What follows belongs to an exercise in optimizing a design on an open flow for small area, a short achievable clock period and few clock cycles per item; a production flow would make more cautious choices.
Only simulation tests tie the RTL to the original design; equivalence was not proved.
No activity file was given, so power comes from the tool's default toggle rates.

--- config.mk ---
export PLATFORM = sky130hd
export DESIGN_NAME = mkfpu_spfloating_multiplier
export DESIGN_NICKNAME = mkfpu_spfloating_multiplier
export VERILOG_FILES = /design/flow/design.v
export SDC_FILE = /design/flow/constraint.sdc
export NUM_CORES = 4
export LEC_CHECK = 0
export CAP_MARGIN = 20
export CORE_MARGIN = 2
export CORE_UTILIZATION = 40
export SLEW_MARGIN = 20
--- constraint.sdc ---
create_clock -name core_clock -period 10.0 [get_ports {CLK}]
set_input_delay 2.0000 -clock core_clock [delete_from_list [all_inputs] [get_ports {CLK}]]
set_output_delay 2.0000 -clock core_clock [all_outputs]
set_load 0.01 [all_outputs]
--- design.v ---
module FIFO2(CLK,
             RST,
             D_IN,
             ENQ,
             FULL_N,
             D_OUT,
             DEQ,
             EMPTY_N,
             CLR);
   parameter width = 1;
   parameter guarded = 1;
   input     CLK ;
   input     RST ;
   input [width - 1 : 0] D_IN;
   input                 ENQ;
   input                 DEQ;
   input                 CLR ;
   output                FULL_N;
   output                EMPTY_N;
   output [width - 1 : 0] D_OUT;
   reg                    full_reg;
   reg                    empty_reg;
   reg [width - 1 : 0]    data0_reg;
   reg [width - 1 : 0]    data1_reg;
   assign                 FULL_N = full_reg ;
   assign                 EMPTY_N = empty_reg ;
   assign                 D_OUT = data0_reg ;
   wire                   d0di = (ENQ && ! empty_reg ) || ( ENQ && DEQ && full_reg ) ;
   wire                   d0d1 = DEQ && ! full_reg ;
   wire                   d0h = ((! DEQ) && (! ENQ )) || (!DEQ && empty_reg ) || ( ! ENQ &&full_reg) ;
   wire                   d1di = ENQ & empty_reg ;
   always@(posedge CLK )
     begin
        if (RST == 1'b0)
          begin
             empty_reg <=  1'b0;
             full_reg  <=  1'b1;
          end  
        else
          begin
             if (CLR)
               begin
                  empty_reg <=  1'b0;
                  full_reg  <=  1'b1;
               end  
             else if ( ENQ && ! DEQ )  
               begin
                  empty_reg <=  1'b1;
                  full_reg <=  ! empty_reg ;
               end
             else if ( DEQ && ! ENQ )
               begin
                  full_reg  <=  1'b1;
                  empty_reg <=  ! full_reg;
               end  
          end  
     end  
   always@(posedge CLK )
     begin
          begin
             data0_reg  <= 
                           {width{d0di}} & D_IN | {width{d0d1}} & data1_reg | {width{d0h}} & data0_reg ;
             data1_reg <= 
                          d1di ? D_IN : data1_reg ;
          end  
     end  
   always@(posedge CLK)
     begin: error_checks
        reg deqerror, enqerror ;
        deqerror =  0;
        enqerror = 0;
        if (RST == ! 1'b0)
          begin
             if ( ! empty_reg && DEQ )
               begin
                  deqerror =  1;
                  $display( "Warning: FIFO2: %m -- Dequeuing from empty fifo" ) ;
               end
             if ( ! full_reg && ENQ && (!DEQ || guarded) )
               begin
                  enqerror = 1;
                  $display( "Warning: FIFO2: %m -- Enqueuing to a full fifo" ) ;
               end
          end
     end  
endmodule
module module_rba(rba_ap,
		  rba_am,
		  rba_bp,
		  rba_bm,
		  rba_betap,
		  rba_hp,
		  rba);
  input  rba_ap;
  input  rba_am;
  input  rba_bp;
  input  rba_bm;
  input  rba_betap;
  input  rba_hp;
  output [3 : 0] rba;
  wire [3 : 0] rba;
  wire alpha__h42,
       beta__h41,
       dm__h43,
       dp__h44,
       h__h39,
       k__h38,
       x__h36,
       x__h57,
       x__h59,
       x__h61,
       x__h64,
       x__h66,
       x__h67,
       x__h81,
       x__h93,
       y__h105,
       y__h37,
       y__h58,
       y__h60,
       y__h68,
       y__h69;
  assign rba = { beta__h41, h__h39, dp__h44, dm__h43 } ;
  assign alpha__h42 = x__h93 ^ rba_hp ;
  assign beta__h41 = x__h57 | y__h58 ;
  assign dm__h43 = alpha__h42 & y__h105 ;
  assign dp__h44 = x__h81 & rba_betap ;
  assign h__h39 = rba_am | rba_bm ;
  assign k__h38 = rba_ap | rba_bp ;
  assign x__h36 = rba_ap | rba_am ;
  assign x__h57 = x__h59 | y__h60 ;
  assign x__h59 = x__h61 & k__h38 ;
  assign x__h61 = x__h36 & y__h37 ;
  assign x__h64 = x__h66 & y__h37 ;
  assign x__h66 = ~x__h36 ;
  assign x__h67 = x__h36 & y__h69 ;
  assign x__h81 = ~alpha__h42 ;
  assign x__h93 = x__h36 ^ y__h37 ;
  assign y__h105 = ~rba_betap ;
  assign y__h37 = rba_bp | rba_bm ;
  assign y__h58 = x__h67 & y__h68 ;
  assign y__h60 = x__h64 & y__h68 ;
  assign y__h68 = ~rba_hp ;
  assign y__h69 = ~y__h37 ;
endmodule   
module module_rbAdder(rbAdder_ap,
		      rbAdder_am,
		      rbAdder_bp,
		      rbAdder_bm,
		      rbAdder);
  input  [63 : 0] rbAdder_ap;
  input  [63 : 0] rbAdder_am;
  input  [63 : 0] rbAdder_bp;
  input  [63 : 0] rbAdder_bm;
  output [127 : 0] rbAdder;
  wire [127 : 0] rbAdder;
  wire [63 : 0] ap_n = rbAdder_ap & ~rbAdder_am;
  wire [63 : 0] am_n = rbAdder_am & ~rbAdder_ap;
  wire [63 : 0] bp_n = rbAdder_bp & ~rbAdder_bm;
  wire [63 : 0] bm_n = rbAdder_bm & ~rbAdder_bp;
  wire [63 : 0] IF_rba_653_BIT_0_THEN_1_ELSE_0__q6,
		IF_rba_653_BIT_1_THEN_1_ELSE_0__q5;
  wire [3 : 0] rba_662_BIT_0_001_CONCAT_rba_659_BIT_0_002_CON_ETC___d2008,
		rba_662_BIT_1_903_CONCAT_rba_659_BIT_1_904_CON_ETC___d1910,
		rba___d1653,
		rba___d1656,
		rba___d1659,
		rba___d1662,
		rba___d1665,
		rba___d1668,
		rba___d1671,
		rba___d1674,
		rba___d1677,
		rba___d1680,
		rba___d1683,
		rba___d1686,
		rba___d1689,
		rba___d1692,
		rba___d1695,
		rba___d1698,
		rba___d1701,
		rba___d1704,
		rba___d1707,
		rba___d1710,
		rba___d1713,
		rba___d1716,
		rba___d1719,
		rba___d1722,
		rba___d1725,
		rba___d1728,
		rba___d1731,
		rba___d1734,
		rba___d1737,
		rba___d1740,
		rba___d1743,
		rba___d1746,
		rba___d1749,
		rba___d1752,
		rba___d1755,
		rba___d1758,
		rba___d1761,
		rba___d1764,
		rba___d1767,
		rba___d1770,
		rba___d1773,
		rba___d1776,
		rba___d1779,
		rba___d1782,
		rba___d1785,
		rba___d1788,
		rba___d1791,
		rba___d1794,
		rba___d1797,
		rba___d1800,
		rba___d1803,
		rba___d1806,
		rba___d1809,
		rba___d1812,
		rba___d1815,
		rba___d1818,
		rba___d1821,
		rba___d1824,
		rba___d1827,
		rba___d1830,
		rba___d1833,
		rba___d1836,
		rba___d1839,
		rba___d1842;
  assign rbAdder =
	     { rba___d1842[1],
	       rba___d1839[1],
	       rba___d1836[1],
	       rba___d1833[1],
	       rba___d1830[1],
	       rba___d1827[1],
	       rba___d1824[1],
	       rba___d1821[1],
	       rba___d1818[1],
	       rba___d1815[1],
	       rba___d1812[1],
	       rba___d1809[1],
	       rba___d1806[1],
	       rba___d1803[1],
	       rba___d1800[1],
	       rba___d1797[1],
	       rba___d1794[1],
	       rba___d1791[1],
	       rba___d1788[1],
	       rba___d1785[1],
	       rba___d1782[1],
	       rba___d1779[1],
	       rba___d1776[1],
	       rba___d1773[1],
	       rba___d1770[1],
	       rba___d1767[1],
	       rba___d1764[1],
	       rba___d1761[1],
	       rba___d1758[1],
	       rba___d1755[1],
	       rba___d1752[1],
	       rba___d1749[1],
	       rba___d1746[1],
	       rba___d1743[1],
	       rba___d1740[1],
	       rba___d1737[1],
	       rba___d1734[1],
	       rba___d1731[1],
	       rba___d1728[1],
	       rba___d1725[1],
	       rba___d1722[1],
	       rba___d1719[1],
	       rba___d1716[1],
	       rba___d1713[1],
	       rba___d1710[1],
	       rba___d1707[1],
	       rba___d1704[1],
	       rba___d1701[1],
	       rba___d1698[1],
	       rba___d1695[1],
	       rba___d1692[1],
	       rba___d1689[1],
	       rba___d1686[1],
	       rba___d1683[1],
	       rba___d1680[1],
	       rba___d1677[1],
	       rba___d1674[1],
	       rba___d1671[1],
	       rba___d1668[1],
	       rba___d1665[1],
	       rba_662_BIT_1_903_CONCAT_rba_659_BIT_1_904_CON_ETC___d1910,
	       rba___d1842[0],
	       rba___d1839[0],
	       rba___d1836[0],
	       rba___d1833[0],
	       rba___d1830[0],
	       rba___d1827[0],
	       rba___d1824[0],
	       rba___d1821[0],
	       rba___d1818[0],
	       rba___d1815[0],
	       rba___d1812[0],
	       rba___d1809[0],
	       rba___d1806[0],
	       rba___d1803[0],
	       rba___d1800[0],
	       rba___d1797[0],
	       rba___d1794[0],
	       rba___d1791[0],
	       rba___d1788[0],
	       rba___d1785[0],
	       rba___d1782[0],
	       rba___d1779[0],
	       rba___d1776[0],
	       rba___d1773[0],
	       rba___d1770[0],
	       rba___d1767[0],
	       rba___d1764[0],
	       rba___d1761[0],
	       rba___d1758[0],
	       rba___d1755[0],
	       rba___d1752[0],
	       rba___d1749[0],
	       rba___d1746[0],
	       rba___d1743[0],
	       rba___d1740[0],
	       rba___d1737[0],
	       rba___d1734[0],
	       rba___d1731[0],
	       rba___d1728[0],
	       rba___d1725[0],
	       rba___d1722[0],
	       rba___d1719[0],
	       rba___d1716[0],
	       rba___d1713[0],
	       rba___d1710[0],
	       rba___d1707[0],
	       rba___d1704[0],
	       rba___d1701[0],
	       rba___d1698[0],
	       rba___d1695[0],
	       rba___d1692[0],
	       rba___d1689[0],
	       rba___d1686[0],
	       rba___d1683[0],
	       rba___d1680[0],
	       rba___d1677[0],
	       rba___d1674[0],
	       rba___d1671[0],
	       rba___d1668[0],
	       rba___d1665[0],
	       rba_662_BIT_0_001_CONCAT_rba_659_BIT_0_002_CON_ETC___d2008 } ;
  module_rba instance_rba_0(.rba_ap(ap_n[0]),
			    .rba_am(am_n[0]),
			    .rba_bp(bp_n[0]),
			    .rba_bm(bm_n[0]),
			    .rba_betap(1'd0),
			    .rba_hp(1'd0),
			    .rba(rba___d1653));
  module_rba instance_rba_1(.rba_ap(ap_n[1]),
			    .rba_am(am_n[1]),
			    .rba_bp(bp_n[1]),
			    .rba_bm(bm_n[1]),
			    .rba_betap(rba___d1653[3]),
			    .rba_hp(rba___d1653[2]),
			    .rba(rba___d1656));
  module_rba instance_rba_2(.rba_ap(ap_n[2]),
			    .rba_am(am_n[2]),
			    .rba_bp(bp_n[2]),
			    .rba_bm(bm_n[2]),
			    .rba_betap(rba___d1656[3]),
			    .rba_hp(rba___d1656[2]),
			    .rba(rba___d1659));
  module_rba instance_rba_3(.rba_ap(ap_n[3]),
			    .rba_am(am_n[3]),
			    .rba_bp(bp_n[3]),
			    .rba_bm(bm_n[3]),
			    .rba_betap(rba___d1659[3]),
			    .rba_hp(rba___d1659[2]),
			    .rba(rba___d1662));
  module_rba instance_rba_4(.rba_ap(ap_n[4]),
			    .rba_am(am_n[4]),
			    .rba_bp(bp_n[4]),
			    .rba_bm(bm_n[4]),
			    .rba_betap(rba___d1662[3]),
			    .rba_hp(rba___d1662[2]),
			    .rba(rba___d1665));
  module_rba instance_rba_5(.rba_ap(ap_n[5]),
			    .rba_am(am_n[5]),
			    .rba_bp(bp_n[5]),
			    .rba_bm(bm_n[5]),
			    .rba_betap(rba___d1665[3]),
			    .rba_hp(rba___d1665[2]),
			    .rba(rba___d1668));
  module_rba instance_rba_6(.rba_ap(ap_n[6]),
			    .rba_am(am_n[6]),
			    .rba_bp(bp_n[6]),
			    .rba_bm(bm_n[6]),
			    .rba_betap(rba___d1668[3]),
			    .rba_hp(rba___d1668[2]),
			    .rba(rba___d1671));
  module_rba instance_rba_7(.rba_ap(ap_n[7]),
			    .rba_am(am_n[7]),
			    .rba_bp(bp_n[7]),
			    .rba_bm(bm_n[7]),
			    .rba_betap(rba___d1671[3]),
			    .rba_hp(rba___d1671[2]),
			    .rba(rba___d1674));
  module_rba instance_rba_8(.rba_ap(ap_n[8]),
			    .rba_am(am_n[8]),
			    .rba_bp(bp_n[8]),
			    .rba_bm(bm_n[8]),
			    .rba_betap(rba___d1674[3]),
			    .rba_hp(rba___d1674[2]),
			    .rba(rba___d1677));
  module_rba instance_rba_9(.rba_ap(ap_n[9]),
			    .rba_am(am_n[9]),
			    .rba_bp(bp_n[9]),
			    .rba_bm(bm_n[9]),
			    .rba_betap(rba___d1677[3]),
			    .rba_hp(rba___d1677[2]),
			    .rba(rba___d1680));
  module_rba instance_rba_10(.rba_ap(ap_n[10]),
			     .rba_am(am_n[10]),
			     .rba_bp(bp_n[10]),
			     .rba_bm(bm_n[10]),
			     .rba_betap(rba___d1680[3]),
			     .rba_hp(rba___d1680[2]),
			     .rba(rba___d1683));
  module_rba instance_rba_11(.rba_ap(ap_n[11]),
			     .rba_am(am_n[11]),
			     .rba_bp(bp_n[11]),
			     .rba_bm(bm_n[11]),
			     .rba_betap(rba___d1683[3]),
			     .rba_hp(rba___d1683[2]),
			     .rba(rba___d1686));
  module_rba instance_rba_12(.rba_ap(ap_n[12]),
			     .rba_am(am_n[12]),
			     .rba_bp(bp_n[12]),
			     .rba_bm(bm_n[12]),
			     .rba_betap(rba___d1686[3]),
			     .rba_hp(rba___d1686[2]),
			     .rba(rba___d1689));
  module_rba instance_rba_13(.rba_ap(ap_n[13]),
			     .rba_am(am_n[13]),
			     .rba_bp(bp_n[13]),
			     .rba_bm(bm_n[13]),
			     .rba_betap(rba___d1689[3]),
			     .rba_hp(rba___d1689[2]),
			     .rba(rba___d1692));
  module_rba instance_rba_14(.rba_ap(ap_n[14]),
			     .rba_am(am_n[14]),
			     .rba_bp(bp_n[14]),
			     .rba_bm(bm_n[14]),
			     .rba_betap(rba___d1692[3]),
			     .rba_hp(rba___d1692[2]),
			     .rba(rba___d1695));
  module_rba instance_rba_15(.rba_ap(ap_n[15]),
			     .rba_am(am_n[15]),
			     .rba_bp(bp_n[15]),
			     .rba_bm(bm_n[15]),
			     .rba_betap(rba___d1695[3]),
			     .rba_hp(rba___d1695[2]),
			     .rba(rba___d1698));
  module_rba instance_rba_16(.rba_ap(ap_n[16]),
			     .rba_am(am_n[16]),
			     .rba_bp(bp_n[16]),
			     .rba_bm(bm_n[16]),
			     .rba_betap(rba___d1698[3]),
			     .rba_hp(rba___d1698[2]),
			     .rba(rba___d1701));
  module_rba instance_rba_17(.rba_ap(ap_n[17]),
			     .rba_am(am_n[17]),
			     .rba_bp(bp_n[17]),
			     .rba_bm(bm_n[17]),
			     .rba_betap(rba___d1701[3]),
			     .rba_hp(rba___d1701[2]),
			     .rba(rba___d1704));
  module_rba instance_rba_18(.rba_ap(ap_n[18]),
			     .rba_am(am_n[18]),
			     .rba_bp(bp_n[18]),
			     .rba_bm(bm_n[18]),
			     .rba_betap(rba___d1704[3]),
			     .rba_hp(rba___d1704[2]),
			     .rba(rba___d1707));
  module_rba instance_rba_19(.rba_ap(ap_n[19]),
			     .rba_am(am_n[19]),
			     .rba_bp(bp_n[19]),
			     .rba_bm(bm_n[19]),
			     .rba_betap(rba___d1707[3]),
			     .rba_hp(rba___d1707[2]),
			     .rba(rba___d1710));
  module_rba instance_rba_20(.rba_ap(ap_n[20]),
			     .rba_am(am_n[20]),
			     .rba_bp(bp_n[20]),
			     .rba_bm(bm_n[20]),
			     .rba_betap(rba___d1710[3]),
			     .rba_hp(rba___d1710[2]),
			     .rba(rba___d1713));
  module_rba instance_rba_21(.rba_ap(ap_n[21]),
			     .rba_am(am_n[21]),
			     .rba_bp(bp_n[21]),
			     .rba_bm(bm_n[21]),
			     .rba_betap(rba___d1713[3]),
			     .rba_hp(rba___d1713[2]),
			     .rba(rba___d1716));
  module_rba instance_rba_22(.rba_ap(ap_n[22]),
			     .rba_am(am_n[22]),
			     .rba_bp(bp_n[22]),
			     .rba_bm(bm_n[22]),
			     .rba_betap(rba___d1716[3]),
			     .rba_hp(rba___d1716[2]),
			     .rba(rba___d1719));
  module_rba instance_rba_23(.rba_ap(ap_n[23]),
			     .rba_am(am_n[23]),
			     .rba_bp(bp_n[23]),
			     .rba_bm(bm_n[23]),
			     .rba_betap(rba___d1719[3]),
			     .rba_hp(rba___d1719[2]),
			     .rba(rba___d1722));
  module_rba instance_rba_24(.rba_ap(ap_n[24]),
			     .rba_am(am_n[24]),
			     .rba_bp(bp_n[24]),
			     .rba_bm(bm_n[24]),
			     .rba_betap(rba___d1722[3]),
			     .rba_hp(rba___d1722[2]),
			     .rba(rba___d1725));
  module_rba instance_rba_25(.rba_ap(ap_n[25]),
			     .rba_am(am_n[25]),
			     .rba_bp(bp_n[25]),
			     .rba_bm(bm_n[25]),
			     .rba_betap(rba___d1725[3]),
			     .rba_hp(rba___d1725[2]),
			     .rba(rba___d1728));
  module_rba instance_rba_26(.rba_ap(ap_n[26]),
			     .rba_am(am_n[26]),
			     .rba_bp(bp_n[26]),
			     .rba_bm(bm_n[26]),
			     .rba_betap(rba___d1728[3]),
			     .rba_hp(rba___d1728[2]),
			     .rba(rba___d1731));
  module_rba instance_rba_27(.rba_ap(ap_n[27]),
			     .rba_am(am_n[27]),
			     .rba_bp(bp_n[27]),
			     .rba_bm(bm_n[27]),
			     .rba_betap(rba___d1731[3]),
			     .rba_hp(rba___d1731[2]),
			     .rba(rba___d1734));
  module_rba instance_rba_28(.rba_ap(ap_n[28]),
			     .rba_am(am_n[28]),
			     .rba_bp(bp_n[28]),
			     .rba_bm(bm_n[28]),
			     .rba_betap(rba___d1734[3]),
			     .rba_hp(rba___d1734[2]),
			     .rba(rba___d1737));
  module_rba instance_rba_29(.rba_ap(ap_n[29]),
			     .rba_am(am_n[29]),
			     .rba_bp(bp_n[29]),
			     .rba_bm(bm_n[29]),
			     .rba_betap(rba___d1737[3]),
			     .rba_hp(rba___d1737[2]),
			     .rba(rba___d1740));
  module_rba instance_rba_30(.rba_ap(ap_n[30]),
			     .rba_am(am_n[30]),
			     .rba_bp(bp_n[30]),
			     .rba_bm(bm_n[30]),
			     .rba_betap(rba___d1740[3]),
			     .rba_hp(rba___d1740[2]),
			     .rba(rba___d1743));
  module_rba instance_rba_31(.rba_ap(ap_n[31]),
			     .rba_am(am_n[31]),
			     .rba_bp(bp_n[31]),
			     .rba_bm(bm_n[31]),
			     .rba_betap(rba___d1743[3]),
			     .rba_hp(rba___d1743[2]),
			     .rba(rba___d1746));
  module_rba instance_rba_32(.rba_ap(ap_n[32]),
			     .rba_am(am_n[32]),
			     .rba_bp(bp_n[32]),
			     .rba_bm(bm_n[32]),
			     .rba_betap(rba___d1746[3]),
			     .rba_hp(rba___d1746[2]),
			     .rba(rba___d1749));
  module_rba instance_rba_33(.rba_ap(ap_n[33]),
			     .rba_am(am_n[33]),
			     .rba_bp(bp_n[33]),
			     .rba_bm(bm_n[33]),
			     .rba_betap(rba___d1749[3]),
			     .rba_hp(rba___d1749[2]),
			     .rba(rba___d1752));
  module_rba instance_rba_34(.rba_ap(ap_n[34]),
			     .rba_am(am_n[34]),
			     .rba_bp(bp_n[34]),
			     .rba_bm(bm_n[34]),
			     .rba_betap(rba___d1752[3]),
			     .rba_hp(rba___d1752[2]),
			     .rba(rba___d1755));
  module_rba instance_rba_35(.rba_ap(ap_n[35]),
			     .rba_am(am_n[35]),
			     .rba_bp(bp_n[35]),
			     .rba_bm(bm_n[35]),
			     .rba_betap(rba___d1755[3]),
			     .rba_hp(rba___d1755[2]),
			     .rba(rba___d1758));
  module_rba instance_rba_36(.rba_ap(ap_n[36]),
			     .rba_am(am_n[36]),
			     .rba_bp(bp_n[36]),
			     .rba_bm(bm_n[36]),
			     .rba_betap(rba___d1758[3]),
			     .rba_hp(rba___d1758[2]),
			     .rba(rba___d1761));
  module_rba instance_rba_37(.rba_ap(ap_n[37]),
			     .rba_am(am_n[37]),
			     .rba_bp(bp_n[37]),
			     .rba_bm(bm_n[37]),
			     .rba_betap(rba___d1761[3]),
			     .rba_hp(rba___d1761[2]),
			     .rba(rba___d1764));
  module_rba instance_rba_38(.rba_ap(ap_n[38]),
			     .rba_am(am_n[38]),
			     .rba_bp(bp_n[38]),
			     .rba_bm(bm_n[38]),
			     .rba_betap(rba___d1764[3]),
			     .rba_hp(rba___d1764[2]),
			     .rba(rba___d1767));
  module_rba instance_rba_39(.rba_ap(ap_n[39]),
			     .rba_am(am_n[39]),
			     .rba_bp(bp_n[39]),
			     .rba_bm(bm_n[39]),
			     .rba_betap(rba___d1767[3]),
			     .rba_hp(rba___d1767[2]),
			     .rba(rba___d1770));
  module_rba instance_rba_40(.rba_ap(ap_n[40]),
			     .rba_am(am_n[40]),
			     .rba_bp(bp_n[40]),
			     .rba_bm(bm_n[40]),
			     .rba_betap(rba___d1770[3]),
			     .rba_hp(rba___d1770[2]),
			     .rba(rba___d1773));
  module_rba instance_rba_41(.rba_ap(ap_n[41]),
			     .rba_am(am_n[41]),
			     .rba_bp(bp_n[41]),
			     .rba_bm(bm_n[41]),
			     .rba_betap(rba___d1773[3]),
			     .rba_hp(rba___d1773[2]),
			     .rba(rba___d1776));
  module_rba instance_rba_42(.rba_ap(ap_n[42]),
			     .rba_am(am_n[42]),
			     .rba_bp(bp_n[42]),
			     .rba_bm(bm_n[42]),
			     .rba_betap(rba___d1776[3]),
			     .rba_hp(rba___d1776[2]),
			     .rba(rba___d1779));
  module_rba instance_rba_43(.rba_ap(ap_n[43]),
			     .rba_am(am_n[43]),
			     .rba_bp(bp_n[43]),
			     .rba_bm(bm_n[43]),
			     .rba_betap(rba___d1779[3]),
			     .rba_hp(rba___d1779[2]),
			     .rba(rba___d1782));
  module_rba instance_rba_44(.rba_ap(ap_n[44]),
			     .rba_am(am_n[44]),
			     .rba_bp(bp_n[44]),
			     .rba_bm(bm_n[44]),
			     .rba_betap(rba___d1782[3]),
			     .rba_hp(rba___d1782[2]),
			     .rba(rba___d1785));
  module_rba instance_rba_45(.rba_ap(ap_n[45]),
			     .rba_am(am_n[45]),
			     .rba_bp(bp_n[45]),
			     .rba_bm(bm_n[45]),
			     .rba_betap(rba___d1785[3]),
			     .rba_hp(rba___d1785[2]),
			     .rba(rba___d1788));
  module_rba instance_rba_46(.rba_ap(ap_n[46]),
			     .rba_am(am_n[46]),
			     .rba_bp(bp_n[46]),
			     .rba_bm(bm_n[46]),
			     .rba_betap(rba___d1788[3]),
			     .rba_hp(rba___d1788[2]),
			     .rba(rba___d1791));
  module_rba instance_rba_47(.rba_ap(ap_n[47]),
			     .rba_am(am_n[47]),
			     .rba_bp(bp_n[47]),
			     .rba_bm(bm_n[47]),
			     .rba_betap(rba___d1791[3]),
			     .rba_hp(rba___d1791[2]),
			     .rba(rba___d1794));
  module_rba instance_rba_48(.rba_ap(ap_n[48]),
			     .rba_am(am_n[48]),
			     .rba_bp(bp_n[48]),
			     .rba_bm(bm_n[48]),
			     .rba_betap(rba___d1794[3]),
			     .rba_hp(rba___d1794[2]),
			     .rba(rba___d1797));
  module_rba instance_rba_49(.rba_ap(ap_n[49]),
			     .rba_am(am_n[49]),
			     .rba_bp(bp_n[49]),
			     .rba_bm(bm_n[49]),
			     .rba_betap(rba___d1797[3]),
			     .rba_hp(rba___d1797[2]),
			     .rba(rba___d1800));
  module_rba instance_rba_50(.rba_ap(ap_n[50]),
			     .rba_am(am_n[50]),
			     .rba_bp(bp_n[50]),
			     .rba_bm(bm_n[50]),
			     .rba_betap(rba___d1800[3]),
			     .rba_hp(rba___d1800[2]),
			     .rba(rba___d1803));
  module_rba instance_rba_51(.rba_ap(ap_n[51]),
			     .rba_am(am_n[51]),
			     .rba_bp(bp_n[51]),
			     .rba_bm(bm_n[51]),
			     .rba_betap(rba___d1803[3]),
			     .rba_hp(rba___d1803[2]),
			     .rba(rba___d1806));
  module_rba instance_rba_52(.rba_ap(ap_n[52]),
			     .rba_am(am_n[52]),
			     .rba_bp(bp_n[52]),
			     .rba_bm(bm_n[52]),
			     .rba_betap(rba___d1806[3]),
			     .rba_hp(rba___d1806[2]),
			     .rba(rba___d1809));
  module_rba instance_rba_53(.rba_ap(ap_n[53]),
			     .rba_am(am_n[53]),
			     .rba_bp(bp_n[53]),
			     .rba_bm(bm_n[53]),
			     .rba_betap(rba___d1809[3]),
			     .rba_hp(rba___d1809[2]),
			     .rba(rba___d1812));
  module_rba instance_rba_54(.rba_ap(ap_n[54]),
			     .rba_am(am_n[54]),
			     .rba_bp(bp_n[54]),
			     .rba_bm(bm_n[54]),
			     .rba_betap(rba___d1812[3]),
			     .rba_hp(rba___d1812[2]),
			     .rba(rba___d1815));
  module_rba instance_rba_55(.rba_ap(ap_n[55]),
			     .rba_am(am_n[55]),
			     .rba_bp(bp_n[55]),
			     .rba_bm(bm_n[55]),
			     .rba_betap(rba___d1815[3]),
			     .rba_hp(rba___d1815[2]),
			     .rba(rba___d1818));
  module_rba instance_rba_56(.rba_ap(ap_n[56]),
			     .rba_am(am_n[56]),
			     .rba_bp(bp_n[56]),
			     .rba_bm(bm_n[56]),
			     .rba_betap(rba___d1818[3]),
			     .rba_hp(rba___d1818[2]),
			     .rba(rba___d1821));
  module_rba instance_rba_57(.rba_ap(ap_n[57]),
			     .rba_am(am_n[57]),
			     .rba_bp(bp_n[57]),
			     .rba_bm(bm_n[57]),
			     .rba_betap(rba___d1821[3]),
			     .rba_hp(rba___d1821[2]),
			     .rba(rba___d1824));
  module_rba instance_rba_58(.rba_ap(ap_n[58]),
			     .rba_am(am_n[58]),
			     .rba_bp(bp_n[58]),
			     .rba_bm(bm_n[58]),
			     .rba_betap(rba___d1824[3]),
			     .rba_hp(rba___d1824[2]),
			     .rba(rba___d1827));
  module_rba instance_rba_59(.rba_ap(ap_n[59]),
			     .rba_am(am_n[59]),
			     .rba_bp(bp_n[59]),
			     .rba_bm(bm_n[59]),
			     .rba_betap(rba___d1827[3]),
			     .rba_hp(rba___d1827[2]),
			     .rba(rba___d1830));
  module_rba instance_rba_60(.rba_ap(ap_n[60]),
			     .rba_am(am_n[60]),
			     .rba_bp(bp_n[60]),
			     .rba_bm(bm_n[60]),
			     .rba_betap(rba___d1830[3]),
			     .rba_hp(rba___d1830[2]),
			     .rba(rba___d1833));
  module_rba instance_rba_61(.rba_ap(ap_n[61]),
			     .rba_am(am_n[61]),
			     .rba_bp(bp_n[61]),
			     .rba_bm(bm_n[61]),
			     .rba_betap(rba___d1833[3]),
			     .rba_hp(rba___d1833[2]),
			     .rba(rba___d1836));
  module_rba instance_rba_62(.rba_ap(ap_n[62]),
			     .rba_am(am_n[62]),
			     .rba_bp(bp_n[62]),
			     .rba_bm(bm_n[62]),
			     .rba_betap(rba___d1836[3]),
			     .rba_hp(rba___d1836[2]),
			     .rba(rba___d1839));
  module_rba instance_rba_63(.rba_ap(ap_n[63]),
			     .rba_am(am_n[63]),
			     .rba_bp(bp_n[63]),
			     .rba_bm(bm_n[63]),
			     .rba_betap(rba___d1839[3]),
			     .rba_hp(rba___d1839[2]),
			     .rba(rba___d1842));
  assign IF_rba_653_BIT_0_THEN_1_ELSE_0__q6 = rba___d1653[0] ? 64'd1 : 64'd0 ;
  assign IF_rba_653_BIT_1_THEN_1_ELSE_0__q5 = rba___d1653[1] ? 64'd1 : 64'd0 ;
  assign rba_662_BIT_0_001_CONCAT_rba_659_BIT_0_002_CON_ETC___d2008 =
	     { rba___d1662[0],
	       rba___d1659[0],
	       rba___d1656[0],
	       IF_rba_653_BIT_0_THEN_1_ELSE_0__q6[0] } ;
  assign rba_662_BIT_1_903_CONCAT_rba_659_BIT_1_904_CON_ETC___d1910 =
	     { rba___d1662[1],
	       rba___d1659[1],
	       rba___d1656[1],
	       IF_rba_653_BIT_1_THEN_1_ELSE_0__q5[0] } ;
endmodule   
module module_c_z_mux(c_z_mux_fp,
		      c_z_mux_fm,
		      c_z_mux_cp,
		      c_z_mux);
  input  c_z_mux_fp;
  input  c_z_mux_fm;
  input  c_z_mux_cp;
  output [1 : 0] c_z_mux;
  wire [1 : 0] c_z_mux;
  wire [1 : 0] res__h25, res__h27;
  wire x__h22;
  assign c_z_mux = c_z_mux_cp ? res__h25 : res__h27 ;
  assign res__h25 = { x__h22, ~c_z_mux_fm } ;
  assign res__h27 = { ~x__h22, c_z_mux_fp } ;
  assign x__h22 = c_z_mux_fp | c_z_mux_fm ;
endmodule   
module module_rb_nb1(rb_nb1_rb,
		     rb_nb1);
  input  [127 : 0] rb_nb1_rb;
  output [16 : 0] rb_nb1;
  wire [16 : 0] rb_nb1;
  wire [15 : 0] IF_c_z_mux_3_BIT_1_THEN_1_ELSE_0__q1, _theResult___fst__h25;
  wire [3 : 0] c_z_mux_9_BIT_1_6_CONCAT_c_z_mux_7_BIT_1_7_CON_ETC___d83;
  wire [1 : 0] c_z_mux___d33,
	       c_z_mux___d35,
	       c_z_mux___d37,
	       c_z_mux___d39,
	       c_z_mux___d41,
	       c_z_mux___d43,
	       c_z_mux___d45,
	       c_z_mux___d47,
	       c_z_mux___d49,
	       c_z_mux___d51,
	       c_z_mux___d53,
	       c_z_mux___d55,
	       c_z_mux___d57,
	       c_z_mux___d59,
	       c_z_mux___d61,
	       c_z_mux___d63;
  assign rb_nb1 = { _theResult___fst__h25, c_z_mux___d63[0] } ;
  module_c_z_mux instance_c_z_mux_1(.c_z_mux_fp(rb_nb1_rb[64]),
				    .c_z_mux_fm(rb_nb1_rb[0]),
				    .c_z_mux_cp(1'd1),
				    .c_z_mux(c_z_mux___d33));
  module_c_z_mux instance_c_z_mux_0(.c_z_mux_fp(rb_nb1_rb[65]),
				    .c_z_mux_fm(rb_nb1_rb[1]),
				    .c_z_mux_cp(c_z_mux___d33[0]),
				    .c_z_mux(c_z_mux___d35));
  module_c_z_mux instance_c_z_mux_2(.c_z_mux_fp(rb_nb1_rb[66]),
				    .c_z_mux_fm(rb_nb1_rb[2]),
				    .c_z_mux_cp(c_z_mux___d35[0]),
				    .c_z_mux(c_z_mux___d37));
  module_c_z_mux instance_c_z_mux_3(.c_z_mux_fp(rb_nb1_rb[67]),
				    .c_z_mux_fm(rb_nb1_rb[3]),
				    .c_z_mux_cp(c_z_mux___d37[0]),
				    .c_z_mux(c_z_mux___d39));
  module_c_z_mux instance_c_z_mux_4(.c_z_mux_fp(rb_nb1_rb[68]),
				    .c_z_mux_fm(rb_nb1_rb[4]),
				    .c_z_mux_cp(c_z_mux___d39[0]),
				    .c_z_mux(c_z_mux___d41));
  module_c_z_mux instance_c_z_mux_5(.c_z_mux_fp(rb_nb1_rb[69]),
				    .c_z_mux_fm(rb_nb1_rb[5]),
				    .c_z_mux_cp(c_z_mux___d41[0]),
				    .c_z_mux(c_z_mux___d43));
  module_c_z_mux instance_c_z_mux_6(.c_z_mux_fp(rb_nb1_rb[70]),
				    .c_z_mux_fm(rb_nb1_rb[6]),
				    .c_z_mux_cp(c_z_mux___d43[0]),
				    .c_z_mux(c_z_mux___d45));
  module_c_z_mux instance_c_z_mux_7(.c_z_mux_fp(rb_nb1_rb[71]),
				    .c_z_mux_fm(rb_nb1_rb[7]),
				    .c_z_mux_cp(c_z_mux___d45[0]),
				    .c_z_mux(c_z_mux___d47));
  module_c_z_mux instance_c_z_mux_8(.c_z_mux_fp(rb_nb1_rb[72]),
				    .c_z_mux_fm(rb_nb1_rb[8]),
				    .c_z_mux_cp(c_z_mux___d47[0]),
				    .c_z_mux(c_z_mux___d49));
  module_c_z_mux instance_c_z_mux_9(.c_z_mux_fp(rb_nb1_rb[73]),
				    .c_z_mux_fm(rb_nb1_rb[9]),
				    .c_z_mux_cp(c_z_mux___d49[0]),
				    .c_z_mux(c_z_mux___d51));
  module_c_z_mux instance_c_z_mux_10(.c_z_mux_fp(rb_nb1_rb[74]),
				     .c_z_mux_fm(rb_nb1_rb[10]),
				     .c_z_mux_cp(c_z_mux___d51[0]),
				     .c_z_mux(c_z_mux___d53));
  module_c_z_mux instance_c_z_mux_11(.c_z_mux_fp(rb_nb1_rb[75]),
				     .c_z_mux_fm(rb_nb1_rb[11]),
				     .c_z_mux_cp(c_z_mux___d53[0]),
				     .c_z_mux(c_z_mux___d55));
  module_c_z_mux instance_c_z_mux_12(.c_z_mux_fp(rb_nb1_rb[76]),
				     .c_z_mux_fm(rb_nb1_rb[12]),
				     .c_z_mux_cp(c_z_mux___d55[0]),
				     .c_z_mux(c_z_mux___d57));
  module_c_z_mux instance_c_z_mux_13(.c_z_mux_fp(rb_nb1_rb[77]),
				     .c_z_mux_fm(rb_nb1_rb[13]),
				     .c_z_mux_cp(c_z_mux___d57[0]),
				     .c_z_mux(c_z_mux___d59));
  module_c_z_mux instance_c_z_mux_14(.c_z_mux_fp(rb_nb1_rb[78]),
				     .c_z_mux_fm(rb_nb1_rb[14]),
				     .c_z_mux_cp(c_z_mux___d59[0]),
				     .c_z_mux(c_z_mux___d61));
  module_c_z_mux instance_c_z_mux_15(.c_z_mux_fp(rb_nb1_rb[79]),
				     .c_z_mux_fm(rb_nb1_rb[15]),
				     .c_z_mux_cp(c_z_mux___d61[0]),
				     .c_z_mux(c_z_mux___d63));
  assign IF_c_z_mux_3_BIT_1_THEN_1_ELSE_0__q1 =
	     c_z_mux___d33[1] ? 16'd1 : 16'd0 ;
  assign _theResult___fst__h25 =
	     { c_z_mux___d63[1],
	       c_z_mux___d61[1],
	       c_z_mux___d59[1],
	       c_z_mux___d57[1],
	       c_z_mux___d55[1],
	       c_z_mux___d53[1],
	       c_z_mux___d51[1],
	       c_z_mux___d49[1],
	       c_z_mux___d47[1],
	       c_z_mux___d45[1],
	       c_z_mux___d43[1],
	       c_z_mux___d41[1],
	       c_z_mux_9_BIT_1_6_CONCAT_c_z_mux_7_BIT_1_7_CON_ETC___d83 } ;
  assign c_z_mux_9_BIT_1_6_CONCAT_c_z_mux_7_BIT_1_7_CON_ETC___d83 =
	     { c_z_mux___d39[1],
	       c_z_mux___d37[1],
	       c_z_mux___d35[1],
	       IF_c_z_mux_3_BIT_1_THEN_1_ELSE_0__q1[0] } ;
endmodule   
module module_rb_nb2(rb_nb2_rb,
		     rb_nb2_fwd,
		     rb_nb2);
  input  [127 : 0] rb_nb2_rb;
  input  [16 : 0] rb_nb2_fwd;
  output [32 : 0] rb_nb2;
  wire [32 : 0] rb_nb2;
  wire [31 : 0] _theResult___fst__h24;
  wire [1 : 0] c_z_mux___d34,
	       c_z_mux___d36,
	       c_z_mux___d38,
	       c_z_mux___d40,
	       c_z_mux___d42,
	       c_z_mux___d44,
	       c_z_mux___d46,
	       c_z_mux___d48,
	       c_z_mux___d50,
	       c_z_mux___d52,
	       c_z_mux___d54,
	       c_z_mux___d56,
	       c_z_mux___d58,
	       c_z_mux___d60,
	       c_z_mux___d62,
	       c_z_mux___d64;
  assign rb_nb2 = { _theResult___fst__h24, c_z_mux___d64[0] } ;
  module_c_z_mux instance_c_z_mux_1(.c_z_mux_fp(rb_nb2_rb[80]),
				    .c_z_mux_fm(rb_nb2_rb[16]),
				    .c_z_mux_cp(rb_nb2_fwd[0]),
				    .c_z_mux(c_z_mux___d34));
  module_c_z_mux instance_c_z_mux_0(.c_z_mux_fp(rb_nb2_rb[81]),
				    .c_z_mux_fm(rb_nb2_rb[17]),
				    .c_z_mux_cp(c_z_mux___d34[0]),
				    .c_z_mux(c_z_mux___d36));
  module_c_z_mux instance_c_z_mux_2(.c_z_mux_fp(rb_nb2_rb[82]),
				    .c_z_mux_fm(rb_nb2_rb[18]),
				    .c_z_mux_cp(c_z_mux___d36[0]),
				    .c_z_mux(c_z_mux___d38));
  module_c_z_mux instance_c_z_mux_3(.c_z_mux_fp(rb_nb2_rb[83]),
				    .c_z_mux_fm(rb_nb2_rb[19]),
				    .c_z_mux_cp(c_z_mux___d38[0]),
				    .c_z_mux(c_z_mux___d40));
  module_c_z_mux instance_c_z_mux_4(.c_z_mux_fp(rb_nb2_rb[84]),
				    .c_z_mux_fm(rb_nb2_rb[20]),
				    .c_z_mux_cp(c_z_mux___d40[0]),
				    .c_z_mux(c_z_mux___d42));
  module_c_z_mux instance_c_z_mux_5(.c_z_mux_fp(rb_nb2_rb[85]),
				    .c_z_mux_fm(rb_nb2_rb[21]),
				    .c_z_mux_cp(c_z_mux___d42[0]),
				    .c_z_mux(c_z_mux___d44));
  module_c_z_mux instance_c_z_mux_6(.c_z_mux_fp(rb_nb2_rb[86]),
				    .c_z_mux_fm(rb_nb2_rb[22]),
				    .c_z_mux_cp(c_z_mux___d44[0]),
				    .c_z_mux(c_z_mux___d46));
  module_c_z_mux instance_c_z_mux_7(.c_z_mux_fp(rb_nb2_rb[87]),
				    .c_z_mux_fm(rb_nb2_rb[23]),
				    .c_z_mux_cp(c_z_mux___d46[0]),
				    .c_z_mux(c_z_mux___d48));
  module_c_z_mux instance_c_z_mux_8(.c_z_mux_fp(rb_nb2_rb[88]),
				    .c_z_mux_fm(rb_nb2_rb[24]),
				    .c_z_mux_cp(c_z_mux___d48[0]),
				    .c_z_mux(c_z_mux___d50));
  module_c_z_mux instance_c_z_mux_9(.c_z_mux_fp(rb_nb2_rb[89]),
				    .c_z_mux_fm(rb_nb2_rb[25]),
				    .c_z_mux_cp(c_z_mux___d50[0]),
				    .c_z_mux(c_z_mux___d52));
  module_c_z_mux instance_c_z_mux_10(.c_z_mux_fp(rb_nb2_rb[90]),
				     .c_z_mux_fm(rb_nb2_rb[26]),
				     .c_z_mux_cp(c_z_mux___d52[0]),
				     .c_z_mux(c_z_mux___d54));
  module_c_z_mux instance_c_z_mux_11(.c_z_mux_fp(rb_nb2_rb[91]),
				     .c_z_mux_fm(rb_nb2_rb[27]),
				     .c_z_mux_cp(c_z_mux___d54[0]),
				     .c_z_mux(c_z_mux___d56));
  module_c_z_mux instance_c_z_mux_12(.c_z_mux_fp(rb_nb2_rb[92]),
				     .c_z_mux_fm(rb_nb2_rb[28]),
				     .c_z_mux_cp(c_z_mux___d56[0]),
				     .c_z_mux(c_z_mux___d58));
  module_c_z_mux instance_c_z_mux_13(.c_z_mux_fp(rb_nb2_rb[93]),
				     .c_z_mux_fm(rb_nb2_rb[29]),
				     .c_z_mux_cp(c_z_mux___d58[0]),
				     .c_z_mux(c_z_mux___d60));
  module_c_z_mux instance_c_z_mux_14(.c_z_mux_fp(rb_nb2_rb[94]),
				     .c_z_mux_fm(rb_nb2_rb[30]),
				     .c_z_mux_cp(c_z_mux___d60[0]),
				     .c_z_mux(c_z_mux___d62));
  module_c_z_mux instance_c_z_mux_15(.c_z_mux_fp(rb_nb2_rb[95]),
				     .c_z_mux_fm(rb_nb2_rb[31]),
				     .c_z_mux_cp(c_z_mux___d62[0]),
				     .c_z_mux(c_z_mux___d64));
  assign _theResult___fst__h24 =
	     { c_z_mux___d64[1],
	       c_z_mux___d62[1],
	       c_z_mux___d60[1],
	       c_z_mux___d58[1],
	       c_z_mux___d56[1],
	       c_z_mux___d54[1],
	       c_z_mux___d52[1],
	       c_z_mux___d50[1],
	       c_z_mux___d48[1],
	       c_z_mux___d46[1],
	       c_z_mux___d44[1],
	       c_z_mux___d42[1],
	       c_z_mux___d40[1],
	       c_z_mux___d38[1],
	       c_z_mux___d36[1],
	       c_z_mux___d34[1],
	       rb_nb2_fwd[16:1] } ;
endmodule   
module module_rb_nb3(rb_nb3_rb,
		     rb_nb3_fwd,
		     rb_nb3);
  input  [127 : 0] rb_nb3_rb;
  input  [32 : 0] rb_nb3_fwd;
  output [48 : 0] rb_nb3;
  wire [48 : 0] rb_nb3;
  wire [47 : 0] _theResult___fst__h24;
  wire [1 : 0] c_z_mux___d34,
	       c_z_mux___d36,
	       c_z_mux___d38,
	       c_z_mux___d40,
	       c_z_mux___d42,
	       c_z_mux___d44,
	       c_z_mux___d46,
	       c_z_mux___d48,
	       c_z_mux___d50,
	       c_z_mux___d52,
	       c_z_mux___d54,
	       c_z_mux___d56,
	       c_z_mux___d58,
	       c_z_mux___d60,
	       c_z_mux___d62,
	       c_z_mux___d64;
  assign rb_nb3 = { _theResult___fst__h24, c_z_mux___d64[0] } ;
  module_c_z_mux instance_c_z_mux_1(.c_z_mux_fp(rb_nb3_rb[96]),
				    .c_z_mux_fm(rb_nb3_rb[32]),
				    .c_z_mux_cp(rb_nb3_fwd[0]),
				    .c_z_mux(c_z_mux___d34));
  module_c_z_mux instance_c_z_mux_0(.c_z_mux_fp(rb_nb3_rb[97]),
				    .c_z_mux_fm(rb_nb3_rb[33]),
				    .c_z_mux_cp(c_z_mux___d34[0]),
				    .c_z_mux(c_z_mux___d36));
  module_c_z_mux instance_c_z_mux_2(.c_z_mux_fp(rb_nb3_rb[98]),
				    .c_z_mux_fm(rb_nb3_rb[34]),
				    .c_z_mux_cp(c_z_mux___d36[0]),
				    .c_z_mux(c_z_mux___d38));
  module_c_z_mux instance_c_z_mux_3(.c_z_mux_fp(rb_nb3_rb[99]),
				    .c_z_mux_fm(rb_nb3_rb[35]),
				    .c_z_mux_cp(c_z_mux___d38[0]),
				    .c_z_mux(c_z_mux___d40));
  module_c_z_mux instance_c_z_mux_4(.c_z_mux_fp(rb_nb3_rb[100]),
				    .c_z_mux_fm(rb_nb3_rb[36]),
				    .c_z_mux_cp(c_z_mux___d40[0]),
				    .c_z_mux(c_z_mux___d42));
  module_c_z_mux instance_c_z_mux_5(.c_z_mux_fp(rb_nb3_rb[101]),
				    .c_z_mux_fm(rb_nb3_rb[37]),
				    .c_z_mux_cp(c_z_mux___d42[0]),
				    .c_z_mux(c_z_mux___d44));
  module_c_z_mux instance_c_z_mux_6(.c_z_mux_fp(rb_nb3_rb[102]),
				    .c_z_mux_fm(rb_nb3_rb[38]),
				    .c_z_mux_cp(c_z_mux___d44[0]),
				    .c_z_mux(c_z_mux___d46));
  module_c_z_mux instance_c_z_mux_7(.c_z_mux_fp(rb_nb3_rb[103]),
				    .c_z_mux_fm(rb_nb3_rb[39]),
				    .c_z_mux_cp(c_z_mux___d46[0]),
				    .c_z_mux(c_z_mux___d48));
  module_c_z_mux instance_c_z_mux_8(.c_z_mux_fp(rb_nb3_rb[104]),
				    .c_z_mux_fm(rb_nb3_rb[40]),
				    .c_z_mux_cp(c_z_mux___d48[0]),
				    .c_z_mux(c_z_mux___d50));
  module_c_z_mux instance_c_z_mux_9(.c_z_mux_fp(rb_nb3_rb[105]),
				    .c_z_mux_fm(rb_nb3_rb[41]),
				    .c_z_mux_cp(c_z_mux___d50[0]),
				    .c_z_mux(c_z_mux___d52));
  module_c_z_mux instance_c_z_mux_10(.c_z_mux_fp(rb_nb3_rb[106]),
				     .c_z_mux_fm(rb_nb3_rb[42]),
				     .c_z_mux_cp(c_z_mux___d52[0]),
				     .c_z_mux(c_z_mux___d54));
  module_c_z_mux instance_c_z_mux_11(.c_z_mux_fp(rb_nb3_rb[107]),
				     .c_z_mux_fm(rb_nb3_rb[43]),
				     .c_z_mux_cp(c_z_mux___d54[0]),
				     .c_z_mux(c_z_mux___d56));
  module_c_z_mux instance_c_z_mux_12(.c_z_mux_fp(rb_nb3_rb[108]),
				     .c_z_mux_fm(rb_nb3_rb[44]),
				     .c_z_mux_cp(c_z_mux___d56[0]),
				     .c_z_mux(c_z_mux___d58));
  module_c_z_mux instance_c_z_mux_13(.c_z_mux_fp(rb_nb3_rb[109]),
				     .c_z_mux_fm(rb_nb3_rb[45]),
				     .c_z_mux_cp(c_z_mux___d58[0]),
				     .c_z_mux(c_z_mux___d60));
  module_c_z_mux instance_c_z_mux_14(.c_z_mux_fp(rb_nb3_rb[110]),
				     .c_z_mux_fm(rb_nb3_rb[46]),
				     .c_z_mux_cp(c_z_mux___d60[0]),
				     .c_z_mux(c_z_mux___d62));
  module_c_z_mux instance_c_z_mux_15(.c_z_mux_fp(rb_nb3_rb[111]),
				     .c_z_mux_fm(rb_nb3_rb[47]),
				     .c_z_mux_cp(c_z_mux___d62[0]),
				     .c_z_mux(c_z_mux___d64));
  assign _theResult___fst__h24 =
	     { c_z_mux___d64[1],
	       c_z_mux___d62[1],
	       c_z_mux___d60[1],
	       c_z_mux___d58[1],
	       c_z_mux___d56[1],
	       c_z_mux___d54[1],
	       c_z_mux___d52[1],
	       c_z_mux___d50[1],
	       c_z_mux___d48[1],
	       c_z_mux___d46[1],
	       c_z_mux___d44[1],
	       c_z_mux___d42[1],
	       c_z_mux___d40[1],
	       c_z_mux___d38[1],
	       c_z_mux___d36[1],
	       c_z_mux___d34[1],
	       rb_nb3_fwd[32:1] } ;
endmodule   
module module_rb_nb4(rb_nb4_rb,
		     rb_nb4_fwd,
		     rb_nb4);
  input  [127 : 0] rb_nb4_rb;
  input  [48 : 0] rb_nb4_fwd;
  output [63 : 0] rb_nb4;
  wire [63 : 0] rb_nb4;
  wire [1 : 0] c_z_mux___d34,
	       c_z_mux___d36,
	       c_z_mux___d38,
	       c_z_mux___d40,
	       c_z_mux___d42,
	       c_z_mux___d44,
	       c_z_mux___d46,
	       c_z_mux___d48,
	       c_z_mux___d50,
	       c_z_mux___d52,
	       c_z_mux___d54,
	       c_z_mux___d56,
	       c_z_mux___d58,
	       c_z_mux___d60,
	       c_z_mux___d62,
	       c_z_mux___d64;
  assign rb_nb4 =
	     { c_z_mux___d64[1],
	       c_z_mux___d62[1],
	       c_z_mux___d60[1],
	       c_z_mux___d58[1],
	       c_z_mux___d56[1],
	       c_z_mux___d54[1],
	       c_z_mux___d52[1],
	       c_z_mux___d50[1],
	       c_z_mux___d48[1],
	       c_z_mux___d46[1],
	       c_z_mux___d44[1],
	       c_z_mux___d42[1],
	       c_z_mux___d40[1],
	       c_z_mux___d38[1],
	       c_z_mux___d36[1],
	       c_z_mux___d34[1],
	       rb_nb4_fwd[48:1] } ;
  module_c_z_mux instance_c_z_mux_1(.c_z_mux_fp(rb_nb4_rb[112]),
				    .c_z_mux_fm(rb_nb4_rb[48]),
				    .c_z_mux_cp(rb_nb4_fwd[0]),
				    .c_z_mux(c_z_mux___d34));
  module_c_z_mux instance_c_z_mux_0(.c_z_mux_fp(rb_nb4_rb[113]),
				    .c_z_mux_fm(rb_nb4_rb[49]),
				    .c_z_mux_cp(c_z_mux___d34[0]),
				    .c_z_mux(c_z_mux___d36));
  module_c_z_mux instance_c_z_mux_2(.c_z_mux_fp(rb_nb4_rb[114]),
				    .c_z_mux_fm(rb_nb4_rb[50]),
				    .c_z_mux_cp(c_z_mux___d36[0]),
				    .c_z_mux(c_z_mux___d38));
  module_c_z_mux instance_c_z_mux_3(.c_z_mux_fp(rb_nb4_rb[115]),
				    .c_z_mux_fm(rb_nb4_rb[51]),
				    .c_z_mux_cp(c_z_mux___d38[0]),
				    .c_z_mux(c_z_mux___d40));
  module_c_z_mux instance_c_z_mux_4(.c_z_mux_fp(rb_nb4_rb[116]),
				    .c_z_mux_fm(rb_nb4_rb[52]),
				    .c_z_mux_cp(c_z_mux___d40[0]),
				    .c_z_mux(c_z_mux___d42));
  module_c_z_mux instance_c_z_mux_5(.c_z_mux_fp(rb_nb4_rb[117]),
				    .c_z_mux_fm(rb_nb4_rb[53]),
				    .c_z_mux_cp(c_z_mux___d42[0]),
				    .c_z_mux(c_z_mux___d44));
  module_c_z_mux instance_c_z_mux_6(.c_z_mux_fp(rb_nb4_rb[118]),
				    .c_z_mux_fm(rb_nb4_rb[54]),
				    .c_z_mux_cp(c_z_mux___d44[0]),
				    .c_z_mux(c_z_mux___d46));
  module_c_z_mux instance_c_z_mux_7(.c_z_mux_fp(rb_nb4_rb[119]),
				    .c_z_mux_fm(rb_nb4_rb[55]),
				    .c_z_mux_cp(c_z_mux___d46[0]),
				    .c_z_mux(c_z_mux___d48));
  module_c_z_mux instance_c_z_mux_8(.c_z_mux_fp(rb_nb4_rb[120]),
				    .c_z_mux_fm(rb_nb4_rb[56]),
				    .c_z_mux_cp(c_z_mux___d48[0]),
				    .c_z_mux(c_z_mux___d50));
  module_c_z_mux instance_c_z_mux_9(.c_z_mux_fp(rb_nb4_rb[121]),
				    .c_z_mux_fm(rb_nb4_rb[57]),
				    .c_z_mux_cp(c_z_mux___d50[0]),
				    .c_z_mux(c_z_mux___d52));
  module_c_z_mux instance_c_z_mux_10(.c_z_mux_fp(rb_nb4_rb[122]),
				     .c_z_mux_fm(rb_nb4_rb[58]),
				     .c_z_mux_cp(c_z_mux___d52[0]),
				     .c_z_mux(c_z_mux___d54));
  module_c_z_mux instance_c_z_mux_11(.c_z_mux_fp(rb_nb4_rb[123]),
				     .c_z_mux_fm(rb_nb4_rb[59]),
				     .c_z_mux_cp(c_z_mux___d54[0]),
				     .c_z_mux(c_z_mux___d56));
  module_c_z_mux instance_c_z_mux_12(.c_z_mux_fp(rb_nb4_rb[124]),
				     .c_z_mux_fm(rb_nb4_rb[60]),
				     .c_z_mux_cp(c_z_mux___d56[0]),
				     .c_z_mux(c_z_mux___d58));
  module_c_z_mux instance_c_z_mux_13(.c_z_mux_fp(rb_nb4_rb[125]),
				     .c_z_mux_fm(rb_nb4_rb[61]),
				     .c_z_mux_cp(c_z_mux___d58[0]),
				     .c_z_mux(c_z_mux___d60));
  module_c_z_mux instance_c_z_mux_14(.c_z_mux_fp(rb_nb4_rb[126]),
				     .c_z_mux_fm(rb_nb4_rb[62]),
				     .c_z_mux_cp(c_z_mux___d60[0]),
				     .c_z_mux(c_z_mux___d62));
  module_c_z_mux instance_c_z_mux_15(.c_z_mux_fp(rb_nb4_rb[127]),
				     .c_z_mux_fm(rb_nb4_rb[63]),
				     .c_z_mux_cp(c_z_mux___d62[0]),
				     .c_z_mux(c_z_mux___d64));
endmodule   
module module_gen_pp(gen_pp_multp,
		     gen_pp_lmultp,
		     gen_pp_sel,
		     gen_pp_inv,
		     gen_pp);
  input  [63 : 0] gen_pp_multp;
  input  [63 : 0] gen_pp_lmultp;
  input  [2 : 0] gen_pp_sel;
  input  [31 : 0] gen_pp_inv;
  output [63 : 0] gen_pp;
  wire [63 : 0] gen_pp;
  reg [63 : 0] IF_gen_pp_sel_EQ_1_OR_gen_pp_sel_EQ_2_THEN_gen_ETC___d18,
	       _theResult____h25;
  wire [63 : 0] result__h28, result__h55, result__h67;
  assign gen_pp = (gen_pp_inv == 32'd1) ? result__h28 : _theResult____h25 ;
  assign result__h28 =
	     (gen_pp_sel == 3'd0) ?
	       64'hFFFFFFFFFFFFFFFF :
	       ~IF_gen_pp_sel_EQ_1_OR_gen_pp_sel_EQ_2_THEN_gen_ETC___d18 ;
  assign result__h55 = ~gen_pp_lmultp + 64'd1 ;
  assign result__h67 = ~gen_pp_multp + 64'd1 ;
  always@(gen_pp_sel or
	  gen_pp_multp or gen_pp_lmultp or result__h55 or result__h67)
  begin
    case (gen_pp_sel)
      3'd0, 3'd7: _theResult____h25 = 64'b0;
      3'd1, 3'd2: _theResult____h25 = gen_pp_multp;
      3'd3: _theResult____h25 = gen_pp_lmultp;
      3'd4: _theResult____h25 = result__h55;
      3'd5, 3'd6: _theResult____h25 = result__h67;
    endcase
  end
  always@(gen_pp_sel or
	  gen_pp_multp or gen_pp_lmultp or result__h55 or result__h67)
  begin
    case (gen_pp_sel)
      3'd1, 3'd2:
	  IF_gen_pp_sel_EQ_1_OR_gen_pp_sel_EQ_2_THEN_gen_ETC___d18 =
	      gen_pp_multp;
      3'd3:
	  IF_gen_pp_sel_EQ_1_OR_gen_pp_sel_EQ_2_THEN_gen_ETC___d18 =
	      gen_pp_lmultp;
      3'd4:
	  IF_gen_pp_sel_EQ_1_OR_gen_pp_sel_EQ_2_THEN_gen_ETC___d18 =
	      result__h55;
      3'd5, 3'd6:
	  IF_gen_pp_sel_EQ_1_OR_gen_pp_sel_EQ_2_THEN_gen_ETC___d18 =
	      result__h67;
      default: IF_gen_pp_sel_EQ_1_OR_gen_pp_sel_EQ_2_THEN_gen_ETC___d18 =
		   64'b0;
    endcase
  end
endmodule   
module module_wallace_rba_part1(wallace_rba_part1_inp,
				wallace_rba_part1);
  input  [1023 : 0] wallace_rba_part1_inp;
  output [255 : 0] wallace_rba_part1;
  wire [255 : 0] wallace_rba_part1;
  wire [127 : 0] rbAdder___d10,
		 rbAdder___d13,
		 rbAdder___d18,
		 rbAdder___d25,
		 rbAdder___d28,
		 rbAdder___d3;
  wire [63 : 0] s1_1m__h32,
		s1_1p__h33,
		s1_2m__h35,
		s1_2p__h36,
		s1_3m__h38,
		s1_3p__h39,
		s1_4m__h41,
		s1_4p__h42;
  assign wallace_rba_part1 = { rbAdder___d13, rbAdder___d28 } ;
  module_rbAdder instance_rbAdder_1(.rbAdder_ap(wallace_rba_part1_inp[63:0]),
				    .rbAdder_am(wallace_rba_part1_inp[127:64]),
				    .rbAdder_bp(64'd0),
				    .rbAdder_bm(64'd286331153),
				    .rbAdder(rbAdder___d3));
  module_rbAdder instance_rbAdder_0(.rbAdder_ap(wallace_rba_part1_inp[191:128]),
				    .rbAdder_am(wallace_rba_part1_inp[255:192]),
				    .rbAdder_bp(wallace_rba_part1_inp[319:256]),
				    .rbAdder_bm(wallace_rba_part1_inp[383:320]),
				    .rbAdder(rbAdder___d10));
  module_rbAdder instance_rbAdder_3(.rbAdder_ap(wallace_rba_part1_inp[447:384]),
				    .rbAdder_am(wallace_rba_part1_inp[511:448]),
				    .rbAdder_bp(wallace_rba_part1_inp[575:512]),
				    .rbAdder_bm(wallace_rba_part1_inp[639:576]),
				    .rbAdder(rbAdder___d18));
  module_rbAdder instance_rbAdder_4(.rbAdder_ap(wallace_rba_part1_inp[703:640]),
				    .rbAdder_am(wallace_rba_part1_inp[767:704]),
				    .rbAdder_bp(wallace_rba_part1_inp[831:768]),
				    .rbAdder_bm(wallace_rba_part1_inp[895:832]),
				    .rbAdder(rbAdder___d25));
  module_rbAdder instance_rbAdder_2(.rbAdder_ap(s1_1p__h33),
				    .rbAdder_am(s1_1m__h32),
				    .rbAdder_bp(s1_2p__h36),
				    .rbAdder_bm(s1_2m__h35),
				    .rbAdder(rbAdder___d13));
  module_rbAdder instance_rbAdder_5(.rbAdder_ap(s1_3p__h39),
				    .rbAdder_am(s1_3m__h38),
				    .rbAdder_bp(s1_4p__h42),
				    .rbAdder_bm(s1_4m__h41),
				    .rbAdder(rbAdder___d28));
  assign s1_1m__h32 = rbAdder___d3[63:0] ;
  assign s1_1p__h33 = rbAdder___d3[127:64] ;
  assign s1_2m__h35 = rbAdder___d10[63:0] ;
  assign s1_2p__h36 = rbAdder___d10[127:64] ;
  assign s1_3m__h38 = rbAdder___d18[63:0] ;
  assign s1_3p__h39 = rbAdder___d18[127:64] ;
  assign s1_4m__h41 = rbAdder___d25[63:0] ;
  assign s1_4p__h42 = rbAdder___d25[127:64] ;
endmodule   
module module_wallace_rba_part2(wallace_rba_part2_s2_1p,
				wallace_rba_part2_s2_1m,
				wallace_rba_part2_s2_2p,
				wallace_rba_part2_s2_2m,
				wallace_rba_part2_inp1,
				wallace_rba_part2_inp2,
				wallace_rba_part2);
  input  [63 : 0] wallace_rba_part2_s2_1p;
  input  [63 : 0] wallace_rba_part2_s2_1m;
  input  [63 : 0] wallace_rba_part2_s2_2p;
  input  [63 : 0] wallace_rba_part2_s2_2m;
  input  [63 : 0] wallace_rba_part2_inp1;
  input  [63 : 0] wallace_rba_part2_inp2;
  output [127 : 0] wallace_rba_part2;
  wire [127 : 0] wallace_rba_part2;
  wire [127 : 0] rbAdder___d1;
  wire [63 : 0] s3_1m__h27, s3_1p__h28;
  module_rbAdder instance_rbAdder_1(.rbAdder_ap(s3_1p__h28),
				    .rbAdder_am(s3_1m__h27),
				    .rbAdder_bp(wallace_rba_part2_inp1),
				    .rbAdder_bm(wallace_rba_part2_inp2),
				    .rbAdder(wallace_rba_part2));
  module_rbAdder instance_rbAdder_0(.rbAdder_ap(wallace_rba_part2_s2_1p),
				    .rbAdder_am(wallace_rba_part2_s2_1m),
				    .rbAdder_bp(wallace_rba_part2_s2_2p),
				    .rbAdder_bm(wallace_rba_part2_s2_2m),
				    .rbAdder(rbAdder___d1));
  assign s3_1m__h27 = rbAdder___d1[63:0] ;
  assign s3_1p__h28 = rbAdder___d1[127:64] ;
endmodule   
module mkinteger_multiplier_for_spfmul(CLK,
				       RST_N,
				       _start__operand1,
				       _start__operand2,
				       _start__destination_address,
				       _start__program_counter,
				       _start__fsr,
				       _start__rob_number,
				       _start__sign,
				       _start__summed_exponent,
				       _start__invalid,
				       _start__infinity,
				       _start__zero,
				       EN__start,
				       RDY__start,
				       EN__deque,
				       RDY__deque,
				       _set_flush__flush,
				       EN__set_flush,
				       RDY__set_flush,
				       result_,
				       RDY_result_);
  input  CLK;
  input  RST_N;
  input  [31 : 0] _start__operand1;
  input  [31 : 0] _start__operand2;
  input  [4 : 0] _start__destination_address;
  input  [31 : 0] _start__program_counter;
  input  [31 : 0] _start__fsr;
  input  [3 : 0] _start__rob_number;
  input  _start__sign;
  input  [9 : 0] _start__summed_exponent;
  input  _start__invalid;
  input  _start__infinity;
  input  _start__zero;
  input  EN__start;
  output RDY__start;
  input  EN__deque;
  output RDY__deque;
  input  _set_flush__flush;
  input  EN__set_flush;
  output RDY__set_flush;
  output [150 : 0] result_;
  output RDY_result_;
  wire [150 : 0] result_;
  wire RDY__deque, RDY__set_flush, RDY__start, RDY_result_;
  wire [150 : 0] ff_final_result_S_D_IN, ff_final_result_S_D_OUT;
  wire ff_final_result_S_CLR,
       ff_final_result_S_DEQ,
       ff_final_result_S_EMPTY_N,
       ff_final_result_S_ENQ,
       ff_final_result_S_FULL_N;
  wire [1110 : 0] ff_stage1_S_D_IN, ff_stage1_S_D_OUT;
  wire ff_stage1_S_CLR,
       ff_stage1_S_DEQ,
       ff_stage1_S_EMPTY_N,
       ff_stage1_S_ENQ,
       ff_stage1_S_FULL_N;
  wire [470 : 0] ff_stage2_S_D_IN, ff_stage2_S_D_OUT;
  wire ff_stage2_S_CLR,
       ff_stage2_S_DEQ,
       ff_stage2_S_EMPTY_N,
       ff_stage2_S_ENQ,
       ff_stage2_S_FULL_N;
  wire [214 : 0] ff_stage3_S_D_IN, ff_stage3_S_D_OUT;
  wire ff_stage3_S_CLR,
       ff_stage3_S_DEQ,
       ff_stage3_S_EMPTY_N,
       ff_stage3_S_ENQ,
       ff_stage3_S_FULL_N;
  wire [231 : 0] ff_stage3a_S_D_IN, ff_stage3a_S_D_OUT;
  wire ff_stage3a_S_CLR,
       ff_stage3a_S_DEQ,
       ff_stage3a_S_EMPTY_N,
       ff_stage3a_S_ENQ,
       ff_stage3a_S_FULL_N;
  wire [247 : 0] ff_stage3b_S_D_IN, ff_stage3b_S_D_OUT;
  wire ff_stage3b_S_CLR,
       ff_stage3b_S_DEQ,
       ff_stage3b_S_EMPTY_N,
       ff_stage3b_S_ENQ,
       ff_stage3b_S_FULL_N;
  wire [263 : 0] ff_stage3c_S_D_IN, ff_stage3c_S_D_OUT;
  wire ff_stage3c_S_CLR,
       ff_stage3c_S_DEQ,
       ff_stage3c_S_EMPTY_N,
       ff_stage3c_S_ENQ,
       ff_stage3c_S_FULL_N;
  wire CAN_FIRE_RL_rl_flush_data,
       CAN_FIRE_RL_rl_rb_nb1,
       CAN_FIRE_RL_rl_rb_nb2,
       CAN_FIRE_RL_rl_rb_nb3,
       CAN_FIRE_RL_rl_rb_nb4,
       CAN_FIRE_RL_rl_wallace_tree_part1,
       CAN_FIRE_RL_rl_wallace_tree_part2,
       CAN_FIRE__deque,
       CAN_FIRE__set_flush,
       CAN_FIRE__start,
       WILL_FIRE_RL_rl_flush_data,
       WILL_FIRE_RL_rl_rb_nb1,
       WILL_FIRE_RL_rl_rb_nb2,
       WILL_FIRE_RL_rl_rb_nb3,
       WILL_FIRE_RL_rl_rb_nb4,
       WILL_FIRE_RL_rl_wallace_tree_part1,
       WILL_FIRE_RL_rl_wallace_tree_part2,
       WILL_FIRE__deque,
       WILL_FIRE__set_flush,
       WILL_FIRE__start;
  wire [383 : 0] x_stage2__h1071;
  wire [255 : 0] wallace_rba_part1___d21;
  wire [127 : 0] data1__h4131, data1__h4306, data1__h4479, lv_res__h3761;
  wire [63 : 0] _theResult____h4701,
		gen_pp___d103,
		gen_pp___d108,
		gen_pp___d113,
		gen_pp___d118,
		gen_pp___d123,
		gen_pp___d128,
		gen_pp___d133,
		gen_pp___d138,
		gen_pp___d143,
		gen_pp___d148,
		gen_pp___d153,
		gen_pp___d158,
		gen_pp___d83,
		gen_pp___d88,
		gen_pp___d93,
		gen_pp___d98,
		lv_inp1__h3723,
		lv_inp2__h3724,
		lv_lmultp__h4702,
		lv_s2_1m__h3726,
		lv_s2_1p__h3725,
		lv_s2_2m__h3728,
		lv_s2_2p__h3727,
		normal_binary_product4__h4481;
  wire [61 : 0] spliced_bits__h8587;
  wire [59 : 0] spliced_bits__h8394;
  wire [57 : 0] spliced_bits__h8201;
  wire [55 : 0] spliced_bits__h8008;
  wire [53 : 0] spliced_bits__h7815;
  wire [51 : 0] spliced_bits__h7622;
  wire [49 : 0] spliced_bits__h7429;
  wire [48 : 0] data2__h4480, normal_binary_product3__h4308;
  wire [47 : 0] spliced_bits__h7236;
  wire [45 : 0] spliced_bits__h7043;
  wire [43 : 0] spliced_bits__h6850;
  wire [41 : 0] spliced_bits__h6657;
  wire [39 : 0] spliced_bits__h6464;
  wire [37 : 0] spliced_bits__h6271;
  wire [35 : 0] spliced_bits__h5966;
  wire [32 : 0] data2__h4307, normal_binary_product2__h4133;
  wire [31 : 0] IF_start__operand2_BIT_31_7_THEN_4294967295_EL_ETC___d78;
  wire [16 : 0] data2__h4132, normal_binary_product1__h4008;
  assign RDY__start = ff_stage1_S_FULL_N ;
  assign CAN_FIRE__start = ff_stage1_S_FULL_N ;
  assign WILL_FIRE__start = EN__start ;
  assign RDY__deque = ff_final_result_S_EMPTY_N ;
  assign CAN_FIRE__deque = ff_final_result_S_EMPTY_N ;
  assign WILL_FIRE__deque = EN__deque ;
  assign RDY__set_flush = 1'd1 ;
  assign CAN_FIRE__set_flush = 1'd1 ;
  assign WILL_FIRE__set_flush = EN__set_flush ;
  assign result_ = ff_final_result_S_D_OUT ;
  assign RDY_result_ = ff_final_result_S_EMPTY_N ;
  FIFO2 #(.width(32'd151), .guarded(32'd1)) ff_final_result(.RST(RST_N),
							    .CLK(CLK),
							    .D_IN(ff_final_result_S_D_IN),
							    .ENQ(ff_final_result_S_ENQ),
							    .DEQ(ff_final_result_S_DEQ),
							    .CLR(ff_final_result_S_CLR),
							    .D_OUT(ff_final_result_S_D_OUT),
							    .FULL_N(ff_final_result_S_FULL_N),
							    .EMPTY_N(ff_final_result_S_EMPTY_N));
  FIFO2 #(.width(32'd1111), .guarded(32'd1)) ff_stage1(.RST(RST_N),
						       .CLK(CLK),
						       .D_IN(ff_stage1_S_D_IN),
						       .ENQ(ff_stage1_S_ENQ),
						       .DEQ(ff_stage1_S_DEQ),
						       .CLR(ff_stage1_S_CLR),
						       .D_OUT(ff_stage1_S_D_OUT),
						       .FULL_N(ff_stage1_S_FULL_N),
						       .EMPTY_N(ff_stage1_S_EMPTY_N));
  FIFO2 #(.width(32'd471), .guarded(32'd1)) ff_stage2(.RST(RST_N),
						      .CLK(CLK),
						      .D_IN(ff_stage2_S_D_IN),
						      .ENQ(ff_stage2_S_ENQ),
						      .DEQ(ff_stage2_S_DEQ),
						      .CLR(ff_stage2_S_CLR),
						      .D_OUT(ff_stage2_S_D_OUT),
						      .FULL_N(ff_stage2_S_FULL_N),
						      .EMPTY_N(ff_stage2_S_EMPTY_N));
  FIFO2 #(.width(32'd215), .guarded(32'd1)) ff_stage3(.RST(RST_N),
						      .CLK(CLK),
						      .D_IN(ff_stage3_S_D_IN),
						      .ENQ(ff_stage3_S_ENQ),
						      .DEQ(ff_stage3_S_DEQ),
						      .CLR(ff_stage3_S_CLR),
						      .D_OUT(ff_stage3_S_D_OUT),
						      .FULL_N(ff_stage3_S_FULL_N),
						      .EMPTY_N(ff_stage3_S_EMPTY_N));
  FIFO2 #(.width(32'd232), .guarded(32'd1)) ff_stage3a(.RST(RST_N),
						       .CLK(CLK),
						       .D_IN(ff_stage3a_S_D_IN),
						       .ENQ(ff_stage3a_S_ENQ),
						       .DEQ(ff_stage3a_S_DEQ),
						       .CLR(ff_stage3a_S_CLR),
						       .D_OUT(ff_stage3a_S_D_OUT),
						       .FULL_N(ff_stage3a_S_FULL_N),
						       .EMPTY_N(ff_stage3a_S_EMPTY_N));
  FIFO2 #(.width(32'd248), .guarded(32'd1)) ff_stage3b(.RST(RST_N),
						       .CLK(CLK),
						       .D_IN(ff_stage3b_S_D_IN),
						       .ENQ(ff_stage3b_S_ENQ),
						       .DEQ(ff_stage3b_S_DEQ),
						       .CLR(ff_stage3b_S_CLR),
						       .D_OUT(ff_stage3b_S_D_OUT),
						       .FULL_N(ff_stage3b_S_FULL_N),
						       .EMPTY_N(ff_stage3b_S_EMPTY_N));
  FIFO2 #(.width(32'd264), .guarded(32'd1)) ff_stage3c(.RST(RST_N),
						       .CLK(CLK),
						       .D_IN(ff_stage3c_S_D_IN),
						       .ENQ(ff_stage3c_S_ENQ),
						       .DEQ(ff_stage3c_S_DEQ),
						       .CLR(ff_stage3c_S_CLR),
						       .D_OUT(ff_stage3c_S_D_OUT),
						       .FULL_N(ff_stage3c_S_FULL_N),
						       .EMPTY_N(ff_stage3c_S_EMPTY_N));
  assign CAN_FIRE_RL_rl_flush_data = EN__set_flush && _set_flush__flush ;
  assign WILL_FIRE_RL_rl_flush_data = CAN_FIRE_RL_rl_flush_data ;
  assign CAN_FIRE_RL_rl_wallace_tree_part1 =
	     ff_stage1_S_EMPTY_N && ff_stage2_S_FULL_N &&
	     (!EN__set_flush || !_set_flush__flush) ;
  assign WILL_FIRE_RL_rl_wallace_tree_part1 =
	     CAN_FIRE_RL_rl_wallace_tree_part1 ;
  assign CAN_FIRE_RL_rl_wallace_tree_part2 =
	     ff_stage2_S_EMPTY_N && ff_stage3_S_FULL_N &&
	     (!EN__set_flush || !_set_flush__flush) ;
  assign WILL_FIRE_RL_rl_wallace_tree_part2 =
	     CAN_FIRE_RL_rl_wallace_tree_part2 ;
  assign CAN_FIRE_RL_rl_rb_nb1 =
	     ff_stage3_S_EMPTY_N && ff_stage3a_S_FULL_N &&
	     (!EN__set_flush || !_set_flush__flush) ;
  assign WILL_FIRE_RL_rl_rb_nb1 = CAN_FIRE_RL_rl_rb_nb1 ;
  assign CAN_FIRE_RL_rl_rb_nb2 =
	     ff_stage3b_S_FULL_N && ff_stage3a_S_EMPTY_N &&
	     (!EN__set_flush || !_set_flush__flush) ;
  assign WILL_FIRE_RL_rl_rb_nb2 = CAN_FIRE_RL_rl_rb_nb2 ;
  assign CAN_FIRE_RL_rl_rb_nb3 =
	     ff_stage3c_S_FULL_N && ff_stage3b_S_EMPTY_N &&
	     (!EN__set_flush || !_set_flush__flush) ;
  assign WILL_FIRE_RL_rl_rb_nb3 = CAN_FIRE_RL_rl_rb_nb3 ;
  assign CAN_FIRE_RL_rl_rb_nb4 =
	     ff_final_result_S_FULL_N && ff_stage3c_S_EMPTY_N &&
	     (!EN__set_flush || !_set_flush__flush) ;
  assign WILL_FIRE_RL_rl_rb_nb4 = CAN_FIRE_RL_rl_rb_nb4 ;
  assign ff_final_result_S_D_IN =
	     { ff_stage3c_S_D_OUT[263:177], normal_binary_product4__h4481 } ;
  assign ff_final_result_S_ENQ = CAN_FIRE_RL_rl_rb_nb4 ;
  assign ff_final_result_S_DEQ = EN__deque ;
  assign ff_final_result_S_CLR = CAN_FIRE_RL_rl_flush_data ;
  assign ff_stage1_S_D_IN =
	     { _start__destination_address,
	       _start__rob_number,
	       _start__fsr,
	       _start__program_counter,
	       spliced_bits__h5966,
	       28'd0,
	       spliced_bits__h6271,
	       26'd0,
	       spliced_bits__h6464,
	       24'd0,
	       spliced_bits__h6657,
	       22'd0,
	       spliced_bits__h6850,
	       20'd0,
	       spliced_bits__h7043,
	       18'd0,
	       spliced_bits__h7236,
	       16'd0,
	       spliced_bits__h7429,
	       14'd0,
	       spliced_bits__h7622,
	       12'd0,
	       spliced_bits__h7815,
	       10'd0,
	       spliced_bits__h8008,
	       8'd0,
	       spliced_bits__h8201,
	       6'd0,
	       spliced_bits__h8394,
	       4'd0,
	       spliced_bits__h8587,
	       2'd0,
	       gen_pp___d153[61:0],
	       2'b11,
	       gen_pp___d158,
	       _start__summed_exponent,
	       _start__infinity,
	       _start__invalid,
	       _start__zero,
	       _start__sign } ;
  assign ff_stage1_S_ENQ = EN__start ;
  assign ff_stage1_S_DEQ =
	     ff_stage1_S_EMPTY_N && ff_stage2_S_FULL_N &&
	     (!EN__set_flush || !_set_flush__flush) ;
  assign ff_stage1_S_CLR = EN__set_flush && _set_flush__flush ;
  assign ff_stage2_S_D_IN =
	     { ff_stage1_S_D_OUT[1110:1038],
	       ff_stage1_S_D_OUT[13:4],
	       ff_stage1_S_D_OUT[0],
	       ff_stage1_S_D_OUT[3:1],
	       x_stage2__h1071 } ;
  assign ff_stage2_S_ENQ = CAN_FIRE_RL_rl_wallace_tree_part1 ;
  assign ff_stage2_S_DEQ = CAN_FIRE_RL_rl_wallace_tree_part2 ;
  assign ff_stage2_S_CLR = CAN_FIRE_RL_rl_flush_data ;
  assign ff_stage3_S_D_IN = { ff_stage2_S_D_OUT[470:384], lv_res__h3761 } ;
  assign ff_stage3_S_ENQ = CAN_FIRE_RL_rl_wallace_tree_part2 ;
  assign ff_stage3_S_DEQ = CAN_FIRE_RL_rl_rb_nb1 ;
  assign ff_stage3_S_CLR = CAN_FIRE_RL_rl_flush_data ;
  assign ff_stage3a_S_D_IN =
	     { ff_stage3_S_D_OUT, normal_binary_product1__h4008 } ;
  assign ff_stage3a_S_ENQ = CAN_FIRE_RL_rl_rb_nb1 ;
  assign ff_stage3a_S_DEQ = CAN_FIRE_RL_rl_rb_nb2 ;
  assign ff_stage3a_S_CLR = CAN_FIRE_RL_rl_flush_data ;
  assign ff_stage3b_S_D_IN =
	     { ff_stage3a_S_D_OUT[231:17], normal_binary_product2__h4133 } ;
  assign ff_stage3b_S_ENQ = CAN_FIRE_RL_rl_rb_nb2 ;
  assign ff_stage3b_S_DEQ = CAN_FIRE_RL_rl_rb_nb3 ;
  assign ff_stage3b_S_CLR = CAN_FIRE_RL_rl_flush_data ;
  assign ff_stage3c_S_D_IN =
	     { ff_stage3b_S_D_OUT[247:33], normal_binary_product3__h4308 } ;
  assign ff_stage3c_S_ENQ = CAN_FIRE_RL_rl_rb_nb3 ;
  assign ff_stage3c_S_DEQ = CAN_FIRE_RL_rl_rb_nb4 ;
  assign ff_stage3c_S_CLR = CAN_FIRE_RL_rl_flush_data ;
  module_rb_nb1 instance_rb_nb1_0(.rb_nb1_rb(ff_stage3_S_D_OUT[127:0]),
				  .rb_nb1(normal_binary_product1__h4008));
  module_wallace_rba_part2 instance_wallace_rba_part2_20(.wallace_rba_part2_s2_1p(lv_s2_1p__h3725),
							 .wallace_rba_part2_s2_1m(lv_s2_1m__h3726),
							 .wallace_rba_part2_s2_2p(lv_s2_2p__h3727),
							 .wallace_rba_part2_s2_2m(lv_s2_2m__h3728),
							 .wallace_rba_part2_inp1(lv_inp1__h3723),
							 .wallace_rba_part2_inp2(lv_inp2__h3724),
							 .wallace_rba_part2(lv_res__h3761));
  module_rb_nb2 instance_rb_nb2_1(.rb_nb2_rb(data1__h4131),
				  .rb_nb2_fwd(data2__h4132),
				  .rb_nb2(normal_binary_product2__h4133));
  module_rb_nb3 instance_rb_nb3_2(.rb_nb3_rb(data1__h4306),
				  .rb_nb3_fwd(data2__h4307),
				  .rb_nb3(normal_binary_product3__h4308));
  module_rb_nb4 instance_rb_nb4_19(.rb_nb4_rb(data1__h4479),
				   .rb_nb4_fwd(data2__h4480),
				   .rb_nb4(normal_binary_product4__h4481));
  module_wallace_rba_part1 instance_wallace_rba_part1_21(.wallace_rba_part1_inp(ff_stage1_S_D_OUT[1037:14]),
							 .wallace_rba_part1(wallace_rba_part1___d21));
  module_gen_pp instance_gen_pp_4(.gen_pp_multp(_theResult____h4701),
				  .gen_pp_lmultp(lv_lmultp__h4702),
				  .gen_pp_sel(_start__operand1[31:29]),
				  .gen_pp_inv(32'd1),
				  .gen_pp(gen_pp___d83));
  module_gen_pp instance_gen_pp_3(.gen_pp_multp(_theResult____h4701),
				  .gen_pp_lmultp(lv_lmultp__h4702),
				  .gen_pp_sel(_start__operand1[29:27]),
				  .gen_pp_inv(32'd0),
				  .gen_pp(gen_pp___d88));
  module_gen_pp instance_gen_pp_5(.gen_pp_multp(_theResult____h4701),
				  .gen_pp_lmultp(lv_lmultp__h4702),
				  .gen_pp_sel(_start__operand1[27:25]),
				  .gen_pp_inv(32'd1),
				  .gen_pp(gen_pp___d93));
  module_gen_pp instance_gen_pp_6(.gen_pp_multp(_theResult____h4701),
				  .gen_pp_lmultp(lv_lmultp__h4702),
				  .gen_pp_sel(_start__operand1[25:23]),
				  .gen_pp_inv(32'd0),
				  .gen_pp(gen_pp___d98));
  module_gen_pp instance_gen_pp_7(.gen_pp_multp(_theResult____h4701),
				  .gen_pp_lmultp(lv_lmultp__h4702),
				  .gen_pp_sel(_start__operand1[23:21]),
				  .gen_pp_inv(32'd1),
				  .gen_pp(gen_pp___d103));
  module_gen_pp instance_gen_pp_8(.gen_pp_multp(_theResult____h4701),
				  .gen_pp_lmultp(lv_lmultp__h4702),
				  .gen_pp_sel(_start__operand1[21:19]),
				  .gen_pp_inv(32'd0),
				  .gen_pp(gen_pp___d108));
  module_gen_pp instance_gen_pp_9(.gen_pp_multp(_theResult____h4701),
				  .gen_pp_lmultp(lv_lmultp__h4702),
				  .gen_pp_sel(_start__operand1[19:17]),
				  .gen_pp_inv(32'd1),
				  .gen_pp(gen_pp___d113));
  module_gen_pp instance_gen_pp_10(.gen_pp_multp(_theResult____h4701),
				   .gen_pp_lmultp(lv_lmultp__h4702),
				   .gen_pp_sel(_start__operand1[17:15]),
				   .gen_pp_inv(32'd0),
				   .gen_pp(gen_pp___d118));
  module_gen_pp instance_gen_pp_12(.gen_pp_multp(_theResult____h4701),
				   .gen_pp_lmultp(lv_lmultp__h4702),
				   .gen_pp_sel(_start__operand1[13:11]),
				   .gen_pp_inv(32'd0),
				   .gen_pp(gen_pp___d128));
  module_gen_pp instance_gen_pp_11(.gen_pp_multp(_theResult____h4701),
				   .gen_pp_lmultp(lv_lmultp__h4702),
				   .gen_pp_sel(_start__operand1[15:13]),
				   .gen_pp_inv(32'd1),
				   .gen_pp(gen_pp___d123));
  module_gen_pp instance_gen_pp_13(.gen_pp_multp(_theResult____h4701),
				   .gen_pp_lmultp(lv_lmultp__h4702),
				   .gen_pp_sel(_start__operand1[11:9]),
				   .gen_pp_inv(32'd1),
				   .gen_pp(gen_pp___d133));
  module_gen_pp instance_gen_pp_14(.gen_pp_multp(_theResult____h4701),
				   .gen_pp_lmultp(lv_lmultp__h4702),
				   .gen_pp_sel(_start__operand1[9:7]),
				   .gen_pp_inv(32'd0),
				   .gen_pp(gen_pp___d138));
  module_gen_pp instance_gen_pp_15(.gen_pp_multp(_theResult____h4701),
				   .gen_pp_lmultp(lv_lmultp__h4702),
				   .gen_pp_sel(_start__operand1[7:5]),
				   .gen_pp_inv(32'd1),
				   .gen_pp(gen_pp___d143));
  module_gen_pp instance_gen_pp_16(.gen_pp_multp(_theResult____h4701),
				   .gen_pp_lmultp(lv_lmultp__h4702),
				   .gen_pp_sel(_start__operand1[5:3]),
				   .gen_pp_inv(32'd0),
				   .gen_pp(gen_pp___d148));
  module_gen_pp instance_gen_pp_17(.gen_pp_multp(_theResult____h4701),
				   .gen_pp_lmultp(lv_lmultp__h4702),
				   .gen_pp_sel(_start__operand1[3:1]),
				   .gen_pp_inv(32'd1),
				   .gen_pp(gen_pp___d153));
  module_gen_pp instance_gen_pp_18(.gen_pp_multp(_theResult____h4701),
				   .gen_pp_lmultp(lv_lmultp__h4702),
				   .gen_pp_sel({ _start__operand1[1:0],
						 1'd0 }),
				   .gen_pp_inv(32'd0),
				   .gen_pp(gen_pp___d158));
  assign IF_start__operand2_BIT_31_7_THEN_4294967295_EL_ETC___d78 =
	     _start__operand2[31] ? 32'hFFFFFFFF : 32'b0 ;
  assign _theResult____h4701 =
	     { IF_start__operand2_BIT_31_7_THEN_4294967295_EL_ETC___d78,
	       _start__operand2 } ;
  assign data1__h4131 = ff_stage3a_S_D_OUT[144:17] ;
  assign data1__h4306 = ff_stage3b_S_D_OUT[160:33] ;
  assign data1__h4479 = ff_stage3c_S_D_OUT[176:49] ;
  assign data2__h4132 = ff_stage3a_S_D_OUT[16:0] ;
  assign data2__h4307 = ff_stage3b_S_D_OUT[32:0] ;
  assign data2__h4480 = ff_stage3c_S_D_OUT[48:0] ;
  assign lv_inp1__h3723 = ff_stage2_S_D_OUT[383:320] ;
  assign lv_inp2__h3724 = ff_stage2_S_D_OUT[319:256] ;
  assign lv_lmultp__h4702 =
	     { IF_start__operand2_BIT_31_7_THEN_4294967295_EL_ETC___d78[30:0],
	       _start__operand2,
	       1'd0 } ;
  assign lv_s2_1m__h3726 = ff_stage2_S_D_OUT[191:128] ;
  assign lv_s2_1p__h3725 = ff_stage2_S_D_OUT[255:192] ;
  assign lv_s2_2m__h3728 = ff_stage2_S_D_OUT[63:0] ;
  assign lv_s2_2p__h3727 = ff_stage2_S_D_OUT[127:64] ;
  assign spliced_bits__h5966 = { gen_pp___d83[33:0], 2'b11 } ;
  assign spliced_bits__h6271 = { gen_pp___d88[35:0], 2'b0 } ;
  assign spliced_bits__h6464 = { gen_pp___d93[37:0], 2'b11 } ;
  assign spliced_bits__h6657 = { gen_pp___d98[39:0], 2'b0 } ;
  assign spliced_bits__h6850 = { gen_pp___d103[41:0], 2'b11 } ;
  assign spliced_bits__h7043 = { gen_pp___d108[43:0], 2'b0 } ;
  assign spliced_bits__h7236 = { gen_pp___d113[45:0], 2'b11 } ;
  assign spliced_bits__h7429 = { gen_pp___d118[47:0], 2'b0 } ;
  assign spliced_bits__h7622 = { gen_pp___d123[49:0], 2'b11 } ;
  assign spliced_bits__h7815 = { gen_pp___d128[51:0], 2'b0 } ;
  assign spliced_bits__h8008 = { gen_pp___d133[53:0], 2'b11 } ;
  assign spliced_bits__h8201 = { gen_pp___d138[55:0], 2'b0 } ;
  assign spliced_bits__h8394 = { gen_pp___d143[57:0], 2'b11 } ;
  assign spliced_bits__h8587 = { gen_pp___d148[59:0], 2'b0 } ;
  assign x_stage2__h1071 =
	     { ff_stage1_S_D_OUT[973:910],
	       ff_stage1_S_D_OUT[1037:974],
	       wallace_rba_part1___d21 } ;
endmodule   
module mkfpu_spfloating_multiplier(CLK,
				   RST_N,
				   _start__operand1,
				   _start__operand2,
				   _start__destination,
				   _start__rob_number,
				   _start__fsr,
				   _start__program_counter,
				   EN__start,
				   RDY__start,
				   EN__deque_buffer_reset_ready_signal,
				   RDY__deque_buffer_reset_ready_signal,
				   _set_flush__flush,
				   EN__set_flush,
				   RDY__set_flush,
				   result_multiplication_,
				   RDY_result_multiplication_,
				   ready_,
				   RDY_ready_);
  input  CLK;
  input  RST_N;
  input  [31 : 0] _start__operand1;
  input  [31 : 0] _start__operand2;
  input  [4 : 0] _start__destination;
  input  [3 : 0] _start__rob_number;
  input  [31 : 0] _start__fsr;
  input  [31 : 0] _start__program_counter;
  input  EN__start;
  output RDY__start;
  input  EN__deque_buffer_reset_ready_signal;
  output RDY__deque_buffer_reset_ready_signal;
  input  _set_flush__flush;
  input  EN__set_flush;
  output RDY__set_flush;
  output [104 : 0] result_multiplication_;
  output RDY_result_multiplication_;
  output ready_;
  output RDY_ready_;
  wire [104 : 0] result_multiplication_;
  wire RDY__deque_buffer_reset_ready_signal,
       RDY__set_flush,
       RDY__start,
       RDY_ready_,
       RDY_result_multiplication_,
       ready_;
  wire [135 : 0] ff_input_register_rv_S_port1__read,
		 ff_input_register_rv_S_port1__write_1,
		 ff_input_register_rv_S_port2__read,
		 ff_input_register_rv_S_port3__read;
  wire [114 : 0] ff_stage3_rv_S_port3__read;
  reg [135 : 0] ff_input_register_rv;
  wire [135 : 0] ff_input_register_rv_S_D_IN;
  wire ff_input_register_rv_S_EN;
  reg [114 : 0] ff_stage3_rv;
  wire [114 : 0] ff_stage3_rv_S_D_IN;
  wire ff_stage3_rv_S_EN;
  reg [10 : 0] rg_exponent_a;
  wire [10 : 0] rg_exponent_a_S_D_IN;
  wire rg_exponent_a_S_EN;
  reg [6 : 0] rg_leftzeros;
  wire [6 : 0] rg_leftzeros_S_D_IN;
  wire rg_leftzeros_S_EN;
  wire [150 : 0] integer_multiplier_S_result_;
  wire [31 : 0] integer_multiplier_S__start__fsr,
		integer_multiplier_S__start__operand1,
		integer_multiplier_S__start__operand2,
		integer_multiplier_S__start__program_counter;
  wire [9 : 0] integer_multiplier_S__start__summed_exponent;
  wire [4 : 0] integer_multiplier_S__start__destination_address;
  wire [3 : 0] integer_multiplier_S__start__rob_number;
  wire integer_multiplier_S_EN__deque,
       integer_multiplier_S_EN__set_flush,
       integer_multiplier_S_EN__start,
       integer_multiplier_S_RDY__deque,
       integer_multiplier_S_RDY__start,
       integer_multiplier_S_RDY_result_,
       integer_multiplier_S__set_flush__flush,
       integer_multiplier_S__start__infinity,
       integer_multiplier_S__start__invalid,
       integer_multiplier_S__start__sign,
       integer_multiplier_S__start__zero;
  wire [104 : 0] output__S_D_IN, output__S_D_OUT;
  wire output__S_CLR, output__S_DEQ, output__S_EMPTY_N, output__S_ENQ, output__S_FULL_N;
  wire CAN_FIRE_RL_rl_flush_all_fifos,
       CAN_FIRE_RL_rl_stage1_after_input_stage,
       CAN_FIRE_RL_rl_stage_3,
       CAN_FIRE__deque_buffer_reset_ready_signal,
       CAN_FIRE__set_flush,
       CAN_FIRE__start,
       WILL_FIRE_RL_rl_flush_all_fifos,
       WILL_FIRE_RL_rl_stage1_after_input_stage,
       WILL_FIRE_RL_rl_stage_3,
       WILL_FIRE__deque_buffer_reset_ready_signal,
       WILL_FIRE__set_flush,
       WILL_FIRE__start;
  reg [2 : 0] CASE_output_D_OUT_BITS_3_TO_1_0_output_D_OUT_ETC__q1;
  reg IF_integer_multiplier_result___5_BITS_117_TO_1_ETC___d97;
  wire [69 : 0] IF_integer_multiplier_result___5_BITS_47_TO_0__ETC___d69,
		lv_new_mantissa___1__h1964,
		lv_new_mantissa__h1408,
		lv_new_mantissa__h1423;
  wire [63 : 0] x_final_result__h1472;
  wire [31 : 0] _theResult_____1_snd_fst__h2357, lv_fsr__h1438, x__h2353;
  wire [30 : 0] IF_IF_IF_IF_integer_multiplier_result___5_BITS_ETC___d131,
		IF_integer_multiplier_result___5_BIT_66_8_THEN_ETC___d133;
  wire [24 : 0] IF_IF_integer_multiplier_result___5_BITS_117_T_ETC___d101,
		lv_rounded_mantissa__h2224;
  wire [9 : 0] IF_IF_IF_integer_multiplier_result___5_BITS_11_ETC___d106,
	       IF_integer_multiplier_result___5_BIT_77_8_OR_i_ETC___d54,
	       lv_exponent___1__h1962,
	       lv_exponent___1__h2281,
	       lv_exponent__h1425,
	       lv_exponent__h2687,
	       lv_v_shr___1__h1749,
	       x__h3041,
	       x__h3042,
	       y__h3043;
  wire [5 : 0] x__h1655;
  wire [3 : 0] IF_NOT_integer_multiplier_result___5_BIT_64_9__ETC___d151,
	       IF_NOT_integer_multiplier_result___5_BIT_65_2__ETC___d153;
  wire IF_integer_multiplier_result___5_BITS_47_TO_0__ETC___d65,
       NOT_integer_multiplier_result___5_BIT_64_9_4_A_ETC___d113,
       _theResult_____1_fst__h1581,
       _theResult_____5__h1432,
       lv_inexact__h1433,
       lv_roundup___1__h1924,
       lv_roundup___1__h2117,
       lv_roundup___1__h2160,
       lv_underflow__h1428,
       start__operand1_BITS_22_TO_0_65_EQ_0_79_AND_st_ETC___d191,
       start__operand1_BITS_30_TO_23_56_EQ_0b11111111_ETC___d194,
       start__operand1_BITS_30_TO_23_56_EQ_0b11111111_ETC___d202,
       start__operand2_BITS_22_TO_0_69_EQ_0_83_AND_st_ETC___d189,
       x__h1978,
       x__h2130,
       x__h2174,
       x__h3100,
       x__h3316,
       x__h3319,
       x__h3417,
       y__h1936,
       y__h2129,
       y__h2173;
  assign RDY__start = !ff_input_register_rv_S_port1__read[135] ;
  assign CAN_FIRE__start = !ff_input_register_rv_S_port1__read[135] ;
  assign WILL_FIRE__start = EN__start ;
  assign RDY__deque_buffer_reset_ready_signal =
	     (!EN__set_flush || !_set_flush__flush) && output__S_EMPTY_N ;
  assign CAN_FIRE__deque_buffer_reset_ready_signal =
	     (!EN__set_flush || !_set_flush__flush) && output__S_EMPTY_N ;
  assign WILL_FIRE__deque_buffer_reset_ready_signal =
	     EN__deque_buffer_reset_ready_signal ;
  assign RDY__set_flush = 1'd1 ;
  assign CAN_FIRE__set_flush = 1'd1 ;
  assign WILL_FIRE__set_flush = EN__set_flush ;
  assign result_multiplication_ =
	     { output__S_D_OUT[104:4],
	       CASE_output_D_OUT_BITS_3_TO_1_0_output_D_OUT_ETC__q1,
	       output__S_D_OUT[0] } ;
  assign RDY_result_multiplication_ = output__S_EMPTY_N ;
  assign ready_ = 1'h0 ;
  assign RDY_ready_ = 1'd1 ;
  mkinteger_multiplier_for_spfmul integer_multiplier(.CLK(CLK),
						     .RST_N(RST_N),
						     ._set_flush__flush(integer_multiplier_S__set_flush__flush),
						     ._start__destination_address(integer_multiplier_S__start__destination_address),
						     ._start__fsr(integer_multiplier_S__start__fsr),
						     ._start__infinity(integer_multiplier_S__start__infinity),
						     ._start__invalid(integer_multiplier_S__start__invalid),
						     ._start__operand1(integer_multiplier_S__start__operand1),
						     ._start__operand2(integer_multiplier_S__start__operand2),
						     ._start__program_counter(integer_multiplier_S__start__program_counter),
						     ._start__rob_number(integer_multiplier_S__start__rob_number),
						     ._start__sign(integer_multiplier_S__start__sign),
						     ._start__summed_exponent(integer_multiplier_S__start__summed_exponent),
						     ._start__zero(integer_multiplier_S__start__zero),
						     .EN__start(integer_multiplier_S_EN__start),
						     .EN__deque(integer_multiplier_S_EN__deque),
						     .EN__set_flush(integer_multiplier_S_EN__set_flush),
						     .RDY__start(integer_multiplier_S_RDY__start),
						     .RDY__deque(integer_multiplier_S_RDY__deque),
						     .RDY__set_flush(),
						     .result_(integer_multiplier_S_result_),
						     .RDY_result_(integer_multiplier_S_RDY_result_));
  FIFO2 #(.width(32'd105), .guarded(32'd1)) output_(.RST(RST_N),
						    .CLK(CLK),
						    .D_IN(output__S_D_IN),
						    .ENQ(output__S_ENQ),
						    .DEQ(output__S_DEQ),
						    .CLR(output__S_CLR),
						    .D_OUT(output__S_D_OUT),
						    .FULL_N(output__S_FULL_N),
						    .EMPTY_N(output__S_EMPTY_N));
  assign CAN_FIRE_RL_rl_stage1_after_input_stage =
	     ff_input_register_rv[135] && integer_multiplier_S_RDY__start &&
	     (!EN__set_flush || !_set_flush__flush) ;
  assign WILL_FIRE_RL_rl_stage1_after_input_stage =
	     CAN_FIRE_RL_rl_stage1_after_input_stage ;
  assign CAN_FIRE_RL_rl_flush_all_fifos = EN__set_flush && _set_flush__flush ;
  assign WILL_FIRE_RL_rl_flush_all_fifos = CAN_FIRE_RL_rl_flush_all_fifos ;
  assign CAN_FIRE_RL_rl_stage_3 = WILL_FIRE_RL_rl_stage_3 ;
  assign WILL_FIRE_RL_rl_stage_3 =
	     integer_multiplier_S_RDY_result_ &&
	     integer_multiplier_S_RDY__deque &&
	     output__S_FULL_N &&
	     (!EN__set_flush || !_set_flush__flush) ;
  assign ff_stage3_rv_S_port3__read =
	     CAN_FIRE_RL_rl_flush_all_fifos ?
	       115'h2AAAAAAAAAAAAAAAAAAAAAAAAAAAA :
	       ff_stage3_rv ;
  assign ff_input_register_rv_S_port1__read =
	     CAN_FIRE_RL_rl_stage1_after_input_stage ?
	       136'h2AAAAAAAAAAAAAAAAAAAAAAAAAAAAAAAAA :
	       ff_input_register_rv ;
  assign ff_input_register_rv_S_port1__write_1 =
	     { 1'd1,
	       _start__operand1[30:23] != 8'd0,
	       _start__operand1[22:0],
	       _start__operand2[30:23] != 8'd0,
	       _start__operand2[22:0],
	       x__h3417,
	       lv_exponent__h2687,
	       _start__rob_number,
	       _start__destination,
	       _start__program_counter,
	       x__h3100,
	       x__h3316,
	       x__h3319,
	       _start__fsr } ;
  assign ff_input_register_rv_S_port2__read =
	     EN__start ?
	       ff_input_register_rv_S_port1__write_1 :
	       ff_input_register_rv_S_port1__read ;
  assign ff_input_register_rv_S_port3__read =
	     CAN_FIRE_RL_rl_flush_all_fifos ?
	       136'h2AAAAAAAAAAAAAAAAAAAAAAAAAAAAAAAAA :
	       ff_input_register_rv_S_port2__read ;
  assign ff_input_register_rv_S_D_IN = ff_input_register_rv_S_port3__read ;
  assign ff_input_register_rv_S_EN = 1'b1 ;
  assign ff_stage3_rv_S_D_IN = ff_stage3_rv_S_port3__read ;
  assign ff_stage3_rv_S_EN = 1'b1 ;
  assign rg_exponent_a_S_D_IN = 11'd682 ;
  assign rg_exponent_a_S_EN = CAN_FIRE_RL_rl_flush_all_fifos ;
  assign rg_leftzeros_S_D_IN = 7'd42 ;
  assign rg_leftzeros_S_EN = CAN_FIRE_RL_rl_flush_all_fifos ;
  assign integer_multiplier_S__set_flush__flush = 1'd1 ;
  assign integer_multiplier_S__start__destination_address =
	     ff_input_register_rv[71:67] ;
  assign integer_multiplier_S__start__fsr = ff_input_register_rv[31:0] ;
  assign integer_multiplier_S__start__infinity = ff_input_register_rv[34] ;
  assign integer_multiplier_S__start__invalid = ff_input_register_rv[33] ;
  assign integer_multiplier_S__start__operand1 =
	     { 8'b0, ff_input_register_rv[134:111] } ;
  assign integer_multiplier_S__start__operand2 =
	     { 8'b0, ff_input_register_rv[110:87] } ;
  assign integer_multiplier_S__start__program_counter =
	     ff_input_register_rv[66:35] ;
  assign integer_multiplier_S__start__rob_number = ff_input_register_rv[75:72] ;
  assign integer_multiplier_S__start__sign = ff_input_register_rv[86] ;
  assign integer_multiplier_S__start__summed_exponent =
	     ff_input_register_rv[85:76] ;
  assign integer_multiplier_S__start__zero = ff_input_register_rv[32] ;
  assign integer_multiplier_S_EN__start =
	     ff_input_register_rv[135] && integer_multiplier_S_RDY__start &&
	     (!EN__set_flush || !_set_flush__flush) ;
  assign integer_multiplier_S_EN__deque =
	     integer_multiplier_S_RDY_result_ &&
	     integer_multiplier_S_RDY__deque &&
	     output__S_FULL_N &&
	     (!EN__set_flush || !_set_flush__flush) ;
  assign integer_multiplier_S_EN__set_flush = CAN_FIRE_RL_rl_flush_all_fifos ;
  assign output__S_D_IN =
	     { integer_multiplier_S_result_[150:146],
	       lv_fsr__h1438,
	       x_final_result__h1472,
	       IF_NOT_integer_multiplier_result___5_BIT_65_2__ETC___d153 } ;
  assign output__S_ENQ = WILL_FIRE_RL_rl_stage_3 ;
  assign output__S_DEQ = EN__deque_buffer_reset_ready_signal ;
  assign output__S_CLR = CAN_FIRE_RL_rl_flush_all_fifos ;
  assign IF_IF_IF_IF_integer_multiplier_result___5_BITS_ETC___d131 =
	     (IF_IF_IF_integer_multiplier_result___5_BITS_11_ETC___d106[8] ||
	      IF_IF_IF_integer_multiplier_result___5_BITS_11_ETC___d106[7:0] ==
	      8'd255) ?
	       ((integer_multiplier_S_result_[117:115] == 3'b001 ||
		 integer_multiplier_S_result_[117:115] == 3'b010 &&
		 !integer_multiplier_S_result_[67] ||
		 integer_multiplier_S_result_[117:115] == 3'b011 &&
		 integer_multiplier_S_result_[67]) ?
		  31'h7F7FFFFF :
		  31'h7F800000) :
	       { IF_IF_IF_integer_multiplier_result___5_BITS_11_ETC___d106[7:0],
		 IF_IF_integer_multiplier_result___5_BITS_117_T_ETC___d101[22:0] } ;
  assign IF_IF_IF_integer_multiplier_result___5_BITS_11_ETC___d106 =
	     IF_IF_integer_multiplier_result___5_BITS_117_T_ETC___d101[24] ?
	       lv_exponent___1__h2281 :
	       lv_exponent__h1425 ;
  assign IF_IF_integer_multiplier_result___5_BITS_117_T_ETC___d101 =
	     IF_integer_multiplier_result___5_BITS_117_TO_1_ETC___d97 ?
	       lv_rounded_mantissa__h2224 :
	       { 1'b0,
		 IF_integer_multiplier_result___5_BITS_47_TO_0__ETC___d69[68:45] } ;
  assign IF_NOT_integer_multiplier_result___5_BIT_64_9__ETC___d151 =
	     NOT_integer_multiplier_result___5_BIT_64_9_4_A_ETC___d113 ?
	       4'd7 :
	       ((!integer_multiplier_S_result_[64] &&
		 !integer_multiplier_S_result_[66] &&
		 lv_underflow__h1428) ?
		  4'd9 :
		  4'd11) ;
  assign IF_NOT_integer_multiplier_result___5_BIT_65_2__ETC___d153 =
	     (!integer_multiplier_S_result_[65] &&
	      (integer_multiplier_S_result_[64] ||
	       integer_multiplier_S_result_[66] ||
	       IF_integer_multiplier_result___5_BITS_47_TO_0__ETC___d65 &&
	       !IF_IF_IF_integer_multiplier_result___5_BITS_11_ETC___d106[8] &&
	       IF_IF_IF_integer_multiplier_result___5_BITS_11_ETC___d106[7:0] !=
	       8'd255 &&
	       !lv_inexact__h1433)) ?
	       4'd0 :
	       (integer_multiplier_S_result_[65] ?
		  4'd3 :
		  IF_NOT_integer_multiplier_result___5_BIT_64_9__ETC___d151) ;
  assign IF_integer_multiplier_result___5_BITS_47_TO_0__ETC___d65 =
	     lv_new_mantissa__h1423[69] ?
	       !integer_multiplier_S_result_[77] &&
	       integer_multiplier_S_result_[76:68] != 9'd0 :
	       lv_new_mantissa__h1423[68] &&
	       !integer_multiplier_S_result_[77] &&
	       integer_multiplier_S_result_[76:68] != 9'd0 ;
  assign IF_integer_multiplier_result___5_BITS_47_TO_0__ETC___d69 =
	     lv_new_mantissa__h1423[69] ?
	       lv_new_mantissa___1__h1964 :
	       lv_new_mantissa__h1423 ;
  assign IF_integer_multiplier_result___5_BIT_66_8_THEN_ETC___d133 =
	     integer_multiplier_S_result_[66] ?
	       31'h7F800000 :
	       (lv_underflow__h1428 ?
		  { 8'd0,
		    IF_IF_integer_multiplier_result___5_BITS_117_T_ETC___d101[22:0] } :
		  IF_IF_IF_IF_integer_multiplier_result___5_BITS_ETC___d131) ;
  assign IF_integer_multiplier_result___5_BIT_77_8_OR_i_ETC___d54 =
	     (integer_multiplier_S_result_[77] ||
	      integer_multiplier_S_result_[76:68] == 9'd0) ?
	       lv_v_shr___1__h1749 :
	       10'd0 ;
  assign NOT_integer_multiplier_result___5_BIT_64_9_4_A_ETC___d113 =
	     !integer_multiplier_S_result_[64] &&
	     !integer_multiplier_S_result_[66] &&
	     IF_integer_multiplier_result___5_BITS_47_TO_0__ETC___d65 &&
	     (IF_IF_IF_integer_multiplier_result___5_BITS_11_ETC___d106[8] ||
	      IF_IF_IF_integer_multiplier_result___5_BITS_11_ETC___d106[7:0] ==
	      8'd255) ;
  assign _theResult_____1_fst__h1581 =
	     !integer_multiplier_S_result_[65] &&
	     NOT_integer_multiplier_result___5_BIT_64_9_4_A_ETC___d113 ;
  assign _theResult_____1_snd_fst__h2357 =
	     { integer_multiplier_S_result_[67],
	       integer_multiplier_S_result_[64] ?
		 31'd0 :
		 IF_integer_multiplier_result___5_BIT_66_8_THEN_ETC___d133 } ;
  assign _theResult_____5__h1432 =
	     IF_integer_multiplier_result___5_BITS_47_TO_0__ETC___d69[42:0] !=
	     43'd0 ||
	     lv_new_mantissa__h1423[69] && lv_new_mantissa__h1423[45] ;
  assign lv_exponent___1__h1962 = integer_multiplier_S_result_[77:68] + 10'd1 ;
  assign lv_exponent___1__h2281 = lv_exponent__h1425 + 10'd1 ;
  assign lv_exponent__h1425 =
	     lv_new_mantissa__h1423[69] ?
	       lv_exponent___1__h1962 :
	       integer_multiplier_S_result_[77:68] ;
  assign lv_exponent__h2687 = x__h3041 - 10'b0001111111 ;
  assign lv_fsr__h1438 =
	     { integer_multiplier_S_result_[141:120],
	       integer_multiplier_S_result_[66],
	       integer_multiplier_S_result_[64],
	       integer_multiplier_S_result_[117:115],
	       integer_multiplier_S_result_[65],
	       1'b0,
	       _theResult_____1_fst__h1581,
	       lv_underflow__h1428,
	       lv_inexact__h1433 } ;
  assign lv_inexact__h1433 = x__h2174 | _theResult_____5__h1432 ;
  assign lv_new_mantissa___1__h1964 = { 1'd0, lv_new_mantissa__h1423[69:1] } ;
  assign lv_new_mantissa__h1408 =
	     { integer_multiplier_S_result_[47:0], 22'd0 } ;
  assign lv_new_mantissa__h1423 = lv_new_mantissa__h1408 >> x__h1655 ;
  assign lv_rounded_mantissa__h2224 =
	     { 1'b0,
	       IF_integer_multiplier_result___5_BITS_47_TO_0__ETC___d69[68:45] } +
	     25'd1 ;
  assign lv_roundup___1__h1924 =
	     IF_integer_multiplier_result___5_BITS_47_TO_0__ETC___d69[44] &
	     y__h1936 ;
  assign lv_roundup___1__h2117 =
	     IF_integer_multiplier_result___5_BITS_47_TO_0__ETC___d69[44] &
	     y__h2129 ;
  assign lv_roundup___1__h2160 = lv_inexact__h1433 & y__h2173 ;
  assign lv_underflow__h1428 =
	     lv_new_mantissa__h1423[69] ?
	       integer_multiplier_S_result_[77] ||
	       integer_multiplier_S_result_[76:68] == 9'd0 :
	       !lv_new_mantissa__h1423[68] ||
	       integer_multiplier_S_result_[77] ||
	       integer_multiplier_S_result_[76:68] == 9'd0 ;
  assign lv_v_shr___1__h1749 = 10'd1 - integer_multiplier_S_result_[77:68] ;
  assign start__operand1_BITS_22_TO_0_65_EQ_0_79_AND_st_ETC___d191 =
	     _start__operand1[22:0] == 23'd0 &
	     _start__operand1[30:23] == 8'd0 ;
  assign start__operand1_BITS_30_TO_23_56_EQ_0b11111111_ETC___d194 =
	     (_start__operand1[30:23] == 8'b11111111 &&
	      _start__operand1[22:0] == 23'd0 ||
	      _start__operand2[30:23] == 8'b11111111 &&
	      _start__operand2[22:0] == 23'd0) &&
	     !start__operand2_BITS_22_TO_0_69_EQ_0_83_AND_st_ETC___d189 &&
	     !start__operand1_BITS_22_TO_0_65_EQ_0_79_AND_st_ETC___d191 ;
  assign start__operand1_BITS_30_TO_23_56_EQ_0b11111111_ETC___d202 =
	     (_start__operand1[30:23] == 8'b11111111 &&
	      _start__operand1[22:0] == 23'd0 ||
	      _start__operand2[30:23] == 8'b11111111 &&
	      _start__operand2[22:0] == 23'd0) &&
	     (start__operand2_BITS_22_TO_0_69_EQ_0_83_AND_st_ETC___d189 ||
	      start__operand1_BITS_22_TO_0_65_EQ_0_79_AND_st_ETC___d191) ;
  assign start__operand2_BITS_22_TO_0_69_EQ_0_83_AND_st_ETC___d189 =
	     _start__operand2[22:0] == 23'd0 &
	     _start__operand2[30:23] == 8'd0 ;
  assign x__h1655 =
	     IF_integer_multiplier_result___5_BIT_77_8_OR_i_ETC___d54[6] ?
	       6'd63 :
	       IF_integer_multiplier_result___5_BIT_77_8_OR_i_ETC___d54[5:0] ;
  assign x__h1978 =
	     IF_integer_multiplier_result___5_BITS_47_TO_0__ETC___d69[45] |
	     IF_integer_multiplier_result___5_BITS_47_TO_0__ETC___d69[43] ;
  assign x__h2130 =
	     IF_integer_multiplier_result___5_BITS_47_TO_0__ETC___d69[43] |
	     _theResult_____5__h1432 ;
  assign x__h2174 =
	     IF_integer_multiplier_result___5_BITS_47_TO_0__ETC___d69[44] |
	     IF_integer_multiplier_result___5_BITS_47_TO_0__ETC___d69[43] ;
  assign x__h2353 =
	     integer_multiplier_S_result_[65] ?
	       32'h7FFFFFFF :
	       _theResult_____1_snd_fst__h2357 ;
  assign x__h3041 = x__h3042 + y__h3043 ;
  assign x__h3042 = { 2'b0, _start__operand1[30:23] } ;
  assign x__h3100 =
	     (_start__operand1[30:23] != 8'b11111111 ||
	      _start__operand1[22:0] == 23'd0) &&
	     (_start__operand2[30:23] != 8'b11111111 ||
	      _start__operand2[22:0] == 23'd0) &&
	     start__operand1_BITS_30_TO_23_56_EQ_0b11111111_ETC___d194 ;
  assign x__h3316 =
	     _start__operand1[30:23] == 8'b11111111 &&
	     _start__operand1[22:0] != 23'd0 ||
	     _start__operand2[30:23] == 8'b11111111 &&
	     _start__operand2[22:0] != 23'd0 ||
	     start__operand1_BITS_30_TO_23_56_EQ_0b11111111_ETC___d202 ;
  assign x__h3319 =
	     (_start__operand1[30:23] != 8'b11111111 ||
	      _start__operand1[22:0] == 23'd0) &&
	     (_start__operand2[30:23] != 8'b11111111 ||
	      _start__operand2[22:0] == 23'd0) &&
	     (_start__operand1[30:23] != 8'b11111111 ||
	      _start__operand1[22:0] != 23'd0) &&
	     (_start__operand2[30:23] != 8'b11111111 ||
	      _start__operand2[22:0] != 23'd0) &&
	     (start__operand1_BITS_22_TO_0_65_EQ_0_79_AND_st_ETC___d191 ||
	      start__operand2_BITS_22_TO_0_69_EQ_0_83_AND_st_ETC___d189) ;
  assign x__h3417 = _start__operand1[31] ^ _start__operand2[31] ;
  assign x_final_result__h1472 = { 32'd0, x__h2353 } ;
  assign y__h1936 = x__h1978 | _theResult_____5__h1432 ;
  assign y__h2129 = x__h2130 | integer_multiplier_S_result_[67] ;
  assign y__h2173 = ~integer_multiplier_S_result_[67] ;
  assign y__h3043 = { 2'b0, _start__operand2[30:23] } ;
  always@(output__S_D_OUT)
  begin
    case (output__S_D_OUT[3:1])
      3'd0, 3'd1, 3'd2, 3'd3, 3'd4:
	  CASE_output_D_OUT_BITS_3_TO_1_0_output_D_OUT_ETC__q1 =
	      output__S_D_OUT[3:1];
      default: CASE_output_D_OUT_BITS_3_TO_1_0_output_D_OUT_ETC__q1 = 3'd5;
    endcase
  end
  always@(integer_multiplier_S_result_ or
	  lv_inexact__h1433 or
	  lv_roundup___1__h1924 or
	  lv_roundup___1__h2160 or lv_roundup___1__h2117)
  begin
    case (integer_multiplier_S_result_[117:115])
      3'b0:
	  IF_integer_multiplier_result___5_BITS_117_TO_1_ETC___d97 =
	      lv_roundup___1__h1924;
      3'b011:
	  IF_integer_multiplier_result___5_BITS_117_TO_1_ETC___d97 =
	      lv_roundup___1__h2160;
      3'b100:
	  IF_integer_multiplier_result___5_BITS_117_TO_1_ETC___d97 =
	      lv_roundup___1__h2117;
      default: IF_integer_multiplier_result___5_BITS_117_TO_1_ETC___d97 =
		   integer_multiplier_S_result_[117:115] == 3'b010 &&
		   lv_inexact__h1433 & integer_multiplier_S_result_[67];
    endcase
  end
  always@(posedge CLK)
  begin
    if (RST_N == 1'b0)
      begin
        ff_input_register_rv <= 
	    136'h2AAAAAAAAAAAAAAAAAAAAAAAAAAAAAAAAA;
	ff_stage3_rv <= 
	    115'h2AAAAAAAAAAAAAAAAAAAAAAAAAAAA;
	rg_exponent_a <=  11'd682;
	rg_leftzeros <=  7'd42;
      end
    else
      begin
        if (ff_input_register_rv_S_EN)
	  ff_input_register_rv <= 
	      ff_input_register_rv_S_D_IN;
	if (ff_stage3_rv_S_EN)
	  ff_stage3_rv <=  ff_stage3_rv_S_D_IN;
	if (rg_exponent_a_S_EN)
	  rg_exponent_a <=  rg_exponent_a_S_D_IN;
	if (rg_leftzeros_S_EN)
	  rg_leftzeros <=  rg_leftzeros_S_D_IN;
      end
  end
endmodule   
--- run.sh ---
#!/bin/bash
# synth_recipe.tcl (not shown) runs the flow's synth.tcl, then flattens the netlist and writes it again
# the make line also repeats each setting of config.mk as NAME=value (left out here)
make -C /OpenROAD-flow-scripts/flow DESIGN_CONFIG=/design/flow/config.mk WORK_HOME=/design/flow/orfs CLKGATE_MAP_FILE= SYNTH_SCRIPT=/design/flow/synth_recipe.tcl finish
==> impl_results.md <==
- Setup crit end: output_.data1_reg[11]$_DFFE_PP_
- Simple logic cell fraction of the synthesized area: 8.616%
- Synth Area in Compound Gates: 16.43%
- Ant diodes: 28
- Avg Inst Size Synth: 9.956 um^2
- Int Pwr: 37.15 mW
- Peak Freq: 131.2 MHz
- Comb_multi_in: 10,430
- Final Hold Fails: 0
- Peak supply drop: 0.0004049 V
- Met3 wire length: 35,510 um
- Slew @ Worst Pin: 1.263 ns
- Post-Syn Instances: 18,010
- Post-DR wirelength/cell: 21.34 um
- Global-route met1 utilization: 28.78%
- WHS Path Cells: 0
- Initial antenna violation count: 31
- Starting Density: 40.21%
- Hold_sp: integer_multiplier.ff_stage1.data0_reg[924]$_DFF_P_
- Total grt overflow: 0
- Vias in the first global route: 125,200
- Power consumption: 64.16 mW
- Non-clock buffers: 469
- GR Layer Usage met3: 3.052%
- Net switching power: 27.00 mW
- Max reg flops: 812
- Req. time, crit path: 10.65 ns
- Sequential-to-total area share from yosys stat: 45.75%
- Clock sink count: 3,371
- Top class by area: registers
- Critical Path AT: 8.27 ns
- R2R Path Start: integer_multiplier.ff_final_result.data0_reg[69]$_DFF_P_
- Area of the multi-input gates: 81,470 um^2
- Root Buffer: clkbuf_16
- Most frequent cell after synthesis: inv_1
- Dominant cell type by area after synthesis: edfxtp_1
- Fill count: 42,030
- Post-synthesis adder-cell area fraction: 16.66%
- Drt total wl: 512,500 um
- Post-synth EDFFs: 1,455
- FF-to-FF setup slack: 2.38 ns
- DRT antenna net count: 0
- DP Area: 186,900 um^2
- Top cell type's share of synthesized area: 24.36%
- Core Rows: 245
- Post-Syn Area: 179,400 um^2
- Clk buf depth: 4
- Crit path capture type: flop
- Tot GR Track Use: 21.79%
- H-tree depth: 5
- DR DRC count: 0
- Reg power frac: 30.1%
- Biggest consumer: combinational logic
- Most common cell after layout, fill and taps aside: inv_1
- Placer Congestion: 0.9606
- Top Ports: 254
- Status: complete, no violations
- Met2 routed WL: 231,900 um
- Area growth syn-to-layout: 11.13%
- Largest net degree at the start of global routing: 190
- Resized cells post-CTS: 0
- Signal inverters: 3,112
- Die width: 673.6 um
- Seq cells: 3,371
- Final setup fails: 0
- Worst r2r path cells: 19
- RSZ-0062 raised after global routing: false
- CP Launch Type: flop
- TritonRoute pass-1 iters: 13
- Multi-input combinational area share: 40.87%
- CTS tree: built
- Vias post-DR: 131,000
- Core area: 446,000 um^2
- Hold Path Sink: integer_multiplier.ff_stage2.data1_reg[334]$_DFFE_PP_
- Seq group: 19.3 mW
- Area contributors post-synth: edfxtp_1, dfxtp_1, ha_1
- Cts hold-fix bufs: 0
- Clk Latency, worst-skew pair: 1.00 ns
- Net Sw Frac: 42.09%
- Clock power share: 21.7%
- Synth Register Bits: 3,371
- Vias per cell: 5.455
- R2R Path End: output_.data1_reg[11]$_DFFE_PP_
- Mux contribution to synthesized area: 0.5476%
- CTS clk-pin slew, worst paths: 0.06 ns
- Nets: 20,270
- Part of the cycle the worst path needs: 76.20%
- Initial DRC count: 15,130
- Buffers on Ports: 207
- Worst-path fanout max: 47
- Combinational gate power: 30.9 mW
Testbench counts, summed over its fixed seeds: cycles 9,672, items 9,600.
-- critical path: stages (launching register included) --
cell,delay (ns)
dfxtp_1,0.46
clkinv_1,0.24
ha_1,0.17
nor4b_2,0.46
a21o_1,0.20
buf_4,0.45
and3_2,0.68
buf_4,0.48
and3_1,0.23
a31oi_1,0.08
a311o_1,0.51
a2111oi_2,0.31
nand4_1,0.22
a22o_1,0.31
o31a_1,0.37
or4_1,0.54
o2111ai_2,0.30
o211ai_4,0.20
o21ai_2,0.83
a21oi_1,0.17
-- cell families (layout without fill, tap and decap cells) --
group	Yosys count	after routing
multiplexers	93	93
adder cells (fa/ha/maj)	2383	2383
XOR/XNOR	595	595
AO/OA/AOI/OAI	3956	3956
buffers and inverters	4216	4261
other	2	31
AND/OR/NAND/NOR	3398	3398
flip-flops	3371	3371
-- through the flow --
step,hold slack [ns],instances,worst slack (ns)
floorplan,0.4064,18020,0.7038
global placement,0.4119,23310,2.561
detailed placement,0.4168,23310,2.526
CTS,0.3899,23990,2.459
global route,0.3986,24010,1.931
finish,0.4069,24020,2.380
Figure 1. Hierarchy map of the flops.
Other sequential cells in the stronger gray, the rest of the logic in the fainter gray.
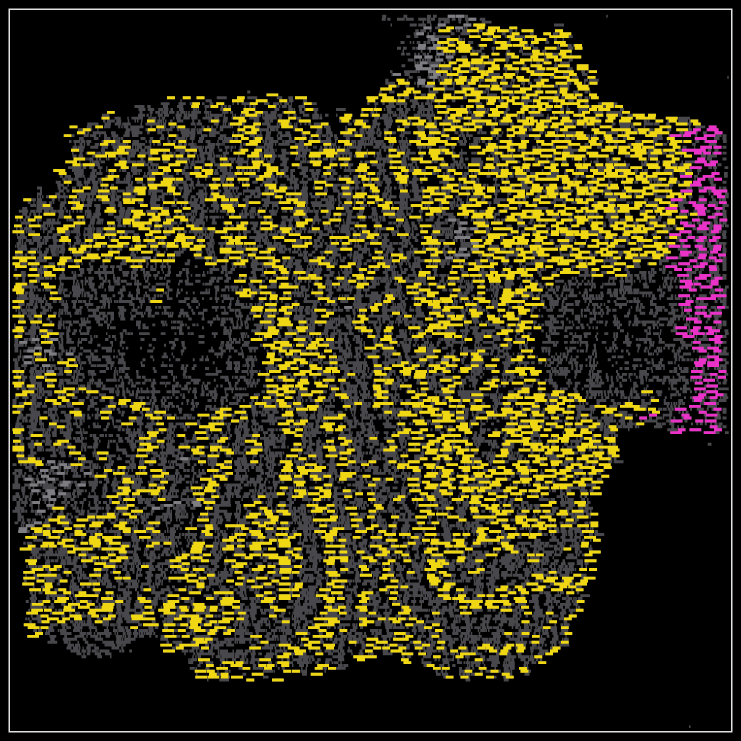
| scope | color | flops |
|---|---|---|
| output_ | magenta | 179 |
| integer_multiplier | yellow | 3,099 |

Figure 2. Cell classes on the final placement.
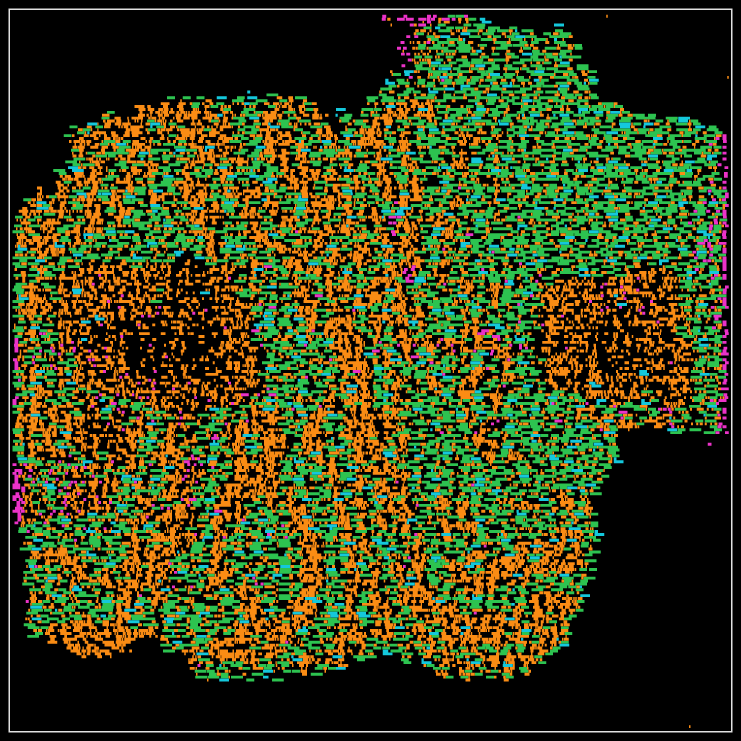
| class | color | cells | share of their area |
|---|---|---|---|
| clock drivers and dummy loads | cyan | 680 | 6.4% |
| remaining logic cells | orange | 13,540 | 49% |
| remaining buffers and delay cells | magenta | 469 | 2.2% |
| sequential cells | green | 3,371 | 43% |

==> re-timing with driven ports <==
How much do the figures lean on ideal ports? The routed layout below was timed once more, with nothing changed but the port constraints.
Step 1 assumes that a clkbuf_16 drives the clock port and a buf_2 every other input.
Step 2 times the ports against the registers' clock, not the clock port: input delays grow and output delays shrink by t, the midpoint of the rising clock arrivals with the driver on.
Three values: no drivers, after step 1, after step 2; two values: the first two.
t (ns): 1.062
setup slack, ns: 2.380 / 2.380 / 2.380
cell pins on the clock port's net: 1
After both steps this run still meets setup and hold. For this run, drivers alone change the setup slack by 0.000 ns; drivers and shift together by 0.000 ns.
